Context: an optimization exercise on an open-source flow, tuned for small area and a short achievable clock period. The choices shown serve that exercise and are no tape-out recipe. Where RTL was checked, it was by simulation tests only, not by an equivalence proof against the original. The series may have gaps, and a smaller design here may also do less where the tests do not look. Only the layout flow was run in runs 2, 3 and 8 to 10; the RTL was not checked for function there. No activity file was given, so power comes from the tool's default toggle rates.

File: flow/design.v
module CRC32_D64(
    data_in,
    crc_last,
    crc_out
);
input   [63:0]  data_in;
input   [31:0]  crc_last;
output  [31:0]  crc_out;
wire    [63:0]  d;
wire    [31:0]  c;
wire    [31:0]  newcrc;
assign     d = data_in;
assign     c = crc_last;
assign    newcrc[0] = d[63] ^ d[61] ^ d[60] ^ d[58] ^ d[55] ^ d[54] ^ d[53] ^ d[50] ^ d[48] ^ d[47] ^ d[45] ^ d[44] ^ d[37] ^ d[34] ^ d[32] ^ d[31] ^ d[30] ^ d[29] ^ d[28] ^ d[26] ^ d[25] ^ d[24] ^ d[16] ^ d[12] ^ d[10] ^ d[9] ^ d[6] ^ d[0] ^ c[0] ^ c[2] ^ c[5] ^ c[12] ^ c[13] ^ c[15] ^ c[16] ^ c[18] ^ c[21] ^ c[22] ^ c[23] ^ c[26] ^ c[28] ^ c[29] ^ c[31];
assign    newcrc[1] = d[63] ^ d[62] ^ d[60] ^ d[59] ^ d[58] ^ d[56] ^ d[53] ^ d[51] ^ d[50] ^ d[49] ^ d[47] ^ d[46] ^ d[44] ^ d[38] ^ d[37] ^ d[35] ^ d[34] ^ d[33] ^ d[28] ^ d[27] ^ d[24] ^ d[17] ^ d[16] ^ d[13] ^ d[12] ^ d[11] ^ d[9] ^ d[7] ^ d[6] ^ d[1] ^ d[0] ^ c[1] ^ c[2] ^ c[3] ^ c[5] ^ c[6] ^ c[12] ^ c[14] ^ c[15] ^ c[17] ^ c[18] ^ c[19] ^ c[21] ^ c[24] ^ c[26] ^ c[27] ^ c[28] ^ c[30] ^ c[31];
assign    newcrc[2] = d[59] ^ d[58] ^ d[57] ^ d[55] ^ d[53] ^ d[52] ^ d[51] ^ d[44] ^ d[39] ^ d[38] ^ d[37] ^ d[36] ^ d[35] ^ d[32] ^ d[31] ^ d[30] ^ d[26] ^ d[24] ^ d[18] ^ d[17] ^ d[16] ^ d[14] ^ d[13] ^ d[9] ^ d[8] ^ d[7] ^ d[6] ^ d[2] ^ d[1] ^ d[0] ^ c[0] ^ c[3] ^ c[4] ^ c[5] ^ c[6] ^ c[7] ^ c[12] ^ c[19] ^ c[20] ^ c[21] ^ c[23] ^ c[25] ^ c[26] ^ c[27];
assign    newcrc[3] = d[60] ^ d[59] ^ d[58] ^ d[56] ^ d[54] ^ d[53] ^ d[52] ^ d[45] ^ d[40] ^ d[39] ^ d[38] ^ d[37] ^ d[36] ^ d[33] ^ d[32] ^ d[31] ^ d[27] ^ d[25] ^ d[19] ^ d[18] ^ d[17] ^ d[15] ^ d[14] ^ d[10] ^ d[9] ^ d[8] ^ d[7] ^ d[3] ^ d[2] ^ d[1] ^ c[0] ^ c[1] ^ c[4] ^ c[5] ^ c[6] ^ c[7] ^ c[8] ^ c[13] ^ c[20] ^ c[21] ^ c[22] ^ c[24] ^ c[26] ^ c[27] ^ c[28];
assign    newcrc[4] = d[63] ^ d[59] ^ d[58] ^ d[57] ^ d[50] ^ d[48] ^ d[47] ^ d[46] ^ d[45] ^ d[44] ^ d[41] ^ d[40] ^ d[39] ^ d[38] ^ d[33] ^ d[31] ^ d[30] ^ d[29] ^ d[25] ^ d[24] ^ d[20] ^ d[19] ^ d[18] ^ d[15] ^ d[12] ^ d[11] ^ d[8] ^ d[6] ^ d[4] ^ d[3] ^ d[2] ^ d[0] ^ c[1] ^ c[6] ^ c[7] ^ c[8] ^ c[9] ^ c[12] ^ c[13] ^ c[14] ^ c[15] ^ c[16] ^ c[18] ^ c[25] ^ c[26] ^ c[27] ^ c[31];
assign    newcrc[5] = d[63] ^ d[61] ^ d[59] ^ d[55] ^ d[54] ^ d[53] ^ d[51] ^ d[50] ^ d[49] ^ d[46] ^ d[44] ^ d[42] ^ d[41] ^ d[40] ^ d[39] ^ d[37] ^ d[29] ^ d[28] ^ d[24] ^ d[21] ^ d[20] ^ d[19] ^ d[13] ^ d[10] ^ d[7] ^ d[6] ^ d[5] ^ d[4] ^ d[3] ^ d[1] ^ d[0] ^ c[5] ^ c[7] ^ c[8] ^ c[9] ^ c[10] ^ c[12] ^ c[14] ^ c[17] ^ c[18] ^ c[19] ^ c[21] ^ c[22] ^ c[23] ^ c[27] ^ c[29] ^ c[31];
assign    newcrc[6] = d[62] ^ d[60] ^ d[56] ^ d[55] ^ d[54] ^ d[52] ^ d[51] ^ d[50] ^ d[47] ^ d[45] ^ d[43] ^ d[42] ^ d[41] ^ d[40] ^ d[38] ^ d[30] ^ d[29] ^ d[25] ^ d[22] ^ d[21] ^ d[20] ^ d[14] ^ d[11] ^ d[8] ^ d[7] ^ d[6] ^ d[5] ^ d[4] ^ d[2] ^ d[1] ^ c[6] ^ c[8] ^ c[9] ^ c[10] ^ c[11] ^ c[13] ^ c[15] ^ c[18] ^ c[19] ^ c[20] ^ c[22] ^ c[23] ^ c[24] ^ c[28] ^ c[30];
assign    newcrc[7] = d[60] ^ d[58] ^ d[57] ^ d[56] ^ d[54] ^ d[52] ^ d[51] ^ d[50] ^ d[47] ^ d[46] ^ d[45] ^ d[43] ^ d[42] ^ d[41] ^ d[39] ^ d[37] ^ d[34] ^ d[32] ^ d[29] ^ d[28] ^ d[25] ^ d[24] ^ d[23] ^ d[22] ^ d[21] ^ d[16] ^ d[15] ^ d[10] ^ d[8] ^ d[7] ^ d[5] ^ d[3] ^ d[2] ^ d[0] ^ c[0] ^ c[2] ^ c[5] ^ c[7] ^ c[9] ^ c[10] ^ c[11] ^ c[13] ^ c[14] ^ c[15] ^ c[18] ^ c[19] ^ c[20] ^ c[22] ^ c[24] ^ c[25] ^ c[26] ^ c[28];
assign    newcrc[8] = d[63] ^ d[60] ^ d[59] ^ d[57] ^ d[54] ^ d[52] ^ d[51] ^ d[50] ^ d[46] ^ d[45] ^ d[43] ^ d[42] ^ d[40] ^ d[38] ^ d[37] ^ d[35] ^ d[34] ^ d[33] ^ d[32] ^ d[31] ^ d[28] ^ d[23] ^ d[22] ^ d[17] ^ d[12] ^ d[11] ^ d[10] ^ d[8] ^ d[4] ^ d[3] ^ d[1] ^ d[0] ^ c[0] ^ c[1] ^ c[2] ^ c[3] ^ c[5] ^ c[6] ^ c[8] ^ c[10] ^ c[11] ^ c[13] ^ c[14] ^ c[18] ^ c[19] ^ c[20] ^ c[22] ^ c[25] ^ c[27] ^ c[28] ^ c[31];
assign    newcrc[9] = d[61] ^ d[60] ^ d[58] ^ d[55] ^ d[53] ^ d[52] ^ d[51] ^ d[47] ^ d[46] ^ d[44] ^ d[43] ^ d[41] ^ d[39] ^ d[38] ^ d[36] ^ d[35] ^ d[34] ^ d[33] ^ d[32] ^ d[29] ^ d[24] ^ d[23] ^ d[18] ^ d[13] ^ d[12] ^ d[11] ^ d[9] ^ d[5] ^ d[4] ^ d[2] ^ d[1] ^ c[0] ^ c[1] ^ c[2] ^ c[3] ^ c[4] ^ c[6] ^ c[7] ^ c[9] ^ c[11] ^ c[12] ^ c[14] ^ c[15] ^ c[19] ^ c[20] ^ c[21] ^ c[23] ^ c[26] ^ c[28] ^ c[29];
assign    newcrc[10] = d[63] ^ d[62] ^ d[60] ^ d[59] ^ d[58] ^ d[56] ^ d[55] ^ d[52] ^ d[50] ^ d[42] ^ d[40] ^ d[39] ^ d[36] ^ d[35] ^ d[33] ^ d[32] ^ d[31] ^ d[29] ^ d[28] ^ d[26] ^ d[19] ^ d[16] ^ d[14] ^ d[13] ^ d[9] ^ d[5] ^ d[3] ^ d[2] ^ d[0] ^ c[0] ^ c[1] ^ c[3] ^ c[4] ^ c[7] ^ c[8] ^ c[10] ^ c[18] ^ c[20] ^ c[23] ^ c[24] ^ c[26] ^ c[27] ^ c[28] ^ c[30] ^ c[31];
assign    newcrc[11] = d[59] ^ d[58] ^ d[57] ^ d[56] ^ d[55] ^ d[54] ^ d[51] ^ d[50] ^ d[48] ^ d[47] ^ d[45] ^ d[44] ^ d[43] ^ d[41] ^ d[40] ^ d[36] ^ d[33] ^ d[31] ^ d[28] ^ d[27] ^ d[26] ^ d[25] ^ d[24] ^ d[20] ^ d[17] ^ d[16] ^ d[15] ^ d[14] ^ d[12] ^ d[9] ^ d[4] ^ d[3] ^ d[1] ^ d[0] ^ c[1] ^ c[4] ^ c[8] ^ c[9] ^ c[11] ^ c[12] ^ c[13] ^ c[15] ^ c[16] ^ c[18] ^ c[19] ^ c[22] ^ c[23] ^ c[24] ^ c[25] ^ c[26] ^ c[27];
assign    newcrc[12] = d[63] ^ d[61] ^ d[59] ^ d[57] ^ d[56] ^ d[54] ^ d[53] ^ d[52] ^ d[51] ^ d[50] ^ d[49] ^ d[47] ^ d[46] ^ d[42] ^ d[41] ^ d[31] ^ d[30] ^ d[27] ^ d[24] ^ d[21] ^ d[18] ^ d[17] ^ d[15] ^ d[13] ^ d[12] ^ d[9] ^ d[6] ^ d[5] ^ d[4] ^ d[2] ^ d[1] ^ d[0] ^ c[9] ^ c[10] ^ c[14] ^ c[15] ^ c[17] ^ c[18] ^ c[19] ^ c[20] ^ c[21] ^ c[22] ^ c[24] ^ c[25] ^ c[27] ^ c[29] ^ c[31];
assign    newcrc[13] = d[62] ^ d[60] ^ d[58] ^ d[57] ^ d[55] ^ d[54] ^ d[53] ^ d[52] ^ d[51] ^ d[50] ^ d[48] ^ d[47] ^ d[43] ^ d[42] ^ d[32] ^ d[31] ^ d[28] ^ d[25] ^ d[22] ^ d[19] ^ d[18] ^ d[16] ^ d[14] ^ d[13] ^ d[10] ^ d[7] ^ d[6] ^ d[5] ^ d[3] ^ d[2] ^ d[1] ^ c[0] ^ c[10] ^ c[11] ^ c[15] ^ c[16] ^ c[18] ^ c[19] ^ c[20] ^ c[21] ^ c[22] ^ c[23] ^ c[25] ^ c[26] ^ c[28] ^ c[30];
assign    newcrc[14] = d[63] ^ d[61] ^ d[59] ^ d[58] ^ d[56] ^ d[55] ^ d[54] ^ d[53] ^ d[52] ^ d[51] ^ d[49] ^ d[48] ^ d[44] ^ d[43] ^ d[33] ^ d[32] ^ d[29] ^ d[26] ^ d[23] ^ d[20] ^ d[19] ^ d[17] ^ d[15] ^ d[14] ^ d[11] ^ d[8] ^ d[7] ^ d[6] ^ d[4] ^ d[3] ^ d[2] ^ c[0] ^ c[1] ^ c[11] ^ c[12] ^ c[16] ^ c[17] ^ c[19] ^ c[20] ^ c[21] ^ c[22] ^ c[23] ^ c[24] ^ c[26] ^ c[27] ^ c[29] ^ c[31];
assign    newcrc[15] = d[62] ^ d[60] ^ d[59] ^ d[57] ^ d[56] ^ d[55] ^ d[54] ^ d[53] ^ d[52] ^ d[50] ^ d[49] ^ d[45] ^ d[44] ^ d[34] ^ d[33] ^ d[30] ^ d[27] ^ d[24] ^ d[21] ^ d[20] ^ d[18] ^ d[16] ^ d[15] ^ d[12] ^ d[9] ^ d[8] ^ d[7] ^ d[5] ^ d[4] ^ d[3] ^ c[1] ^ c[2] ^ c[12] ^ c[13] ^ c[17] ^ c[18] ^ c[20] ^ c[21] ^ c[22] ^ c[23] ^ c[24] ^ c[25] ^ c[27] ^ c[28] ^ c[30];
assign    newcrc[16] = d[57] ^ d[56] ^ d[51] ^ d[48] ^ d[47] ^ d[46] ^ d[44] ^ d[37] ^ d[35] ^ d[32] ^ d[30] ^ d[29] ^ d[26] ^ d[24] ^ d[22] ^ d[21] ^ d[19] ^ d[17] ^ d[13] ^ d[12] ^ d[8] ^ d[5] ^ d[4] ^ d[0] ^ c[0] ^ c[3] ^ c[5] ^ c[12] ^ c[14] ^ c[15] ^ c[16] ^ c[19] ^ c[24] ^ c[25];
assign    newcrc[17] = d[58] ^ d[57] ^ d[52] ^ d[49] ^ d[48] ^ d[47] ^ d[45] ^ d[38] ^ d[36] ^ d[33] ^ d[31] ^ d[30] ^ d[27] ^ d[25] ^ d[23] ^ d[22] ^ d[20] ^ d[18] ^ d[14] ^ d[13] ^ d[9] ^ d[6] ^ d[5] ^ d[1] ^ c[1] ^ c[4] ^ c[6] ^ c[13] ^ c[15] ^ c[16] ^ c[17] ^ c[20] ^ c[25] ^ c[26];
assign    newcrc[18] = d[59] ^ d[58] ^ d[53] ^ d[50] ^ d[49] ^ d[48] ^ d[46] ^ d[39] ^ d[37] ^ d[34] ^ d[32] ^ d[31] ^ d[28] ^ d[26] ^ d[24] ^ d[23] ^ d[21] ^ d[19] ^ d[15] ^ d[14] ^ d[10] ^ d[7] ^ d[6] ^ d[2] ^ c[0] ^ c[2] ^ c[5] ^ c[7] ^ c[14] ^ c[16] ^ c[17] ^ c[18] ^ c[21] ^ c[26] ^ c[27];
assign    newcrc[19] = d[60] ^ d[59] ^ d[54] ^ d[51] ^ d[50] ^ d[49] ^ d[47] ^ d[40] ^ d[38] ^ d[35] ^ d[33] ^ d[32] ^ d[29] ^ d[27] ^ d[25] ^ d[24] ^ d[22] ^ d[20] ^ d[16] ^ d[15] ^ d[11] ^ d[8] ^ d[7] ^ d[3] ^ c[0] ^ c[1] ^ c[3] ^ c[6] ^ c[8] ^ c[15] ^ c[17] ^ c[18] ^ c[19] ^ c[22] ^ c[27] ^ c[28];
assign    newcrc[20] = d[61] ^ d[60] ^ d[55] ^ d[52] ^ d[51] ^ d[50] ^ d[48] ^ d[41] ^ d[39] ^ d[36] ^ d[34] ^ d[33] ^ d[30] ^ d[28] ^ d[26] ^ d[25] ^ d[23] ^ d[21] ^ d[17] ^ d[16] ^ d[12] ^ d[9] ^ d[8] ^ d[4] ^ c[1] ^ c[2] ^ c[4] ^ c[7] ^ c[9] ^ c[16] ^ c[18] ^ c[19] ^ c[20] ^ c[23] ^ c[28] ^ c[29];
assign    newcrc[21] = d[62] ^ d[61] ^ d[56] ^ d[53] ^ d[52] ^ d[51] ^ d[49] ^ d[42] ^ d[40] ^ d[37] ^ d[35] ^ d[34] ^ d[31] ^ d[29] ^ d[27] ^ d[26] ^ d[24] ^ d[22] ^ d[18] ^ d[17] ^ d[13] ^ d[10] ^ d[9] ^ d[5] ^ c[2] ^ c[3] ^ c[5] ^ c[8] ^ c[10] ^ c[17] ^ c[19] ^ c[20] ^ c[21] ^ c[24] ^ c[29] ^ c[30];
assign    newcrc[22] = d[62] ^ d[61] ^ d[60] ^ d[58] ^ d[57] ^ d[55] ^ d[52] ^ d[48] ^ d[47] ^ d[45] ^ d[44] ^ d[43] ^ d[41] ^ d[38] ^ d[37] ^ d[36] ^ d[35] ^ d[34] ^ d[31] ^ d[29] ^ d[27] ^ d[26] ^ d[24] ^ d[23] ^ d[19] ^ d[18] ^ d[16] ^ d[14] ^ d[12] ^ d[11] ^ d[9] ^ d[0] ^ c[2] ^ c[3] ^ c[4] ^ c[5] ^ c[6] ^ c[9] ^ c[11] ^ c[12] ^ c[13] ^ c[15] ^ c[16] ^ c[20] ^ c[23] ^ c[25] ^ c[26] ^ c[28] ^ c[29] ^ c[30];
assign    newcrc[23] = d[62] ^ d[60] ^ d[59] ^ d[56] ^ d[55] ^ d[54] ^ d[50] ^ d[49] ^ d[47] ^ d[46] ^ d[42] ^ d[39] ^ d[38] ^ d[36] ^ d[35] ^ d[34] ^ d[31] ^ d[29] ^ d[27] ^ d[26] ^ d[20] ^ d[19] ^ d[17] ^ d[16] ^ d[15] ^ d[13] ^ d[9] ^ d[6] ^ d[1] ^ d[0] ^ c[2] ^ c[3] ^ c[4] ^ c[6] ^ c[7] ^ c[10] ^ c[14] ^ c[15] ^ c[17] ^ c[18] ^ c[22] ^ c[23] ^ c[24] ^ c[27] ^ c[28] ^ c[30];
assign    newcrc[24] = d[63] ^ d[61] ^ d[60] ^ d[57] ^ d[56] ^ d[55] ^ d[51] ^ d[50] ^ d[48] ^ d[47] ^ d[43] ^ d[40] ^ d[39] ^ d[37] ^ d[36] ^ d[35] ^ d[32] ^ d[30] ^ d[28] ^ d[27] ^ d[21] ^ d[20] ^ d[18] ^ d[17] ^ d[16] ^ d[14] ^ d[10] ^ d[7] ^ d[2] ^ d[1] ^ c[0] ^ c[3] ^ c[4] ^ c[5] ^ c[7] ^ c[8] ^ c[11] ^ c[15] ^ c[16] ^ c[18] ^ c[19] ^ c[23] ^ c[24] ^ c[25] ^ c[28] ^ c[29] ^ c[31];
assign    newcrc[25] = d[62] ^ d[61] ^ d[58] ^ d[57] ^ d[56] ^ d[52] ^ d[51] ^ d[49] ^ d[48] ^ d[44] ^ d[41] ^ d[40] ^ d[38] ^ d[37] ^ d[36] ^ d[33] ^ d[31] ^ d[29] ^ d[28] ^ d[22] ^ d[21] ^ d[19] ^ d[18] ^ d[17] ^ d[15] ^ d[11] ^ d[8] ^ d[3] ^ d[2] ^ c[1] ^ c[4] ^ c[5] ^ c[6] ^ c[8] ^ c[9] ^ c[12] ^ c[16] ^ c[17] ^ c[19] ^ c[20] ^ c[24] ^ c[25] ^ c[26] ^ c[29] ^ c[30];
assign    newcrc[26] = d[62] ^ d[61] ^ d[60] ^ d[59] ^ d[57] ^ d[55] ^ d[54] ^ d[52] ^ d[49] ^ d[48] ^ d[47] ^ d[44] ^ d[42] ^ d[41] ^ d[39] ^ d[38] ^ d[31] ^ d[28] ^ d[26] ^ d[25] ^ d[24] ^ d[23] ^ d[22] ^ d[20] ^ d[19] ^ d[18] ^ d[10] ^ d[6] ^ d[4] ^ d[3] ^ d[0] ^ c[6] ^ c[7] ^ c[9] ^ c[10] ^ c[12] ^ c[15] ^ c[16] ^ c[17] ^ c[20] ^ c[22] ^ c[23] ^ c[25] ^ c[27] ^ c[28] ^ c[29] ^ c[30];
assign    newcrc[27] = d[63] ^ d[62] ^ d[61] ^ d[60] ^ d[58] ^ d[56] ^ d[55] ^ d[53] ^ d[50] ^ d[49] ^ d[48] ^ d[45] ^ d[43] ^ d[42] ^ d[40] ^ d[39] ^ d[32] ^ d[29] ^ d[27] ^ d[26] ^ d[25] ^ d[24] ^ d[23] ^ d[21] ^ d[20] ^ d[19] ^ d[11] ^ d[7] ^ d[5] ^ d[4] ^ d[1] ^ c[0] ^ c[7] ^ c[8] ^ c[10] ^ c[11] ^ c[13] ^ c[16] ^ c[17] ^ c[18] ^ c[21] ^ c[23] ^ c[24] ^ c[26] ^ c[28] ^ c[29] ^ c[30] ^ c[31];
assign    newcrc[28] = d[63] ^ d[62] ^ d[61] ^ d[59] ^ d[57] ^ d[56] ^ d[54] ^ d[51] ^ d[50] ^ d[49] ^ d[46] ^ d[44] ^ d[43] ^ d[41] ^ d[40] ^ d[33] ^ d[30] ^ d[28] ^ d[27] ^ d[26] ^ d[25] ^ d[24] ^ d[22] ^ d[21] ^ d[20] ^ d[12] ^ d[8] ^ d[6] ^ d[5] ^ d[2] ^ c[1] ^ c[8] ^ c[9] ^ c[11] ^ c[12] ^ c[14] ^ c[17] ^ c[18] ^ c[19] ^ c[22] ^ c[24] ^ c[25] ^ c[27] ^ c[29] ^ c[30] ^ c[31];
assign    newcrc[29] = d[63] ^ d[62] ^ d[60] ^ d[58] ^ d[57] ^ d[55] ^ d[52] ^ d[51] ^ d[50] ^ d[47] ^ d[45] ^ d[44] ^ d[42] ^ d[41] ^ d[34] ^ d[31] ^ d[29] ^ d[28] ^ d[27] ^ d[26] ^ d[25] ^ d[23] ^ d[22] ^ d[21] ^ d[13] ^ d[9] ^ d[7] ^ d[6] ^ d[3] ^ c[2] ^ c[9] ^ c[10] ^ c[12] ^ c[13] ^ c[15] ^ c[18] ^ c[19] ^ c[20] ^ c[23] ^ c[25] ^ c[26] ^ c[28] ^ c[30] ^ c[31];
assign    newcrc[30] = d[63] ^ d[61] ^ d[59] ^ d[58] ^ d[56] ^ d[53] ^ d[52] ^ d[51] ^ d[48] ^ d[46] ^ d[45] ^ d[43] ^ d[42] ^ d[35] ^ d[32] ^ d[30] ^ d[29] ^ d[28] ^ d[27] ^ d[26] ^ d[24] ^ d[23] ^ d[22] ^ d[14] ^ d[10] ^ d[8] ^ d[7] ^ d[4] ^ c[0] ^ c[3] ^ c[10] ^ c[11] ^ c[13] ^ c[14] ^ c[16] ^ c[19] ^ c[20] ^ c[21] ^ c[24] ^ c[26] ^ c[27] ^ c[29] ^ c[31];
assign    newcrc[31] = d[62] ^ d[60] ^ d[59] ^ d[57] ^ d[54] ^ d[53] ^ d[52] ^ d[49] ^ d[47] ^ d[46] ^ d[44] ^ d[43] ^ d[36] ^ d[33] ^ d[31] ^ d[30] ^ d[29] ^ d[28] ^ d[27] ^ d[25] ^ d[24] ^ d[23] ^ d[15] ^ d[11] ^ d[9] ^ d[8] ^ d[5] ^ c[1] ^ c[4] ^ c[11] ^ c[12] ^ c[14] ^ c[15] ^ c[17] ^ c[20] ^ c[21] ^ c[22] ^ c[25] ^ c[27] ^ c[28] ^ c[30];
assign crc_out = newcrc;
endmodule
module crc32_64bit_gen(
  input 			     clk			  , 	 
	input 			     reset_n		,	   
	input [63:0] 	   data		    ,	   
	input 			     datavalid	,	   
	output[31:0] 	   checksum	  ,	   
	output reg			     crcvalid		     
);
wire [31:0] nextCRC32_D64 	;
wire [63:0] data_tmp		    ;
reg [31:0] 	crc_result		  ;
reg  [31:0] checksum_tmp 	  ;
assign data_tmp = {data[56],data[57],data[58],data[59],data[60],data[61],data[62],data[63],
                   data[48],data[49],data[50],data[51],data[52],data[53],data[54],data[55],
                   data[40],data[41],data[42],data[43],data[44],data[45],data[46],data[47],
                   data[32],data[33],data[34],data[35],data[36],data[37],data[38],data[39],
                   data[24],data[25],data[26],data[27],data[28],data[29],data[30],data[31],
                   data[16],data[17],data[18],data[19],data[20],data[21],data[22],data[23],
                   data[8],data[9],data[10],data[11],data[12],data[13],data[14],data[15],
                   data[0],data[1],data[2],data[3],data[4],data[5],data[6],data[7]
                   };
always @ (posedge clk or negedge reset_n)
begin
    if (~reset_n) begin
        checksum_tmp <= 32'b0;
        crcvalid <= 1'b0;
    end
    else if(datavalid) begin
    	crcvalid <= 1'b1;
    	checksum_tmp <= nextCRC32_D64;
    end
    else begin
    	checksum_tmp <= 32'b0;
        crcvalid <= 1'b0;
    end
end
assign checksum = ~{checksum_tmp[24],checksum_tmp[25],checksum_tmp[26],checksum_tmp[27],checksum_tmp[28],checksum_tmp[29],checksum_tmp[30],checksum_tmp[31],
                    checksum_tmp[16],checksum_tmp[17],checksum_tmp[18],checksum_tmp[19],checksum_tmp[20],checksum_tmp[21],checksum_tmp[22],checksum_tmp[23],
                    checksum_tmp[8],checksum_tmp[9],checksum_tmp[10],checksum_tmp[11],checksum_tmp[12],checksum_tmp[13],checksum_tmp[14],checksum_tmp[15],
                    checksum_tmp[0],checksum_tmp[1],checksum_tmp[2],checksum_tmp[3],checksum_tmp[4],checksum_tmp[5],checksum_tmp[6],checksum_tmp[7]};
always @ (posedge clk or negedge reset_n)
begin
    if (~reset_n)
        crc_result <= 32'hffffffff;
    else if(datavalid)
        crc_result <= 32'hffffffff;
    else if(datavalid)
        crc_result <= nextCRC32_D64;
end
CRC32_D64  CRC32_D64_u  (.data_in(data_tmp[63:00]),.crc_last(crc_result),.crc_out(nextCRC32_D64 ));   
endmodule
`timescale 1ns / 1ps
module MINGA_TOP(
	input 			sys_clk		,		 
	input 			rst_n 		,		 
	input [31:0] 	e 			,		 
	input 			e_valid		,		 
	input 			e_query		,		 
	output reg 		out_valid	,		 
	output reg[31:0]out_id 		,		 
	output reg[15:0]out_count			 
    );
	parameter LENGTH = 32 ;
	localparam AW = 5 ;
	wire[31:0] hash							;	 
	wire 	   hash_valid 					;	 
	wire[31:0] random_num 					;	 
	reg [15:0] timer 						;	 
	reg [15:0] counter_array [0:LENGTH-1]	;
	reg [31:0] ID_array [0:LENGTH-1]		;
	reg [31:0] e_reg 						;
	reg 	   query_reg 					;
	reg 	   valid_1 						;
	reg 	   query_1 						;
	reg [31:0] e_reg_1 						;
	reg [AW-1:0] addr_1 					;
	reg [16:0] counter_1 					;	 
	reg [31:0] random_num_reg 				;
	reg 	   valid_2 						;
	reg 	   query_2 						;
	reg [31:0] e_reg_2 						;
	reg [AW-1:0] addr_2 					;
	reg [15:0] counter_2 					;
	reg [63:0] multi_result_1				;
	reg [63:0] multi_result_2				;
	reg [63:0] multi_result_3				;
	reg [63:0] multi_result_4				;
	reg 	   valid_3 						;
	reg 	   query_3 						;
	reg [31:0] e_reg_3 						;
	reg [AW-1:0] addr_3 					;
	reg [15:0] counter_3 					;
	reg 	   replace_3 					;
	integer i ;
	wire [AW-1:0] addr_0 = query_reg ? e_reg[AW-1:0] : hash[AW-1:0] ;
	wire [15:0]   counter_rd = counter_array[addr_0] ;
	wire [16:0]   counter_inc = {1'b0, counter_rd} + 17'b1 ;
	wire [63:0]   multi_sum = {multi_result_1[39:0], 24'b0} + {multi_result_2[47:0], 16'b0}
	                        + {multi_result_3[55:0], 8'b0} + multi_result_4 ;
	wire [31:0]   id_rd = ID_array[addr_3] ;
	always @ (posedge sys_clk or negedge rst_n) begin
	    if (~rst_n) begin
	        timer 			<= 16'b0;
	        e_reg 			<= 32'b0;
	        query_reg 		<= 1'b0;
	    end
	    else begin
	    	timer 			<= timer + 16'b1;
	    	e_reg 			<= e;
	    	query_reg 		<= e_query;
	    end
	end
	always @ (posedge sys_clk or negedge rst_n) begin
	    if (~rst_n) begin
	        for (i = 0; i < LENGTH; i = i + 1)
	        	counter_array[i] <= 16'b0;
	        valid_1 		<= 1'b0;
	        query_1 		<= 1'b0;
	        e_reg_1 		<= 32'b0;
	        addr_1 			<= {AW{1'b0}};
	        counter_1 		<= 17'b0;
	        random_num_reg 	<= 32'b0;
	    end
	    else begin
	    	if (hash_valid == 1'b1 && query_reg == 1'b0)
	    		counter_array[addr_0] <= counter_inc[15:0];
	    	valid_1 		<= hash_valid;
	    	query_1 		<= query_reg;
	    	e_reg_1 		<= e_reg;
	    	addr_1 			<= addr_0;
	    	counter_1 		<= query_reg ? {1'b0, counter_rd} : counter_inc;
	    	random_num_reg 	<= random_num;
	    end
	end
	always @(posedge sys_clk or negedge rst_n) begin
		if(~rst_n) begin
			valid_2 		<= 1'b0;
			query_2 		<= 1'b0;
			e_reg_2 		<= 32'b0;
			addr_2 			<= {AW{1'b0}};
			counter_2 		<= 16'b0;
			multi_result_1 	<= 64'b0;
			multi_result_2 	<= 64'b0;
			multi_result_3 	<= 64'b0;
			multi_result_4 	<= 64'b0;
		end
		else begin
			valid_2 		<= valid_1;
			query_2 		<= query_1;
			e_reg_2 		<= e_reg_1;
			addr_2 			<= addr_1;
			counter_2 		<= counter_1[15:0];
			if (valid_1 == 1'b1) begin
				multi_result_1 <= random_num_reg[31:16] * counter_1[16:8];
				multi_result_2 <= random_num_reg[31:16] * counter_1[7:0];
				multi_result_3 <= random_num_reg[15:0] * counter_1[16:8];
				multi_result_4 <= random_num_reg[15:0] * counter_1[7:0];
			end
		end
	end
	always @(posedge sys_clk or negedge rst_n) begin
		if(~rst_n) begin
			valid_3 		<= 1'b0;
			query_3 		<= 1'b0;
			e_reg_3 		<= 32'b0;
			addr_3 			<= {AW{1'b0}};
			counter_3 		<= 16'b0;
			replace_3 		<= 1'b0;
		end
		else begin
			valid_3 		<= valid_2;
			query_3 		<= query_2;
			e_reg_3 		<= e_reg_2;
			addr_3 			<= addr_2;
			counter_3 		<= counter_2;
			replace_3 		<= (multi_sum[63:32] == 32'b0);
		end
	end
	always @(posedge sys_clk or negedge rst_n) begin
		if(~rst_n) begin
			for (i = 0; i < LENGTH; i = i + 1)
				ID_array[i] <= 32'b0;
			out_valid 		<= 1'b0;
			out_id 			<= 32'b0;
			out_count 		<= 16'b0;
		end
		else begin
			out_valid 		<= valid_3;
			out_count 		<= counter_3;
			if (valid_3 == 1'b1 && query_3 == 1'b0 && replace_3 == 1'b1) begin
				ID_array[addr_3] <= e_reg_3;
				out_id 			<= e_reg_3;
			end
			else begin
				out_id 			<= id_rd;
			end
		end
	end
	crc32_64bit_gen random_num_gen(
    .clk		(sys_clk			), 	 
	.reset_n	(rst_n 				),	 
	.data		({48'b0, timer}		),	 
	.datavalid	(e_valid			),	 
	.checksum	(random_num			),
	.crcvalid	(					)
	);
	crc32_64bit_gen hash_gen(
    .clk		(sys_clk			), 	 
	.reset_n	(rst_n 				),	 
	.data		({32'b0, e}			),	 
	.datavalid	(e_valid			),	 
	.checksum	(hash				),
	.crcvalid	(hash_valid			)
	);
endmodule
File: flow/run.sh
#!/bin/bash
# synth_recipe.tcl (not shown) runs the flow's synth.tcl, then flattens the netlist and writes it again
# the make line also repeats each setting of config.mk as NAME=value (left out here)
make -C /OpenROAD-flow-scripts/flow DESIGN_CONFIG=/design/flow/config.mk WORK_HOME=/design/flow/orfs CLKGATE_MAP_FILE= SYNTH_SCRIPT=/design/flow/synth_recipe.tcl finish
File: flow/config.mk
export PLATFORM = sky130hd
export DESIGN_NAME = MINGA_TOP
export DESIGN_NICKNAME = MINGA_TOP
export VERILOG_FILES = /design/flow/design.v
export SDC_FILE = /design/flow/constraint.sdc
export NUM_CORES = 4
export LEC_CHECK = 0
export CAP_MARGIN = 20
export CORE_MARGIN = 2
export CORE_UTILIZATION = 45
export PLACE_DENSITY = 0.6
export SLEW_MARGIN = 20
File: flow/constraint.sdc
create_clock -name core_clock -period 5.5 [get_ports {sys_clk}]
set_input_delay 1.1000 -clock core_clock [delete_from_list [all_inputs] [get_ports {sys_clk}]]
set_output_delay 1.1000 -clock core_clock [all_outputs]
set_load 0.01 [all_outputs]
==> results.txt, run 1 <==
vias in the first global route 73000; area leader, netlist dfrtp_1; grt ovf 0; outcome timing/DRC/antenna clean; Net Count, Synth 9330; TritonCTS clock tree done; share of cells above drive strength 1 24.0%; Row Count 172; # DRC 0; DP HPWL 215000 um; Slew HR 20.3%; GPL Wtd Cong 0.902; clk root buf clkbuf_16; FFs w/ async S/R, synth 100%; Reg clk slew, reported paths 0.07 ns; H-Tree Depth 4; total CTS buffers 209; #FFs+latches synth 1961; Static Leak 53.4 nW; EDFF count, synth 0; routed vias/inst 6.06; Synth Cell Area 0.0995 sq mm; Fin. Hold Viols 0; Core Box Area 0.220 sq mm; worst hold path class in -> async; Main synth FF type dfrtp_1; Die Span X 474 um; Final Worst Setup Slack 0.164 ns; drt pass-1 iters 6; Biggest register ID_array; worst vdd ir 0.973 mV; Power Dens Cells 658 mW/mm^2; DRT antenna net count 0; # clock sinks 1961; Final setup violation count 0; Clock Latency Late Sink 0.90 ns; Slew Limit Fails 0; Place WS -0.0102 ns; max cap viols 0; FMAX 187 MHz; final net count 9434; First DRT Iteration DRCs 7267; Largest regs ID_array: 1024 flops, counter_array: 512 flops; synth warn 4; Distinct cells, synth 90; worst-margin pin slew 1.16 ns; first-pass GRT wire length 495000 um; max FFs per register 1024; register area 0.0491 sq mm; I/O Buffers 84; Period minus WS final 5.34 ns; count leader, synth dfrtp_1; IO Pins 85; Setup TNS 0 ns; multi-input combinational cell area 0.0468 sq mm; CP endpoint kind flip-flop; die footprint 0.225 sq mm
-- run 1: routing by layer --
metal,wire (um),share of wire (%),vias to the layer above
li1,-,-,30600
met1,136000,41,37500
met2,154000,46,3338
met5,18,0.0054,-
met3,28500,8.5,859
met4,15300,4.6,4
-- run 1: logic make-up (layout without fill, tap and decap cells) --
| kind of cell | count (synthesis) | after routing | share of synthesized area [%] |
|---|---|---|---|
| DFF | 1961 | 1961 | 49.3 |
| and+or+nand+nor | 1845 | 1845 | 8.67 |
| AOI/OAI and AO/OA | 1714 | 1714 | 11.7 |
| muxes | 1149 | 1149 | 13.0 |
| buffers and inverters | 1130 | 1415 | 4.46 |
| adders and majority gates | 610 | 610 | 10.5 |
| xor gates and xnor gates | 275 | 275 | 2.43 |
| other | 0 | 3 | 0 |
-- run 1: path summary, 6_finish.rpt --
kind | from | end | slack [ns] | depth (start not counted)
max reg2reg | counter_1[12] | multi_result_1[23] | 0.16 | 20
min | rst_n | out_id[26] | 0.28 | 1
min in group core_clock | counter_2[7] | counter_3[7] | 0.34 | 0
max in group asynchronous | rst_n | ID_array[29][12] | 3.77 | 2
min reg2reg | counter_2[7] | counter_3[7] | 0.34 | 0
max | counter_1[12] | multi_result_1[23] | 0.16 | 20
-- run 1: metrics by stage --
stage	hold slack (ns)	instances	area, sq um	utilization [%]
after floorplan	0.331	8684	99500	-
after global placement	0.331	11500	106000	48.3
after detailed placement	0.335	11500	106000	48.4
after CTS	0.264	11900	114000	51.7
after global routing	0.294	11900	114000	51.8
final	0.277	11900	114000	51.8
-- run 1: area by class of cell --
type	instances	area share (%)
tap	2958	3.25
timing repair buffer	575	4.62
multi-input combinational	5593	41.2
clock inverter	87	1.05
inverter	448	1.48
clock buffer	305	5.32
antenna	3	0.00659
sequential	1961	43.1
-- run 1: cells in the final DEF, fill, tap and decap left out, types with 89 or more instances in the layout --
master and n:
dfrtp_1 1954, mux2_2 1130, nand2_1 707, inv_1 446, buf_4 434, a21oi_1 382
fa_1 374, nor2_1 339, o21ai_0 308, and2_1 255, ha_1 232, a22oi_1 218
clkbuf_16 209, xnor2_1 199, a221oi_1 195, a22o_1 175, nand3_1 152, o21ai_1 89
-- run 1: worst max-delay path, stage by stage, from the launching register on --
cell     delay, ns
dfrtp_1       0.40
buf_12        0.16
buf_4         0.19
and2_1        0.16
fa_1          0.50
inv_1         0.06
fa_1          0.48
fa_1          0.49
inv_1         0.05
fa_1          0.43
ha_1          0.29
or3_1         0.36
o21ai_0       0.11
a311o_1       0.23
nand3_2       0.10
nand2_2       0.09
o21ai_1       0.11
or4_4         0.45
a31oi_4       0.20
xnor2_1       0.08
mux2_2        0.26
-- run 1: power by group --
part           leakage [nW]  internal, W  switching (W)
sequential             26.4       0.0164        0.00130
combinational          23.5       0.0187         0.0236
clock                  3.52      0.00852        0.00629
total                  53.4       0.0437         0.0312
-- run 1: what timing repair did --
item | CTS | global route
setup buffers | 0 | 4
setup endpoints to repair | 4 | 21
pin swaps | 0 | 12
hold buffers | 0 | 0
endpoints found under the hold margin | 0 | 0
resized for setup | 3 | 47
==> run_1/metal_stack.png <==
The bar under the picture is 100 um long. Only two layers are drawn.
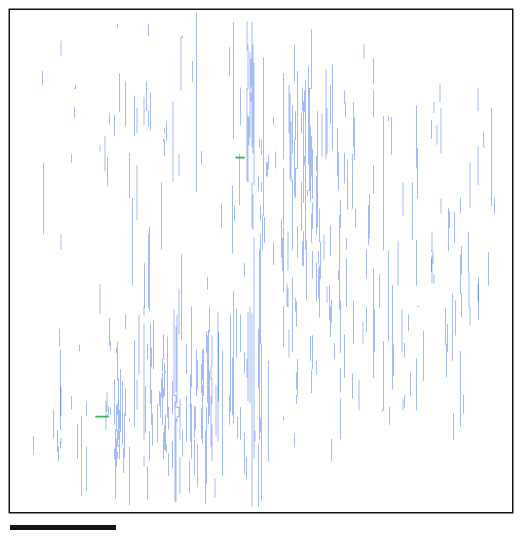
- met5: green (wire length 18.4 um)
- met4: blue (wire length 15300 um)
routed len/inst: 28.0 um
final wirelength: 334000 um
GRT Resource Usage Total: 29.7%
Via Count: 72200

==> run_1/final_congestion.png <==
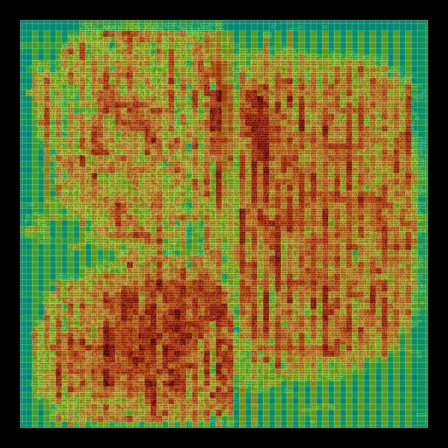
met3 usage: 5.98%
gr busiest metal: met2
met1 Track Usage GR: 40.1%
M2 GR Usage: 46.9%

==> run_1/clock_map.png <==
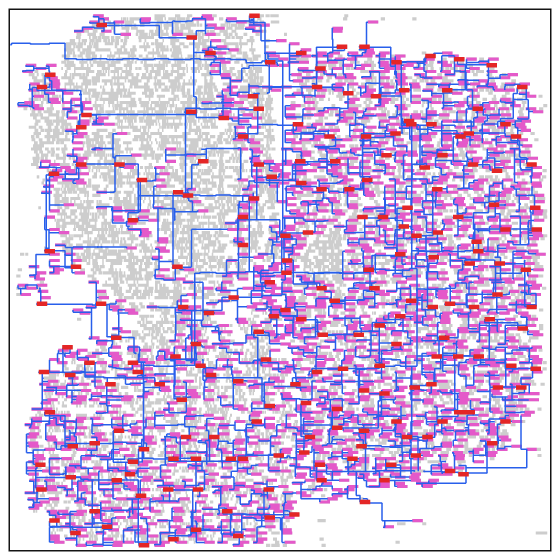
- flip-flops: magenta (count 1961)
- cells driving clock nets: red (count 209)
- clock wires: blue (length 25.2 mm)
- routed clock nets: 210
- flops lie: all over the die
skew final: 0.0570 ns
clock group share of total power: 19.8%

==> run_1/zoom.png <==
The bar under the picture is 10 um long. Window x 106 to 131, y 343 to 368 um. Cells in grey, sequential cells in the stronger grey; small squares are vias.
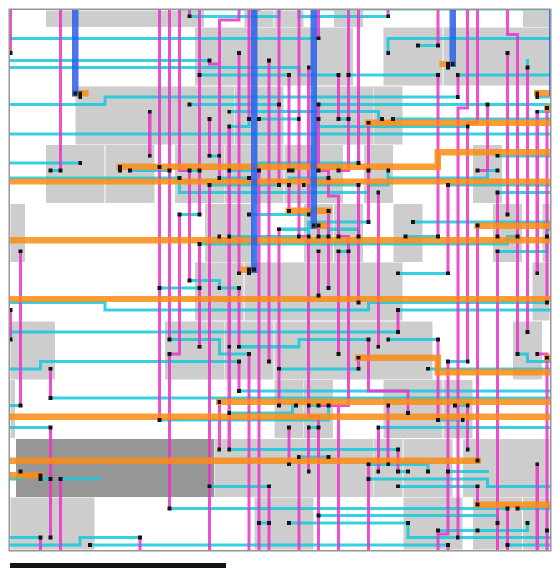
- met1: cyan
- met2: magenta
- met4: blue
- met3: orange
- sequential cells in the window: 1
- netlist names of flops here include: random_num_reg (1)
- most frequent: nand2_1 (10)
- cells with their middle in the window: 39

==> run 2: too many edits to list; what changed since run 1 <==
flow/design.v: 262 -> 803 lines; modules unchanged: 0
  MINGA_TOP: edited, 163 -> 803 lines
  removed: CRC32_D64, crc32_64bit_gen
--- a/flow/config.mk
+++ b/flow/config.mk
@@ -6,7 +6,10 @@
 export NUM_CORES = 4
 export LEC_CHECK = 0
+export ABC_CLOCK_PERIOD_IN_PS = 2800
 export CAP_MARGIN = 20
 export CORE_MARGIN = 2
 export CORE_UTILIZATION = 45
 export PLACE_DENSITY = 0.6
+export SETUP_SLACK_MARGIN = 2.7
 export SLEW_MARGIN = 20
+export TNS_END_PERCENT = 100
==> run_2/zoom.png <==
The bar under the picture is 10 um long. Window x 94 to 119, y 308 to 333 um. Cells in grey, sequential cells in the stronger grey; small squares are vias.
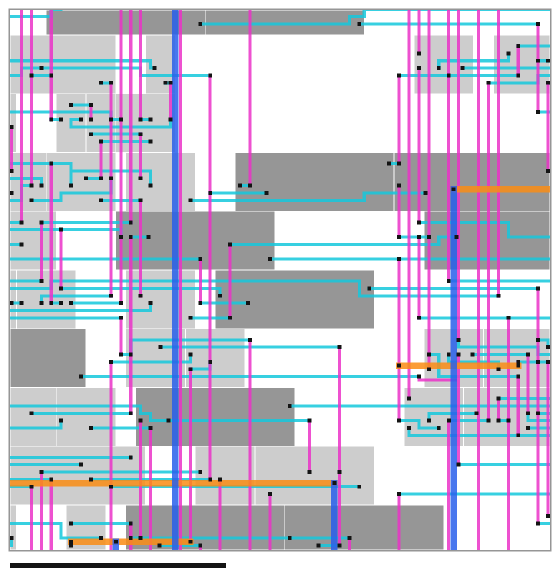
- met4: blue
- met3: orange
- met1: cyan
- met2: magenta
- sequential cells in the window: 8
- netlist names of flops here include: r1 (5), r3 (3)
- cells with their middle in the window: 33
- most frequent: dfxtp_1 (8), buf_4 (6)

==> results.txt, run 2 <==
Clock Latency Late Sink 0.87 ns; area leader, netlist edfxtp_1; skew final 0.0454 ns; DRT antenna net count 0; IO Pins 85; CP Class reg -> reg; GRT Resource Usage Total 31.5%; count leader, synth edfxtp_1; sequential power share 41.3%; slowest stage cell, crit path dfstp_2; Period minus WS final 3.62 ns; DP HPWL 161000 um; drt pass-1 iters 6; routed vias/inst 6.46; routed len/inst 35.1 um; first-pass GRT wire length 402000 um; clk root buf clkbuf_16; final wirelength 292000 um; Fillers 13900; Placed Cells 7534; max cap viols 0; commonest non-fill, non-tap cell in the layout edfxtp_1; switching part of the total power 31.8%; outcome timing/DRC/antenna clean; share of cells above drive strength 1 26.8%; #FFs+latches synth 2031; Internal 0.0309 W; register area share after synthesis 69.9%; Via Count 53700; Largest stage delay, worst path 0.59 ns; EDFF count, synth 1536; largest family of logic cells by synthesized area compound AO/OA/AOI/OAI gates; FFs w/ async S/R, synth 2.61%; largest net degree at the start of global routing 69; CP endpoint kind flip-flop; worst vdd ir 0.369 mV; GPL Wtd Cong 0.995; Final setup violation count 0; Startpoint Class flip-flop; Row Count 155; worst-margin pin slew 1.26 ns; Cell Chain, Critical Path ha_4 -> xor2_4 -> buf_12 -> xnor2_4 -> xor2_1 -> buf_4 -> ha_2 -> a21oi_2 -> nand2_1 -> nand3_1 -> a31o_4 -> a21boi_2 -> o21a_1 -> or4bb_1 -> o311ai_2; Required @ worst endpoint 6.25 ns; clock group share of total power 31.3%; Setup TNS 0 ns; Initial Util 45.2%; total CTS buffers 203; mux cell area share after synthesis 2.78%; Core Box Area 0.178 sq mm; Slew HR 16.1%; FMAX 277 MHz; Net Count, Synth 5482; Final Worst Setup Slack 1.88 ns; TritonCTS clock tree done; DP Area 0.0848 sq mm; Static Leak 35.8 nW; Biggest register ID_array; initial antenna violation count 12; clk buf depth 3; chip height 427 um; synth warn 3; Synth-to-Final Area Change 21.6%; First DRT Iteration DRCs 8018; hold buffers post-CTS 0; Synth Instances 5234; Slew Limit Fails 0; Main synth FF type edfxtp_1; Final period util 65.7%; H-Tree Depth 4; synth cell count leaders edfxtp_1, dfxtp_1, a22oi_1, and3_1, a22o_1; grt ovf 0; Synth Area in Compound Gates 10.3%; I/O Buffers 84; Power Dens Cells 462 mW/mm^2; Synth Area in Simple Gates 7.57%; # DRC 0; Adder-Cell Fraction of Synth Area 4.53%; leading post-synthesis cells by cell area edfxtp_1, dfxtp_1, a22oi_1; critical path peak fanout 4; Reg clk slew, reported paths 0.06 ns; XOR/XNOR Fraction of Synth Area 2.10%; vias in the first global route 51900; non-filler cells, final 8307; # clock sinks 2031; Comb power frac 27.4%; Synth top area share 57.3%; Die Span X 427 um; multi-input combinational cell area 0.0250 sq mm; RSZ-0062 raised after global routing yes; syn_area_per_cell 15.4 sq um; Place WS 1.50 ns; Worst EP arrival 4.36 ns; Psw 0.0144 W; Synth Cell Area 0.0805 sq mm; final net count 6009; die footprint 0.182 sq mm; most frequent cells in the layout edfxtp_1, a22oi_1, dfxtp_1; Distinct cells, synth 85; Largest regs ID_array: 1024 flops, counter_array: 512 flops, r3: 33 flops; worst hold path class reg -> reg; Fin. Hold Viols 0; max FFs per register 1024; fin area 0.0979 sq mm
==> run_2/registers.png <==
The bar under the picture is 100 um long.
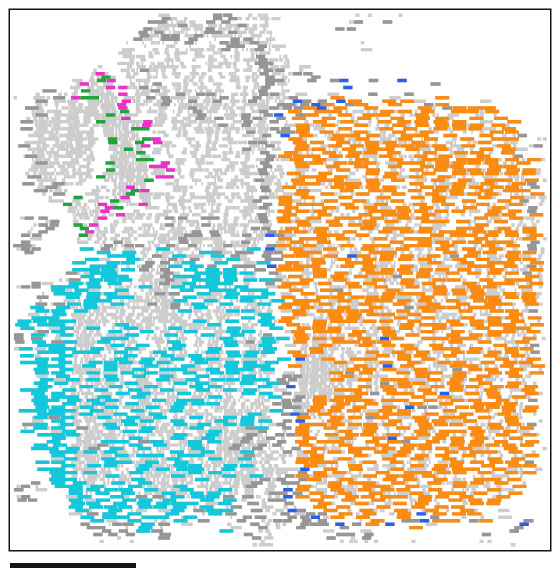
- e2: blue (sequential cells 32)
- counter_array: cyan (sequential cells 512)
- r3: magenta (sequential cells 33; where top left)
- ID_array: orange (sequential cells 1024)
- r1: green (sequential cells 31; where top left)
register area: 0.0564 sq mm
power in sequential cells: 0.0187 W
Finished Core Util: 54.9%
register share of the cell area: 57.6%

==> run 2: cell types whose count changed after synthesis, moves of 242 or more <==
cell,delta
o21ai_0,-293
nand2_1,-586
fa_1,-242
dfrtp_1,-1924
dfxtp_1,+442
mux2_2,-931
clkbuf_1,-312
a21oi_1,-344
edfxtp_1,+1536
==> run 2: final cells by class <==
type / count / share of cell area [%]
well taps: 2355 / 3.01
flip-flops and latches: 2031 / 57.6
clock buffers: 286 / 5.98
multi-input cells: 2697 / 25.5
repair buffers: 621 / 6.09
diodes: 9 / 0.0230
inverters: 207 / 0.793
clock inverters: 101 / 1.03
==> run 2: path summary, 6_finish.rpt <==
check	to	depth (start not counted)	slack (ns)	from
worst max-delay path	r3[22]	15	1.88	tc[7]
worst max register to register	r3[22]	15	1.88	tc[7]
max in group asynchronous	cnt_valid[10]	2	4.40	rst_n
min in group asynchronous	tc[10]	1	0.33	rst_n
worst min-delay path	e3[21]	0	0.29	e2[21]
worst min register to register	e3[21]	0	0.29	e2[21]
==> run 2: critical path: cells and delay by family, from the launching register on <==
| family | cells | cell delay [ns] |
|---|---|---|
| compound gates | 5 | 0.73 |
| simple gates | 3 | 0.73 |
| flops | 1 | 0.59 |
| xor+xnor | 3 | 0.57 |
| fa+ha+maj | 2 | 0.56 |
| buf+inv | 2 | 0.31 |
==> run 2: what timing repair did <==
action | 4_1_cts | 5_1_grt
endpoints found under the hold margin | 0 | 0
gates cloned | 20 | 5
pin swaps | 147 | 86
resized for setup | 550 | 134
setup endpoints to repair | 1094 | 277
buffers inserted | 289 | 63
==> run 2: cell families (layout without fill, tap and decap cells) <==
group,count (synthesis),in the layout
compound gates,1027,1027
buf+inv,523,1215
xor+xnor,193,193
mux,199,199
fa+ha+maj,212,212
other cells,0,9
simple gates,1049,1066
flops,2031,2031
==> run 2: power groups by stage <==
stage	Combinational, W	Clock [W]	Sequential, W
final	0.0124	0.0142	0.0187
after global routing	0.0132	0.0149	0.0188
after CTS	0.0118	0.0143	0.0187
after detailed placement	0.0101	0	0.0190
after global placement	0.0100	0	0.0190
after floorplan	0.00617	0	0.0187
==> run 2: metal layers <==
layer / up-vias / track usage (%) / part of all wire (%)
li1: 21400 / - / -
met1: 27200 / 40.6 / 36
met2: 4022 / 48.6 / 45
met3: 980 / 8.65 / 12
met4: 20 / 16.3 / 6.3
met5: - / 0 / 0.045
==> run 2: metrics by stage <==
stage	utilization (%)	hold slack (ns)	total power, W
2_1_floorplan	-	0.310	0.0249
3_3_place_gp	47.6	0.310	0.0290
3_5_place_dp	47.6	0.312	0.0291
4_1_cts	54.2	0.300	0.0448
5_1_grt	54.9	0.313	0.0468
6_report	54.9	0.289	0.0453
==> run 3, diff against run 2 <==
--- a/flow/design.v
+++ b/flow/design.v
@@ -24,4 +24,6 @@
 	reg [4:0]  idx0 ;
 	reg [31:0] e0 ;
+	reg [LENGTH-1:0] oh0 ;	 
+	wire [4:0] idx_in = e_query ? e[4:0] : hash5 ;
 	always @(posedge sys_clk or negedge rst_n)
 		if (~rst_n) v0 <= 1'b0;
@@ -29,12 +31,15 @@
 	always @(posedge sys_clk) begin
 		ins0 <= ~e_query;
-		idx0 <= e_query ? e[4:0] : hash5;
+		idx0 <= idx_in;
+		oh0  <= 32'd1 << idx_in;
 		e0   <= e;
 	end
 	reg [15:0] tc ;
 	always @(posedge sys_clk or negedge rst_n)
-		if (~rst_n) tc <= 16'hffff;
+		if (~rst_n) tc <= 16'h0000;
 		else        tc <= tc + 16'd1;
-	wire [31:0] rnd = {
+	reg [31:0] r0 ;	 
+	always @(posedge sys_clk)
+		r0 <= {
 			^(tc & 16'h2261) ^ 1'b0,
 			^(tc & 16'h9130) ^ 1'b1,
@@ -70,5 +75,5 @@
 			^(tc & 16'ha1b5) ^ 1'b1
 		};
-	wire [33:0] rnd3 = {2'b00, rnd} + {1'b0, rnd, 1'b0} ;
+	wire [33:0] rnd3 = {2'b00, r0} + {1'b0, r0, 1'b0} ;
 	reg        v1, ins1, tch1 ;
 	reg [4:0]  idx1 ;
@@ -76,5 +81,4 @@
 	reg [33:0] r3 ;
 	reg [15:0] cnt_x ;
-	wire [LENGTH-1:0] oh0 = 32'd1 << idx0 ;
 	reg  [15:0] rd_cnt ;
 	reg         rd_tch ;
@@ -97,5 +101,5 @@
 		idx1  <= idx0;
 		e1    <= e0;
-		r1    <= rnd;
+		r1    <= r0;
 		r3    <= rnd3;
 		cnt_x <= byp1 ? inc_x : inc_rd;
==> run_3/clock_map.png <==
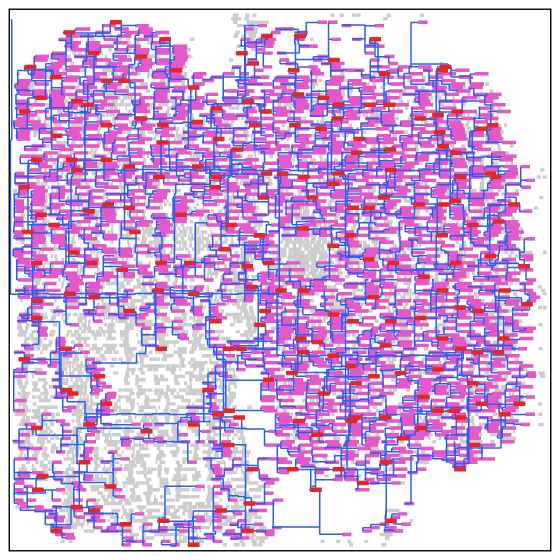
- flip-flops: magenta (count 2095)
- clock wires: blue (length 23.9 mm)
- cells driving clock nets: red (count 211)
- flops lie: all over the die
- routed clock nets: 212
skew final: 0.0501 ns
clock group share of total power: 32.8%
Clock Power: 0.0146 W
Clock Latency Late Sink: 0.87 ns

==> results.txt, run 3 <==
outcome timing/DRC/antenna clean; clk buf depth 3; RSZ-0062 raised after global routing yes; non-filler cells, final 8105; Reg clk slew, reported paths 0.06 ns; Fin Hold WS 0.305 ns; Required @ worst endpoint 6.26 ns; DP HPWL 154000 um; Slew Limit Fails 0; routed vias/inst 6.32; final net count 5803; Cell Chain, Critical Path fa_1 -> inv_1 -> fa_1 -> ha_4 -> a21o_1 -> a21o_1 -> a21o_1 -> a21o_1 -> a21oi_2 -> o21ai_2 -> a21oi_2 -> o21ai_2 -> a41oi_2; Fillers 14400; worst vdd ir 0.360 mV; area leader, netlist edfxtp_1; max cap viols 0; DRT antenna net count 0; CP endpoint kind flip-flop; Biggest register ID_array; H-Tree Depth 4; IO Pins 85; Core Box Area 0.178 sq mm; Setup TNS 0 ns; commonest non-fill, non-tap cell in the layout edfxtp_1; Largest stage delay, worst path 0.53 ns; share of cells above drive strength 1 21.1%; Startpoint Class flip-flop; Largest regs ID_array: 1024 flops, counter_array: 512 flops, r3: 33 flops; most frequent cells in the layout edfxtp_1, dfxtp_1, nand3_1; EDFF count, synth 1536; Fin. Hold Viols 0; Net Count, Synth 5509; grt ovf 0; Main synth FF type edfxtp_1; Power Dens Cells 471 mW/mm^2; TritonCTS clock tree done; drt pass-1 iters 7; Row Count 155; critical path's top delay family compound AO/OA/AOI/OAI gates; first-pass GRT wire length 379000 um; most used cell, CP a21o_1; FFs w/ async S/R, synth 2.53%; Static Leak 32.9 nW; Die Span X 427 um; Synth Cell Area 0.0806 sq mm; leading post-synthesis cells by cell area edfxtp_1, dfxtp_1, fa_1; slowest stage cell, crit path fa_1; Via Count 51200; Final setup violation count 0; Distinct cells, synth 66
==> run_3/final_congestion.png <==
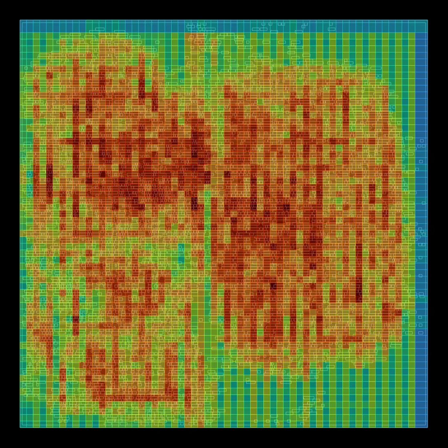
routed len/inst: 33.4 um
Finished Core Util: 52.9%
met1 Track Usage GR: 38.7%
met3 usage: 6.23%
M2 GR Usage: 47.0%

## run 3: kinds of logic after synthesis
group                    count (synthesis)  share of synthesized area, %
AND/OR/NAND/NOR                        987                          6.46
adder cells (fa/ha/maj)                212                          4.53
flip-flops                            2095                          71.5
XOR/XNOR                               199                          2.18
multiplexers                           201                          2.81
AO/OA/AOI/OAI                         1016                          9.86
buffers and inverters                  551                          2.70
## run 3: cell type report
type | count | area (sq um) | area share [%]
well taps | 2355 | 2950 | 3.13
inverters | 217 | 817 | 0.867
multi-input cells | 2630 | 22200 | 23.5
clock buffers | 307 | 6170 | 6.55
clock inverters | 96 | 960 | 1.02
flip-flops and latches | 2095 | 57700 | 61.2
diodes | 5 | 12.5 | 0.0133
repair buffers | 400 | 3430 | 3.64
## run 3: final timing paths
check                           endpoint  startpoint  cells after the start
setup / recovery                    rep3      q_n109                     13
hold / removal                    e2[30]      e1[30]                      0
setup reg to reg                    rep3      q_n109                     13
hold reg to reg                   e2[30]      e1[30]                      0
max in group asynchronous  cnt_valid[17]       rst_n                      1
min in group asynchronous  cnt_valid[19]       rst_n                      1
## run 3: power breakdown
part           internal (W)  total [W]  switching, W  leakage [nW]
registers            0.0183     0.0194       0.00110          18.8
clock network       0.00835     0.0146       0.00623          3.51
logic               0.00391     0.0104       0.00647          10.6
## run 3: metal layers
metal  share of wire, %  track usage, %  vias up  wire [um]
met2                 46            47.0     3512     126000
li1                   -               -    21000          -
met4                5.3            13.3        2      14500
met5             0.0030               0        -          8
met1                 37            38.7    26000     100000
met3                 11            6.23      770      30200
## run 3: timing repair
action / CTS / global route
pin swaps: 46 / 25
gates cloned: 13 / 2
resized for setup: 237 / 110
setup endpoints to repair: 1156 / 175
setup buffers: 117 / 20
endpoints found under the hold margin: 0 / 0
## run 3: stage by stage
step	setup WS [ns]	cell area (sq um)
3_3_place_gp	0.903	84800
2_1_floorplan	2.70	80600
6_report	2.38	94300
5_1_grt	2.30	94200
4_1_cts	2.37	93500
3_5_place_dp	0.926	84800
==> run 4, diff against run 3 <==
--- a/flow/design.v
+++ b/flow/design.v
@@ -770,8 +770,132 @@
 	wire n275 = q_n164 ^ n219 ^ n218;
 	wire n276 = (q_n164 & n219) | (q_n164 & n218) | (n219 & n218);
-	wire [31:0] csa_an = {n275, n273, n271, n269, n267, n265, n263, n261, n259, n257, n255, n253, n251, n249, n247, n245, n243, n241, n239, n237, n235, n233, n231, n229, n227, n225, n223, q_ppn_2_4, q_ppn_0_3, q_ppn_0_2, q_ppn_0_1, q_ppn_0_0};
-	wire [31:0] csa_bn = {n274, n272, n270, n268, n266, n264, n262, n260, n258, n256, n254, n252, n250, n248, n246, n244, n242, n240, n238, n236, n234, n232, n230, n228, n226, n224, n222, n221, q_ppn_1_3, q_ppn_1_2, 1'b1, 1'b1};
+	wire cg0_0 = ~(q_ppn_0_0 | 1'b1);
+	wire cp0_0 = ~(q_ppn_0_0 & 1'b1);
+	wire cg0_1 = ~(q_ppn_0_1 | 1'b1);
+	wire cp0_1 = ~(q_ppn_0_1 & 1'b1);
+	wire cg0_2 = ~(q_ppn_0_2 | q_ppn_1_2);
+	wire cp0_2 = ~(q_ppn_0_2 & q_ppn_1_2);
+	wire cg0_3 = ~(q_ppn_0_3 | q_ppn_1_3);
+	wire cp0_3 = ~(q_ppn_0_3 & q_ppn_1_3);
+	wire cg0_4 = ~(q_ppn_2_4 | n221);
+	wire cp0_4 = ~(q_ppn_2_4 & n221);
+	wire cg0_5 = ~(n223 | n222);
+	wire cp0_5 = ~(n223 & n222);
+	wire cg0_6 = ~(n225 | n224);
+	wire cp0_6 = ~(n225 & n224);
+	wire cg0_7 = ~(n227 | n226);
+	wire cp0_7 = ~(n227 & n226);
+	wire cg0_8 = ~(n229 | n228);
+	wire cp0_8 = ~(n229 & n228);
+	wire cg0_9 = ~(n231 | n230);
+	wire cp0_9 = ~(n231 & n230);
+	wire cg0_10 = ~(n233 | n232);
+	wire cp0_10 = ~(n233 & n232);
+	wire cg0_11 = ~(n235 | n234);
+	wire cp0_11 = ~(n235 & n234);
+	wire cg0_12 = ~(n237 | n236);
+	wire cp0_12 = ~(n237 & n236);
+	wire cg0_13 = ~(n239 | n238);
+	wire cp0_13 = ~(n239 & n238);
+	wire cg0_14 = ~(n241 | n240);
+	wire cp0_14 = ~(n241 & n240);
+	wire cg0_15 = ~(n243 | n242);
+	wire cp0_15 = ~(n243 & n242);
+	wire cg0_16 = ~(n245 | n244);
+	wire cp0_16 = ~(n245 & n244);
+	wire cg0_17 = ~(n247 | n246);
+	wire cp0_17 = ~(n247 & n246);
+	wire cg0_18 = ~(n249 | n248);
+	wire cp0_18 = ~(n249 & n248);
+	wire cg0_19 = ~(n251 | n250);
+	wire cp0_19 = ~(n251 & n250);
+	wire cg0_20 = ~(n253 | n252);
+	wire cp0_20 = ~(n253 & n252);
+	wire cg0_21 = ~(n255 | n254);
+	wire cp0_21 = ~(n255 & n254);
+	wire cg0_22 = ~(n257 | n256);
+	wire cp0_22 = ~(n257 & n256);
+	wire cg0_23 = ~(n259 | n258);
+	wire cp0_23 = ~(n259 & n258);
+	wire cg0_24 = ~(n261 | n260);
+	wire cp0_24 = ~(n261 & n260);
+	wire cg0_25 = ~(n263 | n262);
+	wire cp0_25 = ~(n263 & n262);
+	wire cg0_26 = ~(n265 | n264);
+	wire cp0_26 = ~(n265 & n264);
+	wire cg0_27 = ~(n267 | n266);
+	wire cp0_27 = ~(n267 & n266);
+	wire cg0_28 = ~(n269 | n268);
+	wire cp0_28 = ~(n269 & n268);
+	wire cg0_29 = ~(n271 | n270);
+	wire cp0_29 = ~(n271 & n270);
+	wire cg0_30 = ~(n273 | n272);
+	wire cp0_30 = ~(n273 & n272);
+	wire cg0_31 = ~(n275 | n274);
+	wire cp0_31 = ~(n275 & n274);
+	wire cg1_0 = cg0_1 | (cp0_1 & cg0_0);
+	wire cp1_0 = cp0_1 & cp0_0;
+	wire cg1_1 = cg0_3 | (cp0_3 & cg0_2);
+	wire cp1_1 = cp0_3 & cp0_2;
+	wire cg1_2 = cg0_5 | (cp0_5 & cg0_4);
+	wire cp1_2 = cp0_5 & cp0_4;
+	wire cg1_3 = cg0_7 | (cp0_7 & cg0_6);
+	wire cp1_3 = cp0_7 & cp0_6;
+	wire cg1_4 = cg0_9 | (cp0_9 & cg0_8);
+	wire cp1_4 = cp0_9 & cp0_8;
+	wire cg1_5 = cg0_11 | (cp0_11 & cg0_10);
+	wire cp1_5 = cp0_11 & cp0_10;
+	wire cg1_6 = cg0_13 | (cp0_13 & cg0_12);
+	wire cp1_6 = cp0_13 & cp0_12;
+	wire cg1_7 = cg0_15 | (cp0_15 & cg0_14);
+	wire cp1_7 = cp0_15 & cp0_14;
+	wire cg1_8 = cg0_17 | (cp0_17 & cg0_16);
+	wire cp1_8 = cp0_17 & cp0_16;
+	wire cg1_9 = cg0_19 | (cp0_19 & cg0_18);
+	wire cp1_9 = cp0_19 & cp0_18;
+	wire cg1_10 = cg0_21 | (cp0_21 & cg0_20);
+	wire cp1_10 = cp0_21 & cp0_20;
+	wire cg1_11 = cg0_23 | (cp0_23 & cg0_22);
+	wire cp1_11 = cp0_23 & cp0_22;
+	wire cg1_12 = cg0_25 | (cp0_25 & cg0_24);
+	wire cp1_12 = cp0_25 & cp0_24;
+	wire cg1_13 = cg0_27 | (cp0_27 & cg0_26);
+	wire cp1_13 = cp0_27 & cp0_26;
+	wire cg1_14 = cg0_29 | (cp0_29 & cg0_28);
+	wire cp1_14 = cp0_29 & cp0_28;
+	wire cg1_15 = cg0_31 | (cp0_31 & cg0_30);
+	wire cp1_15 = cp0_31 & cp0_30;
+	wire cg2_0 = cg1_1 | (cp1_1 & cg1_0);
+	wire cp2_0 = cp1_1 & cp1_0;
+	wire cg2_1 = cg1_3 | (cp1_3 & cg1_2);
+	wire cp2_1 = cp1_3 & cp1_2;
+	wire cg2_2 = cg1_5 | (cp1_5 & cg1_4);
+	wire cp2_2 = cp1_5 & cp1_4;
+	wire cg2_3 = cg1_7 | (cp1_7 & cg1_6);
+	wire cp2_3 = cp1_7 & cp1_6;
+	wire cg2_4 = cg1_9 | (cp1_9 & cg1_8);
+	wire cp2_4 = cp1_9 & cp1_8;
+	wire cg2_5 = cg1_11 | (cp1_11 & cg1_10);
+	wire cp2_5 = cp1_11 & cp1_10;
+	wire cg2_6 = cg1_13 | (cp1_13 & cg1_12);
+	wire cp2_6 = cp1_13 & cp1_12;
+	wire cg2_7 = cg1_15 | (cp1_15 & cg1_14);
+	wire cp2_7 = cp1_15 & cp1_14;
+	wire cg3_0 = cg2_1 | (cp2_1 & cg2_0);
+	wire cp3_0 = cp2_1 & cp2_0;
+	wire cg3_1 = cg2_3 | (cp2_3 & cg2_2);
+	wire cp3_1 = cp2_3 & cp2_2;
+	wire cg3_2 = cg2_5 | (cp2_5 & cg2_4);
+	wire cp3_2 = cp2_5 & cp2_4;
+	wire cg3_3 = cg2_7 | (cp2_7 & cg2_6);
+	wire cp3_3 = cp2_7 & cp2_6;
+	wire cg4_0 = cg3_1 | (cp3_1 & cg3_0);
+	wire cp4_0 = cp3_1 & cp3_0;
+	wire cg4_1 = cg3_3 | (cp3_3 & cg3_2);
+	wire cp4_1 = cp3_3 & cp3_2;
+	wire cg5_0 = cg4_1 | (cp4_1 & cg4_0);
+	wire cp5_0 = cp4_1 & cp4_0;
+	wire csa_cout = cg5_0;
 	wire csa_k = ~q_ppn_0_32 | ~q_ppn_1_32 | ~q_ppn_2_32 | ~q_ppn_3_32 | ~q_ppn_4_32 | ~q_ppn_5_32 | ~q_ppn_6_32 | ~q_ppn_7_32 | ~q_n74 | ~q_n76 | ~q_n166 | ~q_n168 | ~n220 | ~n276;
-	wire [32:0] ssum = {1'b0, ~csa_an} + {1'b0, ~csa_bn} ;
 	reg        v3, tch3, rep3 ;
 	reg [4:0]  idx3 ;
@@ -782,5 +906,5 @@
 		else        v3 <= v2;
 	always @(posedge sys_clk) begin
-		rep3 <= ins2 & ~big2 & ~csa_k & ~ssum[32];
+		rep3 <= ins2 & ~big2 & ~csa_k & ~csa_cout;
 		tch3 <= tch2;
 		idx3 <= idx2;
==> run_4/metal_stack.png <==
The bar under the picture is 100 um long. Only two layers are drawn.
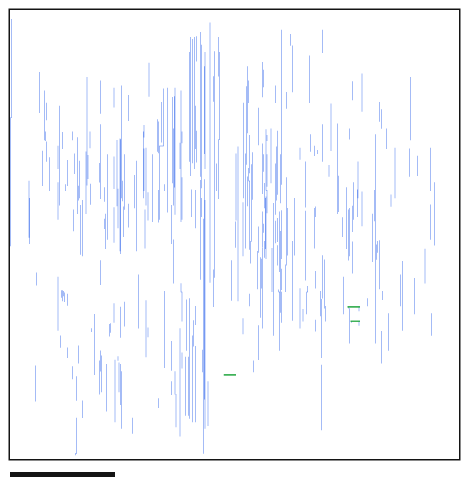
- met4: blue (wire length 13200 um)
- met5: green (wire length 27.6 um)
GRT Resource Usage Total: 29.1%
routed len/inst: 33.5 um
Via Count: 50300
final wirelength: 268000 um

==> results.txt, run 4 <==
clk root buf clkbuf_16; H-Tree Depth 4; max cap viols 0; Cell Chain, Critical Path fa_1 -> fa_1 -> nand2b_1 -> o221a_2 -> nand2_1 -> nor4_1 -> a31oi_1; grt ovf 0; Main synth FF type edfxtp_1; worst vdd ir 0.388 mV; worst-margin pin slew 1.14 ns; Synth-to-Final Area Change 16.6%; Reg clk slew, reported paths 0.06 ns; skew final 0.0556 ns; max FFs per register 1024; Net Count, Synth 5365; most frequent cells in the layout edfxtp_1, a22oi_1, dfxtp_1; Die Span X 427 um; DRT antenna net count 0; Final period util 53.4%; final net count 5670; largest net degree at the start of global routing 67; Internal 0.0302 W; Psw 0.0130 W; leading post-synthesis cells by cell area edfxtp_1, dfxtp_1, a22oi_1; mux cell area share after synthesis 2.88%; switching part of the total power 30.2%; XOR/XNOR Fraction of Synth Area 2.20%; Synth Area in Simple Gates 5.68%; drt pass-1 iters 6; CP endpoint kind flip-flop; FFs w/ async S/R, synth 2.53%; synth cell count leaders edfxtp_1, a22oi_1, dfxtp_1, a22o_1, clkbuf_1; synth warn 3; register area share after synthesis 71.6%; Final Worst Setup Slack 2.56 ns; outcome timing/DRC/antenna clean; hold buffers post-CTS 0; FMAX 340 MHz; Required @ worst endpoint 6.15 ns; IO Pins 85; clk buf depth 3; Final setup violation count 0; RSZ-0062 raised after global routing yes; total CTS buffers 208; TritonCTS clock tree done; sequential power share 44.8%; Static Leak 32.8 nW; #FFs+latches synth 2095; Setup TNS 0 ns; share of cells above drive strength 1 20.7%; Row Count 155; slowest stage cell, crit path nor4_1; first-pass GRT wire length 373000 um; routed wl met2 127000 um; fin area 0.0937 sq mm; Biggest register ID_array; Clock Latency Late Sink 0.85 ns; Slew HR 23.7%; Period minus WS final 2.94 ns; worst hold path class reg -> reg; Largest regs ID_array: 1024 flops, counter_array: 512 flops, r3: 33 flops; area leader, netlist edfxtp_1; Largest stage delay, worst path 0.70 ns; Finished Core Util 52.6%; # clock sinks 2095; clock group share of total power 32.6%; WL met1 101000 um; Crit path buffers/inverters 0; critical path's top delay family adder cells; syn_area_per_cell 15.6 sq um; Place WS 1.10 ns; critical path peak fanout 2; DP HPWL 151000 um; Initial Util 45.1%; commonest non-fill, non-tap cell in the layout edfxtp_1; Comb power frac 22.6%; # DRC 0; met3 routed WL 26600 um
==> run_4/zoom.png <==
The bar under the picture is 10 um long. Window x 94 to 119, y 307 to 332 um. Cells in grey, sequential cells in the stronger grey; small squares are vias.
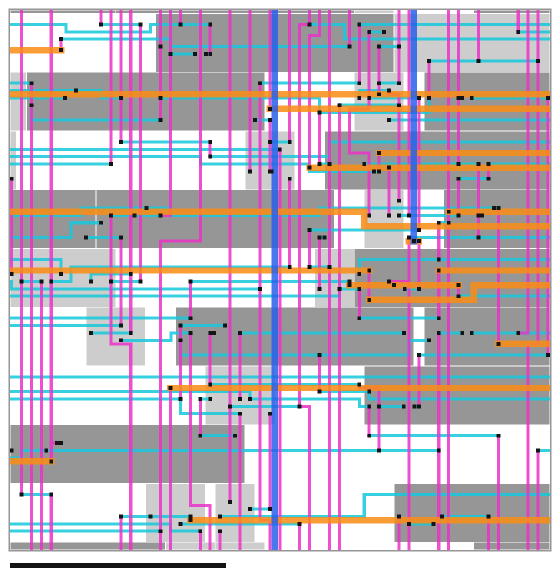
- met2: magenta
- met3: orange
- met1: cyan
- met4: blue
- cells with their middle in the window: 21
- netlist names of flops here include: counter_array (11)
- sequential cells in the window: 11
- most frequent: edfxtp_1 (11), nand3_1 (2), buf_4 (2)

==> run 4: repair_timing <==
action | CTS | global route
setup endpoints to repair | 1030 | 200
pin swaps | 44 | 34
gates resized for setup | 189 | 147
buffers inserted | 103 | 34
cloned | 7 | 1
==> run 4: stage by stage <==
step | std cells | hold WS (ns)
5_1_grt | 7991 | 0.309
6_report | 7996 | 0.299
3_5_place_dp | 7451 | 0.312
4_1_cts | 7951 | 0.304
2_1_floorplan | 5146 | 0.310
3_3_place_gp | 7451 | 0.310
==> run 4: kinds of logic after synthesis <==
group,after synthesis
muxes,204
DFF,2095
adders and majority gates,188
AOI/OAI and AO/OA,1110
buffers and inverters,503
xor gates and xnor gates,193
and+or+nand+nor,853
==> run 4: final timing paths <==
check	start	end	slack (ns)	cells after the start
max	q_n165	rep3	2.56	7
min	e1[4]	e2[4]	0.30	0
max reg2reg	q_n165	rep3	2.56	7
min reg2reg	e1[4]	e2[4]	0.30	0
max in group asynchronous	rst_n	cnt_valid[8]	4.24	1
min in group asynchronous	rst_n	cnt_valid[25]	0.40	1
==> run 4: final cells by class <==
class                      count  area (sq um)
clock buffer                 303          6000
clock inverter                87           808
inverter                     207           779
sequential                  2095         57700
tap                         2355          2950
antenna                       10          25.0
fill                       14500         84300
multi-input combinational   2556         22100
timing repair buffer         383          3400
==> run 4: per-layer routing <==
metal  track usage [%]  vias up
li1                  -    20700
met1              38.2    25800
met2              47.4     3108
met3              5.70      669
met4              12.5        6
met5                 0        -
==> run 4: power by group through the flow <==
stage | Combinational [W] | Clock, W | Sequential [W]
after floorplan | 0.00557 | 0 | 0.0193
after global placement | 0.00881 | 0 | 0.0196
after detailed placement | 0.00892 | 0 | 0.0197
after CTS | 0.00937 | 0.0142 | 0.0193
after global routing | 0.0105 | 0.0148 | 0.0194
final | 0.00977 | 0.0141 | 0.0193
==> run 5, diff against run 4 <==
--- a/flow/config.mk
+++ b/flow/config.mk
@@ -9,6 +9,8 @@
 export CAP_MARGIN = 20
 export CORE_MARGIN = 2
-export CORE_UTILIZATION = 45
-export PLACE_DENSITY = 0.6
+export CORE_UTILIZATION = 60
+export CTS_CLUSTER_DIAMETER = 70
+export CTS_CLUSTER_SIZE = 28
+export PLACE_DENSITY = 0.72
 export SETUP_SLACK_MARGIN = 2.7
 export SLEW_MARGIN = 20
==> run_5/final_placement.png <==
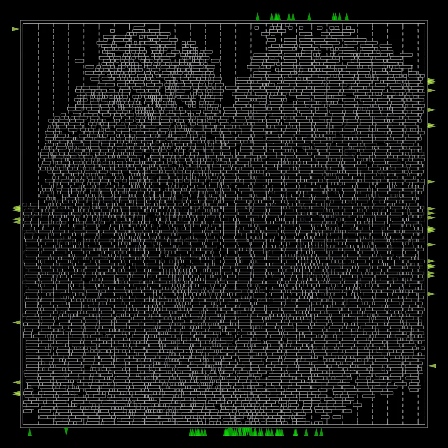
Seq Cell Count: 2095
Fillers: 8911
Core Box Area: 0.133 sq mm

==> results.txt, run 5 <==
outcome timing/DRC/antenna clean; Die Span X 370 um; Main synth FF type edfxtp_1; IO Pins 85; EDFF count, synth 1536; routed len/inst 34.3 um; # DRC 0; max cap viols 0; grt ovf 0; area leader, netlist edfxtp_1; Net Count, Synth 5365; WHS Path Cells 0; Synth Instances 5146; CP Class reg -> reg; skew final 0.0522 ns; Power Dens Cells 434 mW/mm^2; synth warn 3; Initial Util 60.4%; worst reg2reg startpoint rep3; Reg clk slew, reported paths 0.10 ns; clk root buf clkbuf_16; syn_area_per_cell 15.6 sq um; Static Leak 31.0 nW; commonest non-fill, non-tap cell in the layout edfxtp_1; count leader, synth edfxtp_1; non-filler cells, final 7188; worst vdd ir 0.391 mV; Largest regs ID_array: 1024 flops, counter_array: 512 flops, r3: 33 flops; final net count 5543; Period minus WS final 2.90 ns; hold_sp e2[19]; register area share after synthesis 71.6%; CP endpoint kind flip-flop; total CTS buffers 107; synth cell count leaders edfxtp_1, a22oi_1, dfxtp_1, a22o_1, clkbuf_1; FFs w/ async S/R, synth 2.53%; share of cells above drive strength 1 17.7%; drt pass-1 iters 7; FMAX 345 MHz; critical path peak fanout 28
==> run_5/registers.png <==
The bar under the picture is 100 um long.
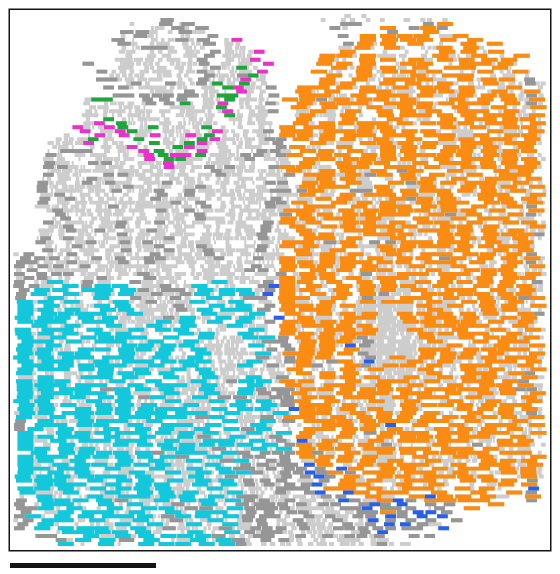
- r3: magenta (sequential cells 33)
- counter_array: cyan (sequential cells 512)
- ID_array: orange (sequential cells 1024)
- r1: green (sequential cells 31)
- e2: blue (sequential cells 32)
- not coloured: 463
Finished Core Util: 67.2%
register area: 0.0577 sq mm
power in sequential cells: 0.0192 W
register share of the cell area: 64.5%

run 5: timing repair:
item / in CTS / in global routing
gates resized for setup: 161 / 79
setup endpoints to repair: 809 / 251
hold endpoints to repair: 0 / 0
pin swaps: 40 / 24
cloned: 6 / 1
hold buffers: 0 / 0
setup buffers: 78 / 53
run 5: how the worst max path moves through the flow:
stage               cells past startpoint     start                to  slack, ns
finish                                  3      rep3    ID_array[5][9]       2.60
global route                           11    q_n113              rep3       2.58
CTS                                     4   idx3[2]  ID_array[14][16]       2.65
detailed placement                      9      e[5]            oh0[4]       1.52
global placement                        9      e[5]            oh0[2]       1.57
floorplan                               7  cnt_x[4]            q_n165       2.72
run 5: cell type report:
cell class	count	area, sq um	area share [%]
clock inverters	72	946	1.06
repair buffers	358	3160	3.53
well taps	1768	2210	2.47
flip-flops and latches	2095	57700	64.5
multi-input cells	2555	21800	24.4
clock buffers	131	2900	3.24
diodes	2	5.00	0.00559
inverters	207	779	0.871
run 5: worst max-delay path, stage by stage (launching register included):
cell	delay [ns]
dfxtp_4	0.73
buf_4	0.49
and2_2	0.71
buf_4	0.53
run 5: routing by layer:
layer / wire [um] / global-route usage [%]
met1: 83200 / 45.7
met2: 113000 / 56.1
met3: 31300 / 7.74
met4: 18300 / 20.9
met5: 27 / 0
run 5: where the power goes:
group,switching (W),internal [W],total (W)
Combinational,0.00605,0.00385,0.00990
Sequential,0.000918,0.0183,0.0192
Clock,0.00546,0.00428,0.00973
run 5: kinds of logic after synthesis:
group	after synthesis	synth area share (%)
flops	2095	71.6
compound gates	1110	11.0
simple gates	853	5.68
buf+inv	503	2.47
mux	204	2.88
xor+xnor	193	2.20
fa+ha+maj	188	4.16
run 5: stage by stage:
step,total power (W),setup slack (ns)
2_1_floorplan,0.0248,2.72
3_3_place_gp,0.0282,1.57
3_5_place_dp,0.0284,1.52
4_1_cts,0.0383,2.65
5_1_grt,0.0401,2.58
6_report,0.0388,2.60
==> run 6, diff against run 5 <==
--- a/flow/config.mk
+++ b/flow/config.mk
@@ -13,5 +13,5 @@
 export CTS_CLUSTER_SIZE = 28
 export PLACE_DENSITY = 0.72
-export SETUP_SLACK_MARGIN = 2.7
+export SETUP_SLACK_MARGIN = 2.85
 export SLEW_MARGIN = 20
 export TNS_END_PERCENT = 100
==> run_6/final_placement.png <==
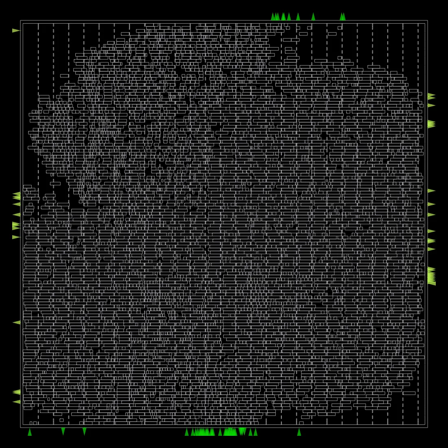
register share of the cell area: 63.6%
Finished Core Util: 68.2%
Fillers: 8783
Row Count: 134

==> results.txt, run 6 <==
hold-critical path endpoint idx3[3]; First DRT Iteration DRCs 8486; critical path peak fanout 12; commonest non-fill, non-tap cell in the layout edfxtp_1; Placed Cells 6853; worst hold path class reg -> reg; largest net degree at the start of global routing 69; skew final 0.0544 ns; I/O Buffers 84; WHS Path Cells 0; max cap viols 0; EDFF count, synth 1536; first-pass GRT wire length 354000 um; synth cell count leaders edfxtp_1, a22oi_1, dfxtp_1, a22o_1, clkbuf_1; vias in the first global route 48800; Initial Util 60.4%; Startpoint Class flip-flop; Die Span X 370 um; GPL Wtd Cong 0.886; initial antenna violation count 7; non-filler cells, final 7262; R2R Path End cnt_x[15]; share of cells above drive strength 1 20.0%; hold_sp idx2[3]; clk root buf clkbuf_16; Slew HR 21.0%; Synth Instances 5146; Fin. Hold Viols 0; Internal 0.0269 W; drt pass-1 iters 6; register area share after synthesis 71.6%; Required @ worst endpoint 6.21 ns; syn_area_per_cell 15.6 sq um; DP HPWL 142000 um; DRT antenna net count 0; Distinct cells, synth 82; Synth-to-Final Area Change 13.0%; slowest stage cell, crit path nor4_1; # DRC 0; area leader, netlist edfxtp_1; clock group share of total power 26.0%; Core Box Area 0.133 sq mm; Reg clk slew, reported paths 0.10 ns; worst-case reg-to-reg path depth 9; Reg2Reg Setup Slack 2.52 ns; Static Leak 31.7 nW; TritonCTS clock tree done; Power Dens Cells 437 mW/mm^2; die footprint 0.137 sq mm; Largest regs ID_array: 1024 flops, counter_array: 512 flops, r3: 33 flops; Final period util 54.2%; total CTS buffers 116; Setup TNS 0 ns; routed vias/inst 6.99; count leader, synth edfxtp_1; grt ovf 0; Main synth FF type edfxtp_1; synth warn 3; clk buf depth 3; outcome timing/DRC/antenna clean; FMAX 335 MHz; leading post-synthesis cells by cell area edfxtp_1, dfxtp_1, a22oi_1; CP endpoint kind flip-flop; Period minus WS final 2.98 ns; Worst EP arrival 3.69 ns; #FFs+latches synth 2095; RSZ-0062 raised after global routing yes; chip height 370 um; Fin Hold WS 0.329 ns; worst-margin pin slew 1.19 ns
==> run_6/metal_stack.png <==
The bar under the picture is 100 um long. Only two layers are drawn.
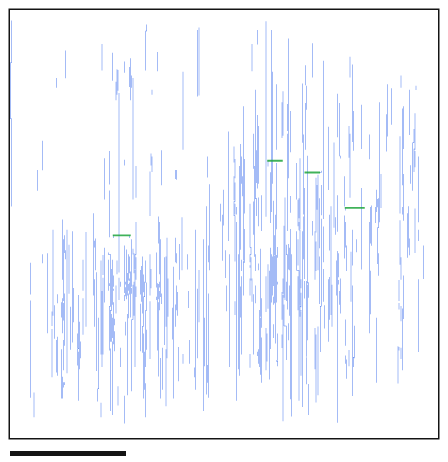
- met4: blue (wire length 16700 um)
- met5: green (wire length 53.4 um)
GRT Resource Usage Total: 36.5%
final wirelength: 250000 um
routed len/inst: 34.5 um
Via Count: 50700

[run 6: cell count changes in the layout (fill, tap and decap cells not counted), sizes merged, moves of 4 or more]
| cell | delta |
|---|---|
| and2 | +5 |
| buf | +52 |
| clkdlybuf4s50 | -29 |
| clkinvlp | -4 |
| dlygate4sd2 | +28 |
| inv | +21 |
[run 6: repair_timing]
action | in CTS | in global routing
gates resized for setup | 270 | 81
endpoints found under the setup margin | 1132 | 111
pin swaps | 58 | 27
gates cloned | 11 | 0
endpoints found under the hold margin | 0 | 0
setup buffers | 150 | 22
hold buffers | 0 | 0
[run 6: logic make-up after synthesis]
logic type | share of synthesized area, %
flops | 71.6
compound gates | 11.0
simple gates | 5.68
mux | 2.88
fa+ha+maj | 4.16
buf+inv | 2.47
xor+xnor | 2.20
[run 6: critical path: cells and delay by family (launching register included)]
| family | cells | cell delay (ns) |
|---|---|---|
| and+or+nand+nor | 5 | 1.47 |
| xor gates and xnor gates | 1 | 0.15 |
| DFF | 1 | 0.51 |
| AOI/OAI and AO/OA | 2 | 0.45 |
| buffers and inverters | 1 | 0.28 |
[run 6: area by class of cell]
type	count	area, sq um	share of cell area, %
Clock inverter	88	1130	1.25
Clock buffer	133	3090	3.41
Antenna cell	5	12.5	0.0138
Tap cell	1768	2210	2.44
Sequential cell	2095	57700	63.6
Inverter	207	782	0.861
Timing Repair Buffer	408	3710	4.09
Multi-Input combinational cell	2558	22100	24.4
[run 6: worst max path at each step]
stage | startpoint | endpoint | slack, ns | cells past startpoint
6_report | cnt_valid[8] | cnt_x[15] | 2.52 | 9
5_1_grt | q_n113 | rep3 | 2.36 | 11
4_1_cts | q_n117 | rep3 | 2.53 | 11
3_5_place_dp | e[28] | oh0[0] | 1.32 | 10
3_3_place_gp | e[28] | oh0[6] | 1.35 | 10
2_1_floorplan | e[5] | oh0[0] | 2.73 | 8
[run 6: through the flow]
stage               setup WS [ns]  util [%]  cell area (sq um)
finish                       2.52      68.2              90800
global route                 2.36      68.2              90800
CTS                          2.53      67.8              90200
detailed placement           1.32      63.0              83900
global placement             1.35      63.0              83900
floorplan                    2.73         -              80600
[run 6: power groups by stage]
stage                     combinational, W  sequential (W)  clock (W)
after detailed placement           0.00885          0.0196          0
after global routing                0.0109          0.0192     0.0109
final                               0.0102          0.0191     0.0103
after floorplan                    0.00564          0.0193          0
after CTS                          0.00974          0.0191     0.0103
after global placement             0.00871          0.0195          0
[run 6: layer usage]
metal / share of wire (%) / GRT usage (%)
met2: 45 / 56.4
met4: 6.7 / 20.0
met5: 0.021 / 0
met3: 14 / 9.02
met1: 34 / 47.8
==> run 7, diff against run 6 <==
--- a/flow/config.mk
+++ b/flow/config.mk
@@ -10,8 +10,8 @@
 export CORE_MARGIN = 2
 export CORE_UTILIZATION = 60
-export CTS_CLUSTER_DIAMETER = 70
-export CTS_CLUSTER_SIZE = 28
+export CTS_CLUSTER_DIAMETER = 74
+export CTS_CLUSTER_SIZE = 32
 export PLACE_DENSITY = 0.72
-export SETUP_SLACK_MARGIN = 2.85
+export SETUP_SLACK_MARGIN = 2.7
 export SLEW_MARGIN = 20
 export TNS_END_PERCENT = 100
==> run_7/registers.png <==
The bar under the picture is 100 um long.
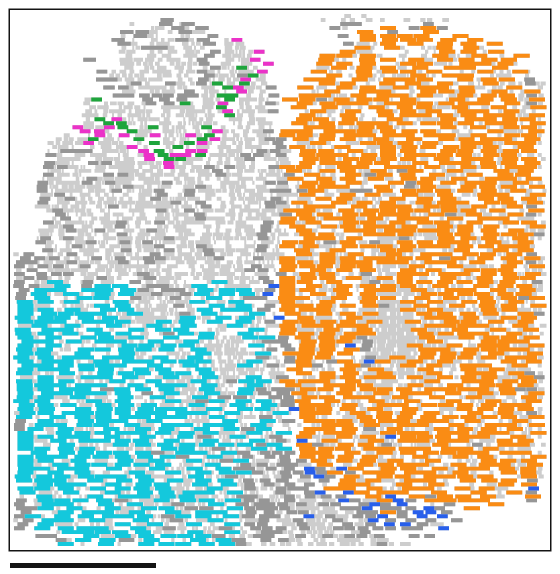
Finished Core Util: 66.9%
register share of the cell area: 64.8%
register area: 0.0577 sq mm

==> results.txt, run 7 <==
Placed Cells 6845; crit path launch oh0[20]; multi-input combinational cell area 0.0218 sq mm; GPL Wtd Cong 0.909; register area share after synthesis 71.6%; count leader, synth edfxtp_1; skew final 0.0759 ns; synth cell count leaders edfxtp_1, a22oi_1, dfxtp_1, a22o_1, clkbuf_1; most frequent cells in the layout edfxtp_1, a22oi_1, dfxtp_1; area leader, netlist edfxtp_1; # clock sinks 2095; Cell Chain, Critical Path buf_4 -> nand3_1 -> nand4_1 -> nor4_1 -> nand4_1 -> o2111a_1 -> o2111a_1 -> nand4_1 -> xor2_1; initial antenna violation count 5; Largest regs ID_array: 1024 flops, counter_array: 512 flops, r3: 33 flops; hold-critical path endpoint e3[19]; Reg2Reg Setup Slack 2.60 ns; RSZ-0062 raised after global routing yes; Reg clk slew, reported paths 0.12 ns; Net Count, Synth 5365; First DRT Iteration DRCs 7950; Biggest register ID_array; CP endpoint kind flip-flop; Crit path buffers/inverters 1; first-pass GRT wire length 345000 um; chip height 370 um; Slew HR 22.5%; Die Span X 370 um; R2R Path End cnt_x[15]; TritonCTS clock tree done; Synth-to-Final Area Change 10.8%; Distinct cells, synth 82; critical path's top delay family simple AND/OR/NAND/NOR gates; Main synth FF type edfxtp_1; largest net degree at the start of global routing 69; #FFs+latches synth 2095; outcome timing/DRC/antenna clean; syn_area_per_cell 15.6 sq um; max cap viols 0; worst vdd ir 0.413 mV; H-Tree Depth 3; clk buf depth 3; Largest stage delay, worst path 0.92 ns; FFs w/ async S/R, synth 2.53%; Row Count 134; slowest stage cell, crit path nor4_1; DRT antenna net count 0; share of cells above drive strength 1 17.1%; final net count 5518; Required @ worst endpoint 6.23 ns; Power Dens Cells 430 mW/mm^2; worst reg2reg startpoint oh0[20]; EDFF count, synth 1536; WHS Path Cells 0; synth warn 3; Period minus WS final 2.90 ns; Final period util 52.8%; worst-margin pin slew 1.16 ns; Place WS 1.52 ns; Worst EP arrival 3.63 ns; worst-case reg-to-reg path depth 9; non-filler cells, final 7153; Synth Cell Area 0.0804 sq mm; most used cell, CP nand4_1; IO Pins 85; # DRC 0; Synth top area share 57.4%; Slew Limit Fails 0; Initial Util 60.4%; Startpoint Class flip-flop; Pwr Total 0.0383 W; I/O Buffers 84; worst hold path class reg -> reg; Final Worst Setup Slack 2.60 ns; clk root buf clkbuf_16; total CTS buffers 98; drt pass-1 iters 6; CP Class reg -> reg; commonest non-fill, non-tap cell in the layout edfxtp_1; Fin. Hold Viols 0; routed vias/inst 6.97; Clock Latency Late Sink 0.80 ns; Fillers 8953; critical path peak fanout 17; Fin Hold WS 0.274 ns; FMAX 345 MHz; Final setup violation count 0; DP HPWL 140000 um; die footprint 0.137 sq mm; leading post-synthesis cells by cell area edfxtp_1, dfxtp_1, a22oi_1
==> run_7/metal_stack.png <==
The bar under the picture is 100 um long. Only two layers are drawn.
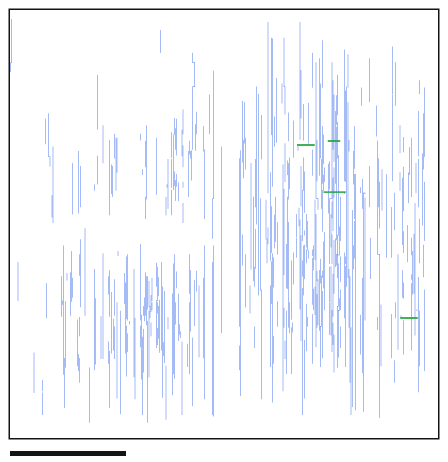
- met4: blue (wire length 17500 um)
- met5: green (wire length 54.0 um)
routed len/inst: 34.3 um
Via Count: 49900
final wirelength: 245000 um
GRT Resource Usage Total: 35.5%

[run 7: cell counts after synthesis]
No cell type changed its count.
[run 7: logic make-up after synthesis]
kind of cell	count (synthesis)	synth area share, %
flops	2095	71.6
compound gates	1110	11.0
simple gates	853	5.68
fa+ha+maj	188	4.16
xor+xnor	193	2.20
mux	204	2.88
buf+inv	503	2.47
[run 7: repair_timing]
| item | CTS | global route |
|---|---|---|
| hold buffers | 0 | 0 |
| setup buffers | 74 | 42 |
| resized for setup | 147 | 92 |
| pin swaps | 33 | 21 |
| setup endpoints to repair | 805 | 216 |
| gates cloned | 5 | 1 |
[run 7: final cells by class]
type,instances,area share (%)
flip-flops and latches,2095,64.8
multi-input cells,2554,24.5
repair buffers,343,3.45
clock buffers,115,2.83
well taps,1768,2.48
clock inverters,70,1.13
inverters,207,0.875
diodes,1,0.00281
[run 7: per-layer routing]
| layer | up-vias | track usage (%) | routed length (um) |
|---|---|---|---|
| met5 | - | 0 | 54 |
| met4 | 8 | 20.2 | 17500 |
| met3 | 894 | 7.59 | 30700 |
| met2 | 3846 | 56.3 | 113000 |
| met1 | 24900 | 45.7 | 83600 |
| li1 | 20300 | - | - |
[run 7: metrics by stage]
step | area, sq um | util, %
detailed placement | 83800 | 62.9
CTS | 88300 | 66.3
finish | 89000 | 66.9
global placement | 83700 | 62.9
global route | 89000 | 66.9
floorplan | 80400 | -
[run 7: power by group]
part	internal [W]	switching (W)	leakage [nW]
clock network	0.00378	0.00546	1.68
registers	0.0183	0.000938	18.8
logic	0.00385	0.00597	10.3
total	0.0259	0.0124	30.8
[run 7: worst max-delay path by stage]
stage                      to  slack, ns  depth (start not counted)
finish              cnt_x[15]       2.60                          9
global route             rep3       2.55                         11
CTS                 out_id[4]       2.65                          8
detailed placement     oh0[4]       1.52                          9
global placement       oh0[2]       1.57                          9
floorplan              q_n165       2.72                          7
==> run 8, diff against run 7 <==
--- a/flow/design.v
+++ b/flow/design.v
@@ -21,5 +21,5 @@
 			^(e & 32'hcc87a1b5) ^ 1'b1
 		};
-	reg        v0, ins0 ;
+	reg        v0, ins0, byp1 ;
 	reg [4:0]  idx0 ;
 	reg [31:0] e0 ;
@@ -32,4 +32,5 @@
 		ins0 <= ~e_query;
 		idx0 <= idx_in;
+		byp1 <= v0 & (idx0 == idx_in);	 
 		oh0  <= 32'd1 << idx_in;
 		e0   <= e;
@@ -81,4 +82,5 @@
 	reg [33:0] r3 ;
 	reg [15:0] cnt_x ;
+	reg [7:0]  d1, d2, d3 ;	 
 	reg  [15:0] rd_cnt ;
 	reg         rd_tch ;
@@ -91,7 +93,7 @@
 		end
 	end
-	wire        byp1 = v1 & (idx1 == idx0) ;
 	wire [15:0] inc_rd = rd_cnt + {15'd0, ins0} ;
 	wire [15:0] inc_x  = cnt_x  + {15'd0, ins0} ;
+	wire [15:0] cnt_n  = byp1 ? inc_x : inc_rd ;
 	always @(posedge sys_clk or negedge rst_n)
 		if (~rst_n) v1 <= 1'b0;
@@ -103,5 +105,10 @@
 		r1    <= r0;
 		r3    <= rnd3;
-		cnt_x <= byp1 ? inc_x : inc_rd;
+		cnt_x <= cnt_n;
+		for (j = 0; j < 8; j = j + 1) begin
+			d1[j] <= ~cnt_n[2*j+1] &  cnt_n[2*j];
+			d2[j] <=  cnt_n[2*j+1] & ~cnt_n[2*j];
+			d3[j] <=  cnt_n[2*j+1] &  cnt_n[2*j];
+		end
 		tch1  <= (byp1 ? tch1 : rd_tch) | ins0;
 	end
@@ -115,11 +122,5 @@
 	wire [15:0] c = cnt_x ;
 	wire        c16 = (cnt_x == 16'd0) ;
-	wire [7:0] d1, d2, d3 ;
 	genvar g ;
-	generate for (g = 0; g < 8; g = g + 1) begin : dig
-		assign d1[g] = ~c[2*g+1] &  c[2*g];
-		assign d2[g] =  c[2*g+1] & ~c[2*g];
-		assign d3[g] =  c[2*g+1] &  c[2*g];
-	end endgenerate
 	wire d0_1 = d1[0], d0_2 = d2[0], d0_3 = d3[0];
 	wire d1_1 = d1[1], d1_2 = d2[1], d1_3 = d3[1];
--- a/flow/config.mk
+++ b/flow/config.mk
@@ -10,6 +10,6 @@
 export CORE_MARGIN = 2
 export CORE_UTILIZATION = 60
-export CTS_CLUSTER_DIAMETER = 74
-export CTS_CLUSTER_SIZE = 32
+export CTS_CLUSTER_DIAMETER = 70
+export CTS_CLUSTER_SIZE = 28
 export PLACE_DENSITY = 0.72
 export SETUP_SLACK_MARGIN = 2.7
==> run_8/registers.png <==
The bar under the picture is 100 um long.
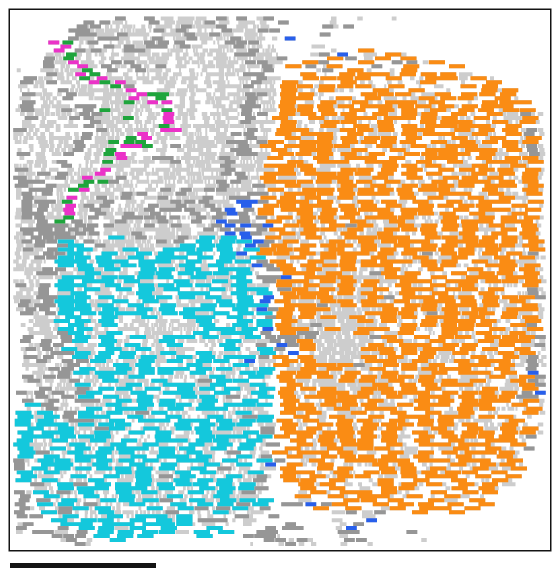
- ID_array: orange (sequential cells 1024)
- r3: magenta (sequential cells 33; where top left)
- counter_array: cyan (sequential cells 512)
- r1: green (sequential cells 31; where top left)
- e2: blue (sequential cells 32)
register share of the cell area: 65.2%
register area: 0.0582 sq mm
Finished Core Util: 67.8%
power in sequential cells: 0.0200 W

==> results.txt, run 8 <==
Reg2Reg Setup Slack 2.57 ns; Net Count, Synth 5425; Fillers 8810; Largest regs ID_array: 1024 flops, counter_array: 512 flops, r3: 33 flops; Placed Cells 6861; Initial Util 60.6%; Synth Cell Area 0.0799 sq mm; Period minus WS final 2.93 ns; DP HPWL 148000 um; Final period util 53.3%; Slew HR 19.1%; GPL Wtd Cong 0.987; synth warn 3; non-filler cells, final 7245; FMAX 341 MHz; Main synth FF type edfxtp_1; most frequent cells in the layout edfxtp_1, dfxtp_1, nand3_1; Comb power frac 25.1%; sequential power share 50.3%; Required @ worst endpoint 5.96 ns; count leader, synth edfxtp_1; grt ovf 0; GRT Resource Usage Total 36.2%; Final setup violation count 0; DRT antenna net count 0; Final Worst Setup Slack 2.57 ns; outcome timing/DRC/antenna clean; skew final 0.0367 ns; clk buf depth 3; Reg clk slew, reported paths 0.09 ns; CP endpoint kind flip-flop; #FFs+latches synth 2120; # DRC 0; CP Class reg -> reg; Adder-Cell Fraction of Synth Area 4.16%; max FFs per register 1024; Row Count 133; Place WS 1.57 ns; RSZ-0062 raised after global routing yes; multi-input combinational cell area 0.0203 sq mm; drt pass-1 iters 19; DP Area 0.0829 sq mm; largest net degree at the start of global routing 46; Slew Limit Fails 0; Synth Area in Simple Gates 6.60%; M2 GR Usage 53.9%; share of cells above drive strength 1 16.2%; register area share after synthesis 72.7%; Static Leak 31.4 nW; worst vdd ir 0.376 mV; XOR/XNOR Fraction of Synth Area 2.32%
==> run_8/zoom.png <==
The bar under the picture is 10 um long. Window x 80 to 105, y 264 to 289 um. Cells in grey, sequential cells in the stronger grey; small squares are vias.
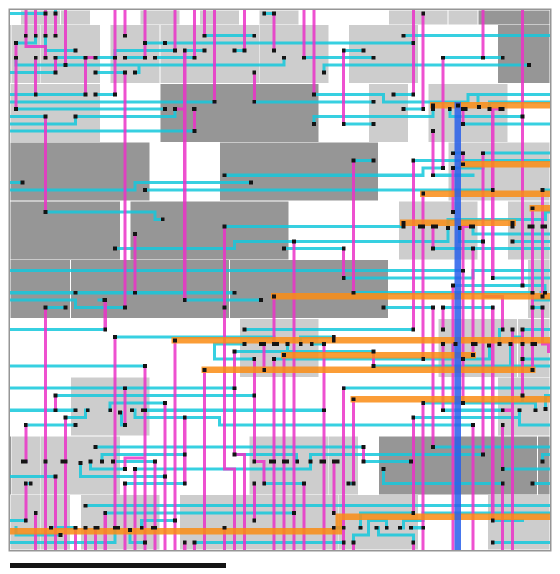
- met1: cyan
- met4: blue
- met2: magenta
- met3: orange
- sequential cells in the window: 8
- netlist names of flops here include: r1 (4), r3 (3)
- most frequent: a222oi_1 (11), dfxtp_1 (8), inv_1 (3)
- cells with their middle in the window: 32

[run 8: changes by cell type after synthesis, moves of 28 or more]
cell / delta
o41ai_1: +28
a221o_1: -71
a221oi_1: +121
a22oi_1: -226
a32oi_1: -30
mux2_2: -200
o21ai_0: +45
nand2_1: -61
a222oi_1: +212
a22o_1: -94
nor3_1: -49
nand3_1: +236
inv_1: +127
[run 8: critical path, stage by stage (launching register included)]
cell and delay (ns):
dfxtp_1 0.84, nand4_1 0.35, nor3_2 0.99, buf_4 0.41
[run 8: power by group through the flow]
| stage | Sequential [W] | Clock (W) | Combinational [W] |
|---|---|---|---|
| floorplan | 0.0195 | 0 | 0.00560 |
| global placement | 0.0203 | 0 | 0.00822 |
| detailed placement | 0.0204 | 0 | 0.00842 |
| CTS | 0.0200 | 0.00979 | 0.00922 |
| global route | 0.0200 | 0.0103 | 0.0107 |
| finish | 0.0200 | 0.00978 | 0.00998 |
[run 8: timing repair]
item	4_1_cts	5_1_grt
hold buffers	0	0
pin swaps	41	55
gates resized for setup	220	117
setup endpoints to repair	932	214
setup buffers	112	47
gates cloned	10	1
[run 8: layer usage]
| metal | wire length, um | share of wire [%] |
|---|---|---|
| met5 | 159 | 0.064 |
| met4 | 14700 | 5.9 |
| met3 | 41300 | 17 |
| met2 | 109000 | 44 |
| met1 | 83700 | 34 |
[run 8: cells by family after synthesis]
kind of cell,after synthesis
AOI/OAI and AO/OA,1044
xor gates and xnor gates,197
adders and majority gates,187
buffers and inverters,670
DFF,2120
and+or+nand+nor,988
[run 8: worst max path at each step]
stage,endpoint,slack [ns],cells after the start
floorplan,oh0[1],2.67,8
global placement,oh0[14],1.59,10
detailed placement,oh0[15],1.57,10
CTS,rep3,2.53,9
global route,rep3,2.52,9
finish,counter_array[28][6],2.57,3
[run 8: final cells by class]
class,instances,share of cell area (%)
sequential,2120,65.2
multi-input combinational,2427,22.7
timing repair buffer,393,3.91
clock buffer,130,3.31
tap,1755,2.46
inverter,336,1.41
clock inverter,74,1.01
antenna,10,0.0280
[run 8: per-stage QoR]
step	utilization [%]	total power, W
4_1_cts	67.1	0.0390
2_1_floorplan	-	0.0251
3_5_place_dp	62.9	0.0288
3_3_place_gp	62.9	0.0285
6_report	67.8	0.0397
5_1_grt	67.8	0.0411
==> run 9, diff against run 8 <==
--- a/flow/config.mk
+++ b/flow/config.mk
@@ -9,9 +9,9 @@
 export CAP_MARGIN = 20
 export CORE_MARGIN = 2
-export CORE_UTILIZATION = 60
+export CORE_UTILIZATION = 58
 export CTS_CLUSTER_DIAMETER = 70
 export CTS_CLUSTER_SIZE = 28
-export PLACE_DENSITY = 0.72
-export SETUP_SLACK_MARGIN = 2.7
+export PLACE_DENSITY = 0.66
+export SETUP_SLACK_MARGIN = 2.55
 export SLEW_MARGIN = 20
 export TNS_END_PERCENT = 100
==> run_9/zoom.png <==
The bar under the picture is 10 um long. Window x 81 to 106, y 269 to 294 um. Cells in grey, sequential cells in the stronger grey; small squares are vias.
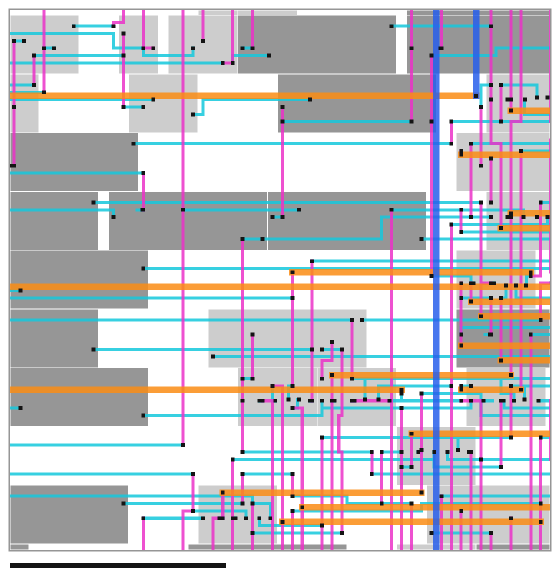

==> results.txt, run 9 <==
outcome timing/DRC/antenna clean; syn_area_per_cell 15.4 sq um; critical path's top delay family simple AND/OR/NAND/NOR gates; worst-margin pin slew 1.17 ns; Final setup violation count 0; FMAX 332 MHz; Slew HR 21.6%; #FFs+latches synth 2120; Worst EP arrival 3.42 ns; area leader, netlist edfxtp_1; Psw 0.0134 W; Largest stage delay, worst path 0.68 ns; Core Box Area 0.137 sq mm; worst vdd ir 0.306 mV; Net Count, Synth 5425; final wirelength 250000 um; switching part of the total power 33.3%; EDFF count, synth 1536; Final Worst Setup Slack 2.49 ns; Initial Util 58.3%; clk root buf clkbuf_16; max cap viols 0; worst hold path class in -> async; Reg clk slew, reported paths 0.09 ns; WL met1 90300 um; Reg2Reg Setup Slack 2.49 ns; GPL Wtd Cong 0.910; Clock Latency Late Sink 0.81 ns; FFs w/ async S/R, synth 2.50%; register area share after synthesis 72.7%; Power Dens Cells 452 mW/mm^2; Slew Limit Fails 0; critical path peak fanout 17; routed vias/inst 6.95; largest net degree at the start of global routing 49; hold buffers post-CTS 0; Cell Chain, Critical Path or3b_2 -> nor2_4 -> and2_4 -> buf_4; Die Span X 375 um; IO Pins 85; Row Count 136
==> run_9/clock_map.png <==
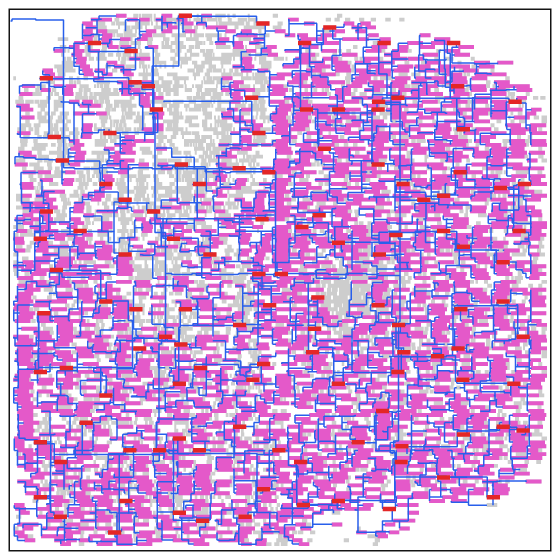
- flip-flops: magenta (count 2120)
- clock wires: blue (length 20.4 mm)
- cells driving clock nets: red (count 120)
- flops lie: all over the die
skew final: 0.0492 ns
Clock Power: 0.0106 W
clock group share of total power: 26.2%

-- run 9: cell counts after synthesis --
Identical to the previous run, type by type.
-- run 9: logic make-up after synthesis --
group / Yosys count / share of synthesized area (%)
flops: 2120 / 72.7
buf+inv: 670 / 3.50
xor+xnor: 197 / 2.32
fa+ha+maj: 187 / 4.16
simple gates: 988 / 6.60
compound gates: 1044 / 10.7
-- run 9: repair_timing --
item | CTS | global route
pin swaps | 33 | 18
gates resized for setup | 164 | 84
setup endpoints to repair | 774 | 139
gates cloned | 8 | 1
buffers inserted | 106 | 27
-- run 9: how the worst min path moves through the flow --
stage / endpoint / cells past startpoint
final: tc[8] / 1
after global routing: tc[8] / 1
after CTS: tc[13] / 1
after detailed placement: e1[23] / 0
after global placement: out_count[9] / 0
after floorplan: cnt3[0] / 0
-- run 9: worst register-to-register path, stage by stage (launching register included) --
cell,delay [ns]
dfxtp_1,0.48
or3b_2,0.68
nor2_4,0.43
and2_4,0.51
buf_4,0.50
-- run 9: power by group through the flow --
stage	Combinational, W	Sequential (W)	Clock [W]
global route	0.0104	0.0201	0.0112
floorplan	0.00560	0.0195	0
global placement	0.00832	0.0204	0
CTS	0.00921	0.0199	0.0106
detailed placement	0.00849	0.0204	0
finish	0.00971	0.0200	0.0106
-- run 9: cell type report --
class | instances | area, sq um
repair buffers | 352 | 3080
clock inverters | 96 | 1320
fillers | 9622 | 47900
flip-flops and latches | 2120 | 58300
clock buffers | 134 | 3080
inverters | 336 | 1260
well taps | 1794 | 2240
diodes | 4 | 10.0
multi-input cells | 2425 | 20000
-- run 9: per-layer routing --
layer  vias to the layer above  global-route usage (%)
met3                       752                    8.37
li1                      20500                       -
met5                         -                       0
met2                      4065                    54.1
met4                        12                    14.8
met1                     25100                    48.3
-- run 9: through the flow --
stage	total power, W	area, sq um	hold slack (ns)	util [%]	std cells
floorplan	0.0251	79900	0.310	-	5206
global placement	0.0287	82900	0.310	60.4	6884
detailed placement	0.0289	82900	0.312	60.4	6884
CTS	0.0398	88600	0.112	64.6	7228
global route	0.0417	89300	0.131	65.1	7257
finish	0.0403	89300	0.150	65.1	7261
==> run 10, diff against run 9 <==
--- a/flow/design.v
+++ b/flow/design.v
@@ -900,5 +900,5 @@
 	wire csa_k = ~q_ppn_0_32 | ~q_ppn_1_32 | ~q_ppn_2_32 | ~q_ppn_3_32 | ~q_ppn_4_32 | ~q_ppn_5_32 | ~q_ppn_6_32 | ~q_ppn_7_32 | ~q_n74 | ~q_n76 | ~q_n166 | ~q_n168 | ~n220 | ~n276;
 	reg        v3, tch3, rep3 ;
-	reg [4:0]  idx3 ;
+	reg [LENGTH-1:0] oh3 ;	 
 	reg [31:0] e3 ;
 	reg [15:0] cnt3 ;
@@ -909,9 +909,8 @@
 		rep3 <= ins2 & ~big2 & ~csa_k & ~csa_cout;
 		tch3 <= tch2;
-		idx3 <= idx2;
+		oh3  <= 32'd1 << idx2;
 		e3   <= e2;
 		cnt3 <= cnt2;
 	end
-	wire [LENGTH-1:0] oh3 = 32'd1 << idx3 ;
 	reg [31:0] rd_id ;
 	always @(*) begin
@@ -922,5 +921,5 @@
 	always @(posedge sys_clk)
 		for (j = 0; j < LENGTH; j = j + 1)
-			if (rep3 && idx3 == j) ID_array[j] <= e3;
+			if (rep3 && oh3[j]) ID_array[j] <= e3;
 	always @(posedge sys_clk or negedge rst_n)
 		if (~rst_n) out_valid <= 1'b0;
--- a/flow/config.mk
+++ b/flow/config.mk
@@ -9,9 +9,9 @@
 export CAP_MARGIN = 20
 export CORE_MARGIN = 2
-export CORE_UTILIZATION = 58
+export CORE_UTILIZATION = 52
 export CTS_CLUSTER_DIAMETER = 70
 export CTS_CLUSTER_SIZE = 28
-export PLACE_DENSITY = 0.66
-export SETUP_SLACK_MARGIN = 2.55
+export PLACE_DENSITY = 0.64
+export SETUP_SLACK_MARGIN = 2.7
 export SLEW_MARGIN = 20
 export TNS_END_PERCENT = 100
==> run_10/final_placement.png <==
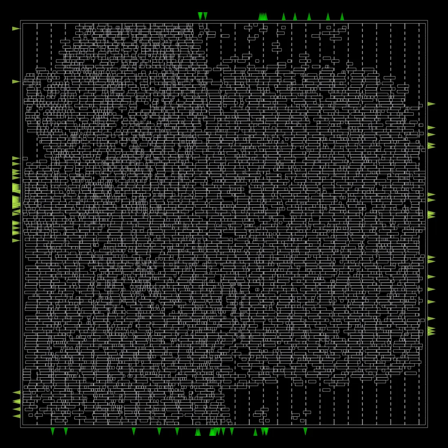
Core Box Area: 0.154 sq mm
Fillers: 11900
Seq Cell Count: 2147
Row Count: 144

==> results.txt, run 10 <==
Period minus WS final 3.04 ns; Placed Cells 7232; DP HPWL 152000 um; synth cell count leaders edfxtp_1, dfxtp_1, nand3_1, a22oi_1, inv_1; routed vias/inst 6.73; GRT Resource Usage Total 32.1%; Main synth FF type edfxtp_1; EDFF count, synth 1536; final wirelength 257000 um; count leader, synth edfxtp_1; largest net degree at the start of global routing 37; # DRC 0; commonest non-fill, non-tap cell in the layout edfxtp_1; share of cells above drive strength 1 15.0%; worst vdd ir 0.356 mV; First DRT Iteration DRCs 8950; Power Dens Cells 456 mW/mm^2; Synth-to-Final Area Change 11.7%; grt ovf 0; chip height 397 um; clk buf depth 3; Die Span X 397 um; total CTS buffers 121; Reg clk slew, reported paths 0.10 ns; leading post-synthesis cells by cell area edfxtp_1, dfxtp_1, a22oi_1; Setup TNS 0 ns; clk root buf clkbuf_16; Worst EP arrival 3.77 ns; RSZ-0062 raised after global routing yes; Place WS 0.783 ns; die footprint 0.158 sq mm; worst hold path class in -> async; DRT antenna net count 0; synth warn 3; area leader, netlist edfxtp_1; # clock sinks 2147; #FFs+latches synth 2147; final net count 5618; Synth top area share 57.3%; Finished Core Util 58.4%; fin area 0.0899 sq mm; critical path peak fanout 8; Via Count 50800; non-filler cells, final 7552; Largest regs ID_array: 1024 flops, counter_array: 512 flops, r3: 33 flops; Startpoint Class flip-flop; initial antenna violation count 16; Final period util 55.3%; Slew Limit Fails 0; IO Pins 85; Initial Util 52.3%; outcome timing/DRC/antenna clean; register area share after synthesis 72.9%; max cap viols 0; DP Area 0.0836 sq mm; Final setup violation count 0; drt pass-1 iters 15; CP endpoint kind flip-flop; FFs w/ async S/R, synth 2.47%; TritonCTS clock tree done; vias in the first global route 47800; Slew HR 20.1%; Distinct cells, synth 77; Fin. Hold Viols 0; Required @ worst endpoint 6.23 ns; first-pass GRT wire length 360000 um; worst-margin pin slew 1.20 ns; Synth Instances 5322; most frequent cells in the layout edfxtp_1, dfxtp_1, nand3_1; GPL Wtd Cong 0.942; Final Worst Setup Slack 2.46 ns; syn_area_per_cell 15.1 sq um; Synth Cell Area 0.0805 sq mm; CP Class reg -> reg; routed len/inst 34.0 um; H-Tree Depth 3; hold buffers post-CTS 0; max FFs per register 1024; Static Leak 31.2 nW; Net Count, Synth 5541; FMAX 329 MHz; I/O Buffers 84; Biggest register ID_array
==> run_10/clock_map.png <==
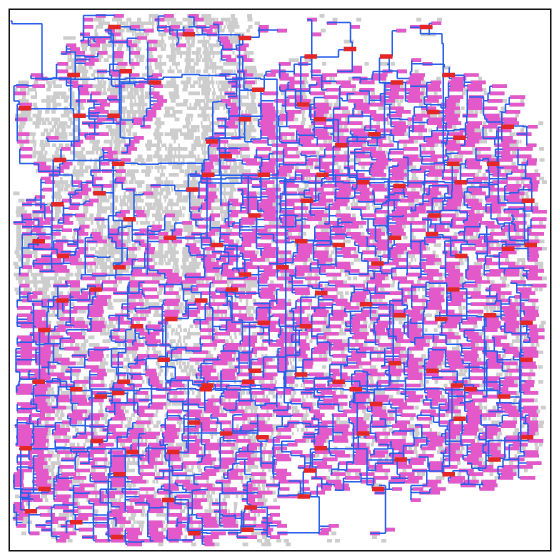
- cells driving clock nets: red (count 121)
- flip-flops: magenta (count 2147)
- clock wires: blue (length 21.0 mm)
- flops lie: all over the die
- routed clock nets: 122
skew final: 0.0454 ns
Clock Power: 0.0105 W
Clock Latency Late Sink: 0.81 ns
clock group share of total power: 25.5%

[run 10: cell count changes after synthesis, moves of 8 or more]
cell      change
nand4_1      +33
buf_4         -8
nand3_1      +58
a22o_1       -65
buf_6         -9
clkbuf_1     +45
inv_1        +14
dfxtp_1      +27
a22oi_1      +90
xor2_1       +11
a221oi_1     -64
a32oi_1      +15
nor2_1       -12
[run 10: metrics by stage]
step	hold WS [ns]	power, W
after floorplan	0.310	0.0255
after detailed placement	0.312	0.0294
after global placement	0.310	0.0293
final	0.285	0.0410
after CTS	0.253	0.0404
after global routing	0.284	0.0425
[run 10: final timing paths]
check | from | end | slack (ns) | depth (start not counted)
hold reg to reg | cnt3[12] | out_count[12] | 0.32 | 0
setup / recovery | cnt_valid[13] | d1[4] | 2.46 | 11
hold / removal | rst_n | tc[14] | 0.28 | 1
setup reg to reg | cnt_valid[13] | d1[4] | 2.46 | 11
max in group asynchronous | rst_n | cnt_valid[1] | 4.00 | 2
min in group core_clock | cnt3[12] | out_count[12] | 0.32 | 0
[run 10: kinds of logic (layout without fill, tap and decap cells)]
group	Yosys count	in the layout	synth area share (%)
muxes	2	2	0.0249
and+or+nand+nor	1040	1040	6.78
buffers and inverters	714	897	3.56
xor gates and xnor gates	201	201	2.25
AOI/OAI and AO/OA	1032	1032	10.4
adders and majority gates	186	186	4.12
other	0	3	0
DFF	2147	2147	72.9
[run 10: what timing repair did]
item | 4_1_cts | 5_1_grt
setup buffers | 68 | 20
gates resized for setup | 249 | 99
gates cloned | 0 | 0
endpoints found under the setup margin | 241 | 89
endpoints found under the hold margin | 0 | 0
pin swaps | 49 | 51
[run 10: per-layer routing]
| layer | GRT usage, % | part of all wire [%] | vias up | routed length (um) |
|---|---|---|---|---|
| met5 | 0 | 0.020 | - | 51 |
| met4 | 12.8 | 4.9 | 8 | 12600 |
| met3 | 7.25 | 13 | 665 | 34100 |
| met2 | 49.5 | 45 | 3953 | 116000 |
| met1 | 44.6 | 37 | 25500 | 94400 |
| li1 | - | - | 20700 | - |
[run 10: area by class of cell]
type	instances	area, sq um	area share (%)
repair buffers	321	2740	3.04
flip-flops and latches	2147	58800	65.5
multi-input cells	2461	20200	22.5
diodes	3	7.51	0.00835
clock inverters	94	1100	1.22
inverters	347	1300	1.45
well taps	2044	2560	2.85
clock buffers	135	3160	3.52
[run 10: where the power goes]
part / leakage, nW / internal, W / switching, W
clock network: 2.06 / 0.00465 / 0.00581
registers: 19.2 / 0.0188 / 0.00180
logic: 9.89 / 0.00397 / 0.00596
total: 31.2 / 0.0274 / 0.0136
[run 10: worst max-delay path, cell delays in order, from the launching register on]
cell	delay (ns)
dfrtp_1	0.41
buf_12	0.15
and2_4	0.17
a222oi_1	0.98
a32oi_2	0.33
nand4_4	0.21
buf_4	0.13
nor2b_4	0.05
and3b_4	0.21
xnor2_4	0.16
inv_2	0.05
nor2_1	0.08
--- run 11: outline of the changes from run 10 ---
flow/design.v: 931 -> 1211 lines; modules unchanged: 0
  MINGA_TOP: edited, 931 -> 1211 lines
==> flow/config.mk (replaced) <==
export PLATFORM = sky130hd
export DESIGN_NAME = MINGA_TOP
export DESIGN_NICKNAME = MINGA_TOP
export VERILOG_FILES = /design/flow/design.v
export SDC_FILE = /design/flow/constraint.sdc
export NUM_CORES = 4
export LEC_CHECK = 0
export CAP_MARGIN = 20
export CORE_MARGIN = 2
export CORE_UTILIZATION = 45
export PLACE_DENSITY = 0.6
export SLEW_MARGIN = 20
==> run_11/clock_map.png <==
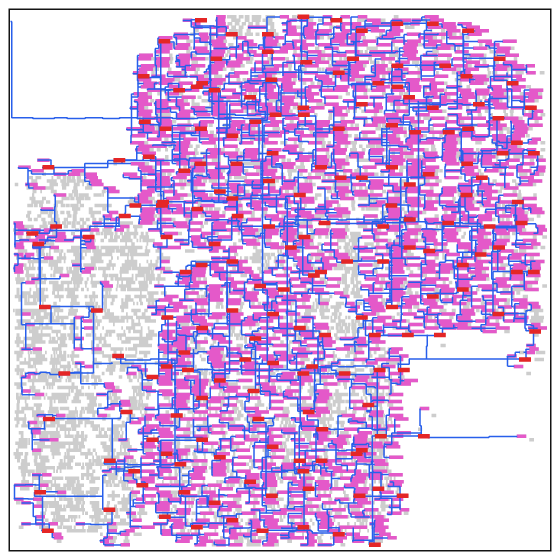
- flip-flops: magenta (count 1880)
- clock wires: blue (length 21.5 mm)
- cells driving clock nets: red (count 186)
- routed clock nets: 187
Clock Power: 0.0130 W
clock group share of total power: 28.3%
Clock Latency Late Sink: 0.88 ns
skew final: 0.0742 ns

==> results.txt, run 11 <==
Synth top area share 59.2%; worst-case reg-to-reg path depth 10; chip height 420 um; Fin Hold WS 0.239 ns; Reg clk slew, reported paths 0.06 ns; Pwr Total 0.0459 W; Startpoint Class flip-flop; Core Box Area 0.172 sq mm; H-Tree Depth 4; # DRC 0; Setup Fix Bufs, Post-CTS 0; CP Depth 10; Initial Util 45.4%; Biggest register ID_array; most frequent cells in the layout edfxtp_1, and2_1, fa_1; routed len/inst 33.8 um; critical path's top delay family adder cells; most used cell, CP fa_1; Comb power frac 33.1%; FMAX 218 MHz; Largest stage delay, worst path 0.61 ns; Reg2Reg Setup Slack 0.90 ns; area leader, netlist edfxtp_1; critical path peak fanout 47; CP Class reg -> reg; synth cell count leaders edfxtp_1, and2_1, fa_1, a22oi_1, dfxtp_1; Synth Instances 5100; R2R Path End sa[16]; Crit path buffers/inverters 3; First DRT Iteration DRCs 7046; syn_area_per_cell 15.3 sq um; vias in the first global route 47900; synth warn 3; sequential power share 38.7%; I/O Buffers 84; grt ovf 0; worst vdd ir 0.609 mV; outcome timing/DRC/antenna clean; RSZ-0062 raised after global routing no; worst reg2reg startpoint cnt_x[5]; FFs w/ async S/R, synth 2.77%; DP HPWL 158000 um; final net count 5696; Placed Cells 7410; register area share after synthesis 68.4%; first-pass GRT wire length 368000 um; slowest stage cell, crit path buf_4; EDFF count, synth 1536; initial antenna violation count 6; Psw 0.0161 W; max cap viols 0; Required @ worst endpoint 6.18 ns; Distinct cells, synth 70; Cell Chain, Critical Path buf_4 -> and2_1 -> fa_1 -> fa_1 -> inv_1 -> fa_1 -> fa_1 -> fa_1 -> inv_1 -> fa_1; Slew Limit Fails 0; commonest non-fill, non-tap cell in the layout edfxtp_1; share of cells above drive strength 1 13.3%; Setup TNS 0 ns; Largest regs ID_array: 1024 flops, counter_array: 512 flops; Row Count 152; non-filler cells, final 7764; hold buffers post-CTS 0; Worst EP arrival 5.28 ns
==> run_11/final_congestion.png <==
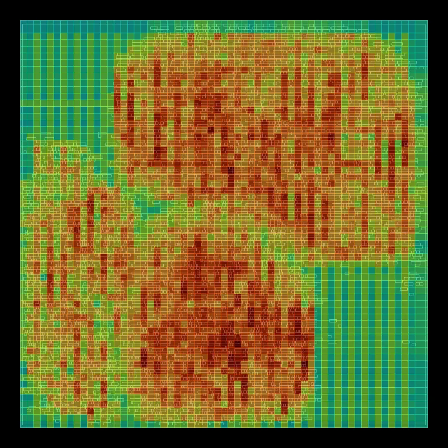
Finished Core Util: 51.9%
GRT Resource Usage Total: 29.9%
M2 GR Usage: 46.0%

[run 11: cell count changes in the layout (fill, tap and decap cells not counted), moves of 184 or more]
cell      before  now
a222oi_1     214    0
and2_1         9  320
dfxtp_1      474  273
fa_1         131  315
nand2_1       77  269
nand3_1      435   39
[run 11: area by class of cell]
cell class	instances	area, sq um
flip-flops and latches	1880	53300
repair buffers	302	2840
clock buffers	272	5340
clock inverters	78	938
well taps	2310	2890
diodes	4	10.0
fillers	14000	82600
multi-input cells	2645	22800
inverters	273	1020
[run 11: worst max-delay path by stage]
stage	end	slack, ns
5_1_grt	k2	0.75
3_5_place_dp	sa[16]	0.98
4_1_cts	sa[16]	0.93
2_1_floorplan	k2	0.68
3_3_place_gp	sa[16]	1.00
6_report	sa[16]	0.90
[run 11: cell families after synthesis]
group / count (synthesis) / share of synthesized area, %
compound gates: 777 / 8.13
xor+xnor: 171 / 1.92
fa+ha+maj: 372 / 9.01
buf+inv: 575 / 2.90
flops: 1880 / 68.4
mux: 34 / 0.495
simple gates: 1291 / 9.14
[run 11: routing by layer]
metal  part of all wire [%]  global-route usage [%]  vias to the layer above
met4                    4.7                    12.2                        2
met5                 0.0042                       0                        -
met1                     38                    40.7                    24900
li1                       -                       -                    19500
met2                     45                    46.0                     3370
met3                     12                    7.28                      608
[run 11: metrics by stage]
stage | setup WS, ns | instance area [sq um]
final | 0.904 | 89200
after global routing | 0.752 | 89200
after CTS | 0.928 | 89200
after detailed placement | 0.975 | 82900
after global placement | 1.00 | 82900
after floorplan | 0.683 | 77900
[run 11: power groups by stage]
stage / clock [W] / sequential, W / combinational [W]
3_5_place_dp: 0 / 0.0180 / 0.0152
5_1_grt: 0.0136 / 0.0178 / 0.0172
4_1_cts: 0.0131 / 0.0177 / 0.0153
3_3_place_gp: 0 / 0.0180 / 0.0149
6_report: 0.0130 / 0.0177 / 0.0152
2_1_floorplan: 0 / 0.0175 / 0.00974
[run 11: worst reg2reg max path, stage by stage (launching register included)]
cell	delay, ns
dfxtp_2	0.52
buf_4	0.61
and2_1	0.28
fa_1	0.42
fa_1	0.59
inv_1	0.06
fa_1	0.46
fa_1	0.49
fa_1	0.51
inv_1	0.06
fa_1	0.44

==> screenshots <==
Clock wires, drivers and flops.
shot_01.png
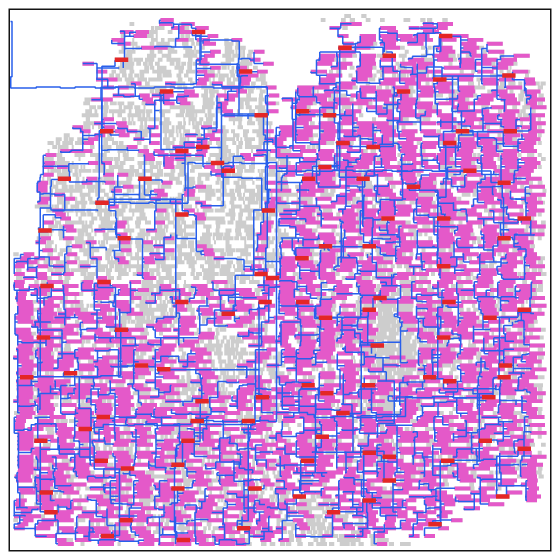
shot_02.png
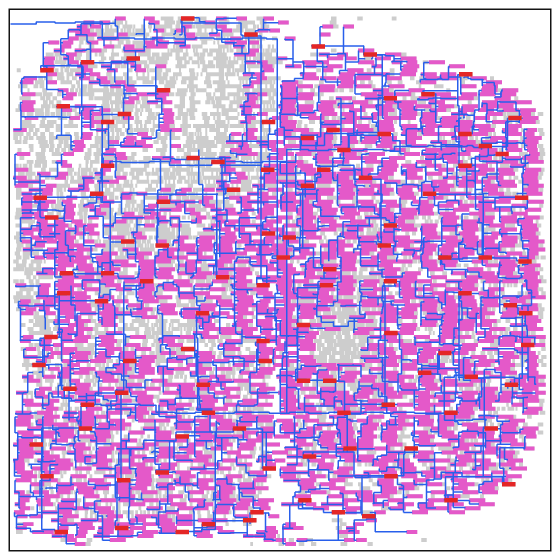
shot_03.png
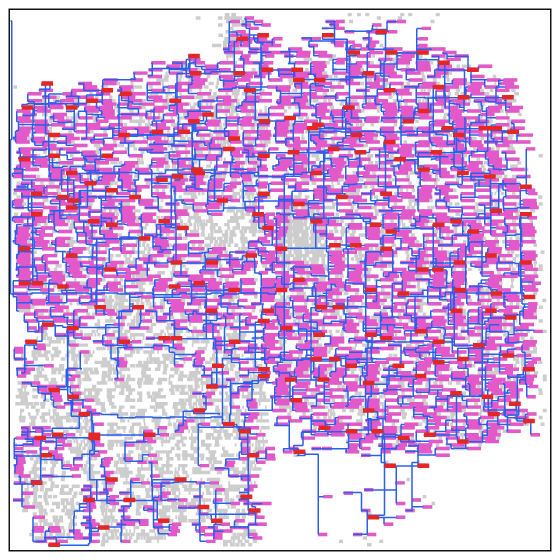
shot_04.png
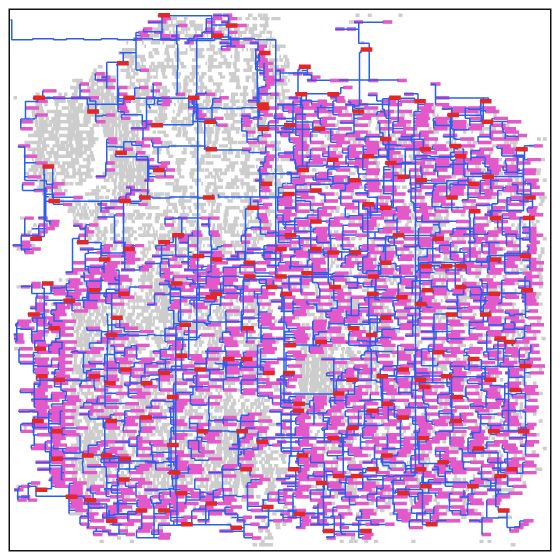
- run 4 = shot_03.png
- run 8 = shot_02.png
- run 2 = shot_04.png
- run 5 = shot_01.png

Key to shot_01.png:
- clock wires: blue (length 19600 um)
- cells driving clock nets: red (count 107)
- flip-flops: magenta (count 2095)
- routed clock nets: 108
- flops lie: all over the die


==> gallery <==
Signal wires by layer.
The bar under the picture is 100 um long. Only two layers are drawn.
(a)
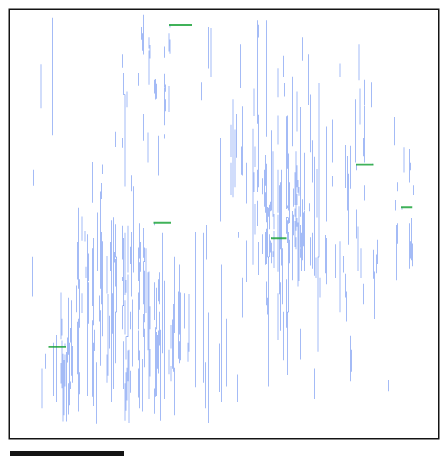
(b)
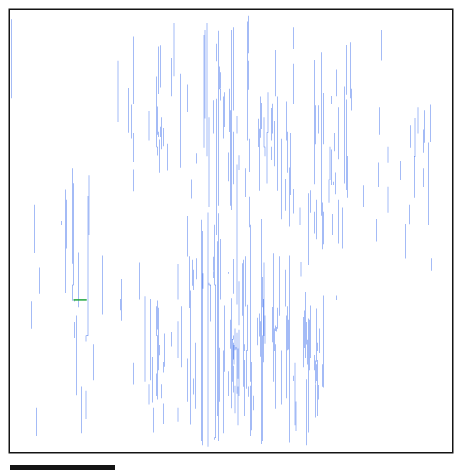
(c)
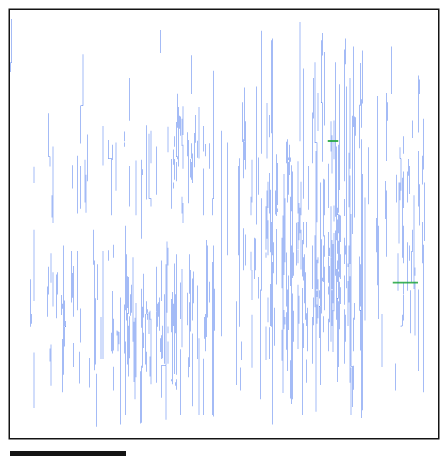
(d)
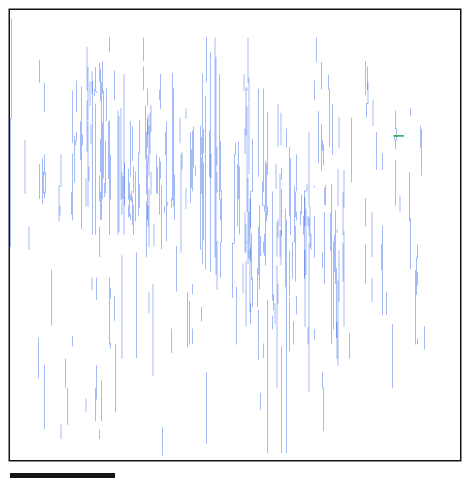
(c): run 5
(a): run 9
(d): run 3
(b): run 11

Key to (b):
- met4: blue (wire length 12500 um)
- met5: green (wire length 11.0 um)

## port drivers added, routing unchanged
No port has a modelled driver above. Below, the same layouts with a new extraction and two added sets of constraints. Step 1 sets driving cells, clkbuf_16 on the clock port and buf_2 on the other inputs (assumed; they add their load-dependent delay and slew). Step 2, shift: input delay + t, output delay - t, t = (earliest + latest rising clock arrival at the registers) / 2. This alone moves slack from input paths to output paths. Three values: ideal, step 1, step 2; two values: the first two.
run | t (ns) | setup WS [ns] | worst hold slack (ns) | worst data-port slew with drivers (ns) | pins driven straight from the clock port
run 1 | 0.965 | 0.164 / 0.164 / 0.164 | 0.277 / 0.274 / 0.341 | 0.18 | 1
run 2 | 0.928 | 1.884 / 1.884 / 1.884 | 0.289 / 0.270 / 0.289 | 0.06 | 1
run 3 | 0.929 | 2.383 / 2.383 / 1.948 | 0.305 / 0.305 / 0.305 | 0.14 | 1
run 4 | 0.908 | 2.562 / 2.562 / 1.777 | 0.299 / 0.299 / 0.299 | 0.16 | 1
run 5 | 0.855 | 2.599 / 2.599 / 1.946 | 0.288 / 0.288 / 0.288 | 0.04 | 1
run 6 | 0.847 | 2.517 / 2.517 / 2.033 | 0.329 / 0.329 / 0.329 | 0.12 | 1
run 7 | 0.841 | 2.598 / 2.598 / 1.972 | 0.274 / 0.274 / 0.274 | 0.04 | 1
run 8 | 0.845 | 2.570 / 2.570 / 2.007 | 0.147 / 0.096 / 0.319 | 0.04 | 1
run 9 | 0.867 | 2.488 / 2.488 / 1.789 | 0.150 / 0.086 / 0.304 | 0.18 | 1
run 10 | 0.867 | 2.460 / 2.460 / 1.928 | 0.285 / 0.215 / 0.319 | 0.19 | 1
run 11 | 0.921 | 0.904 / 0.904 / 0.904 | 0.239 / 0.178 / 0.293 | 0.09 | 1
After both steps setup and hold are still met in every run listed. For run 4, which loses most, drivers alone change the setup slack by 0.000 ns; drivers and shift together by -0.785 ns.
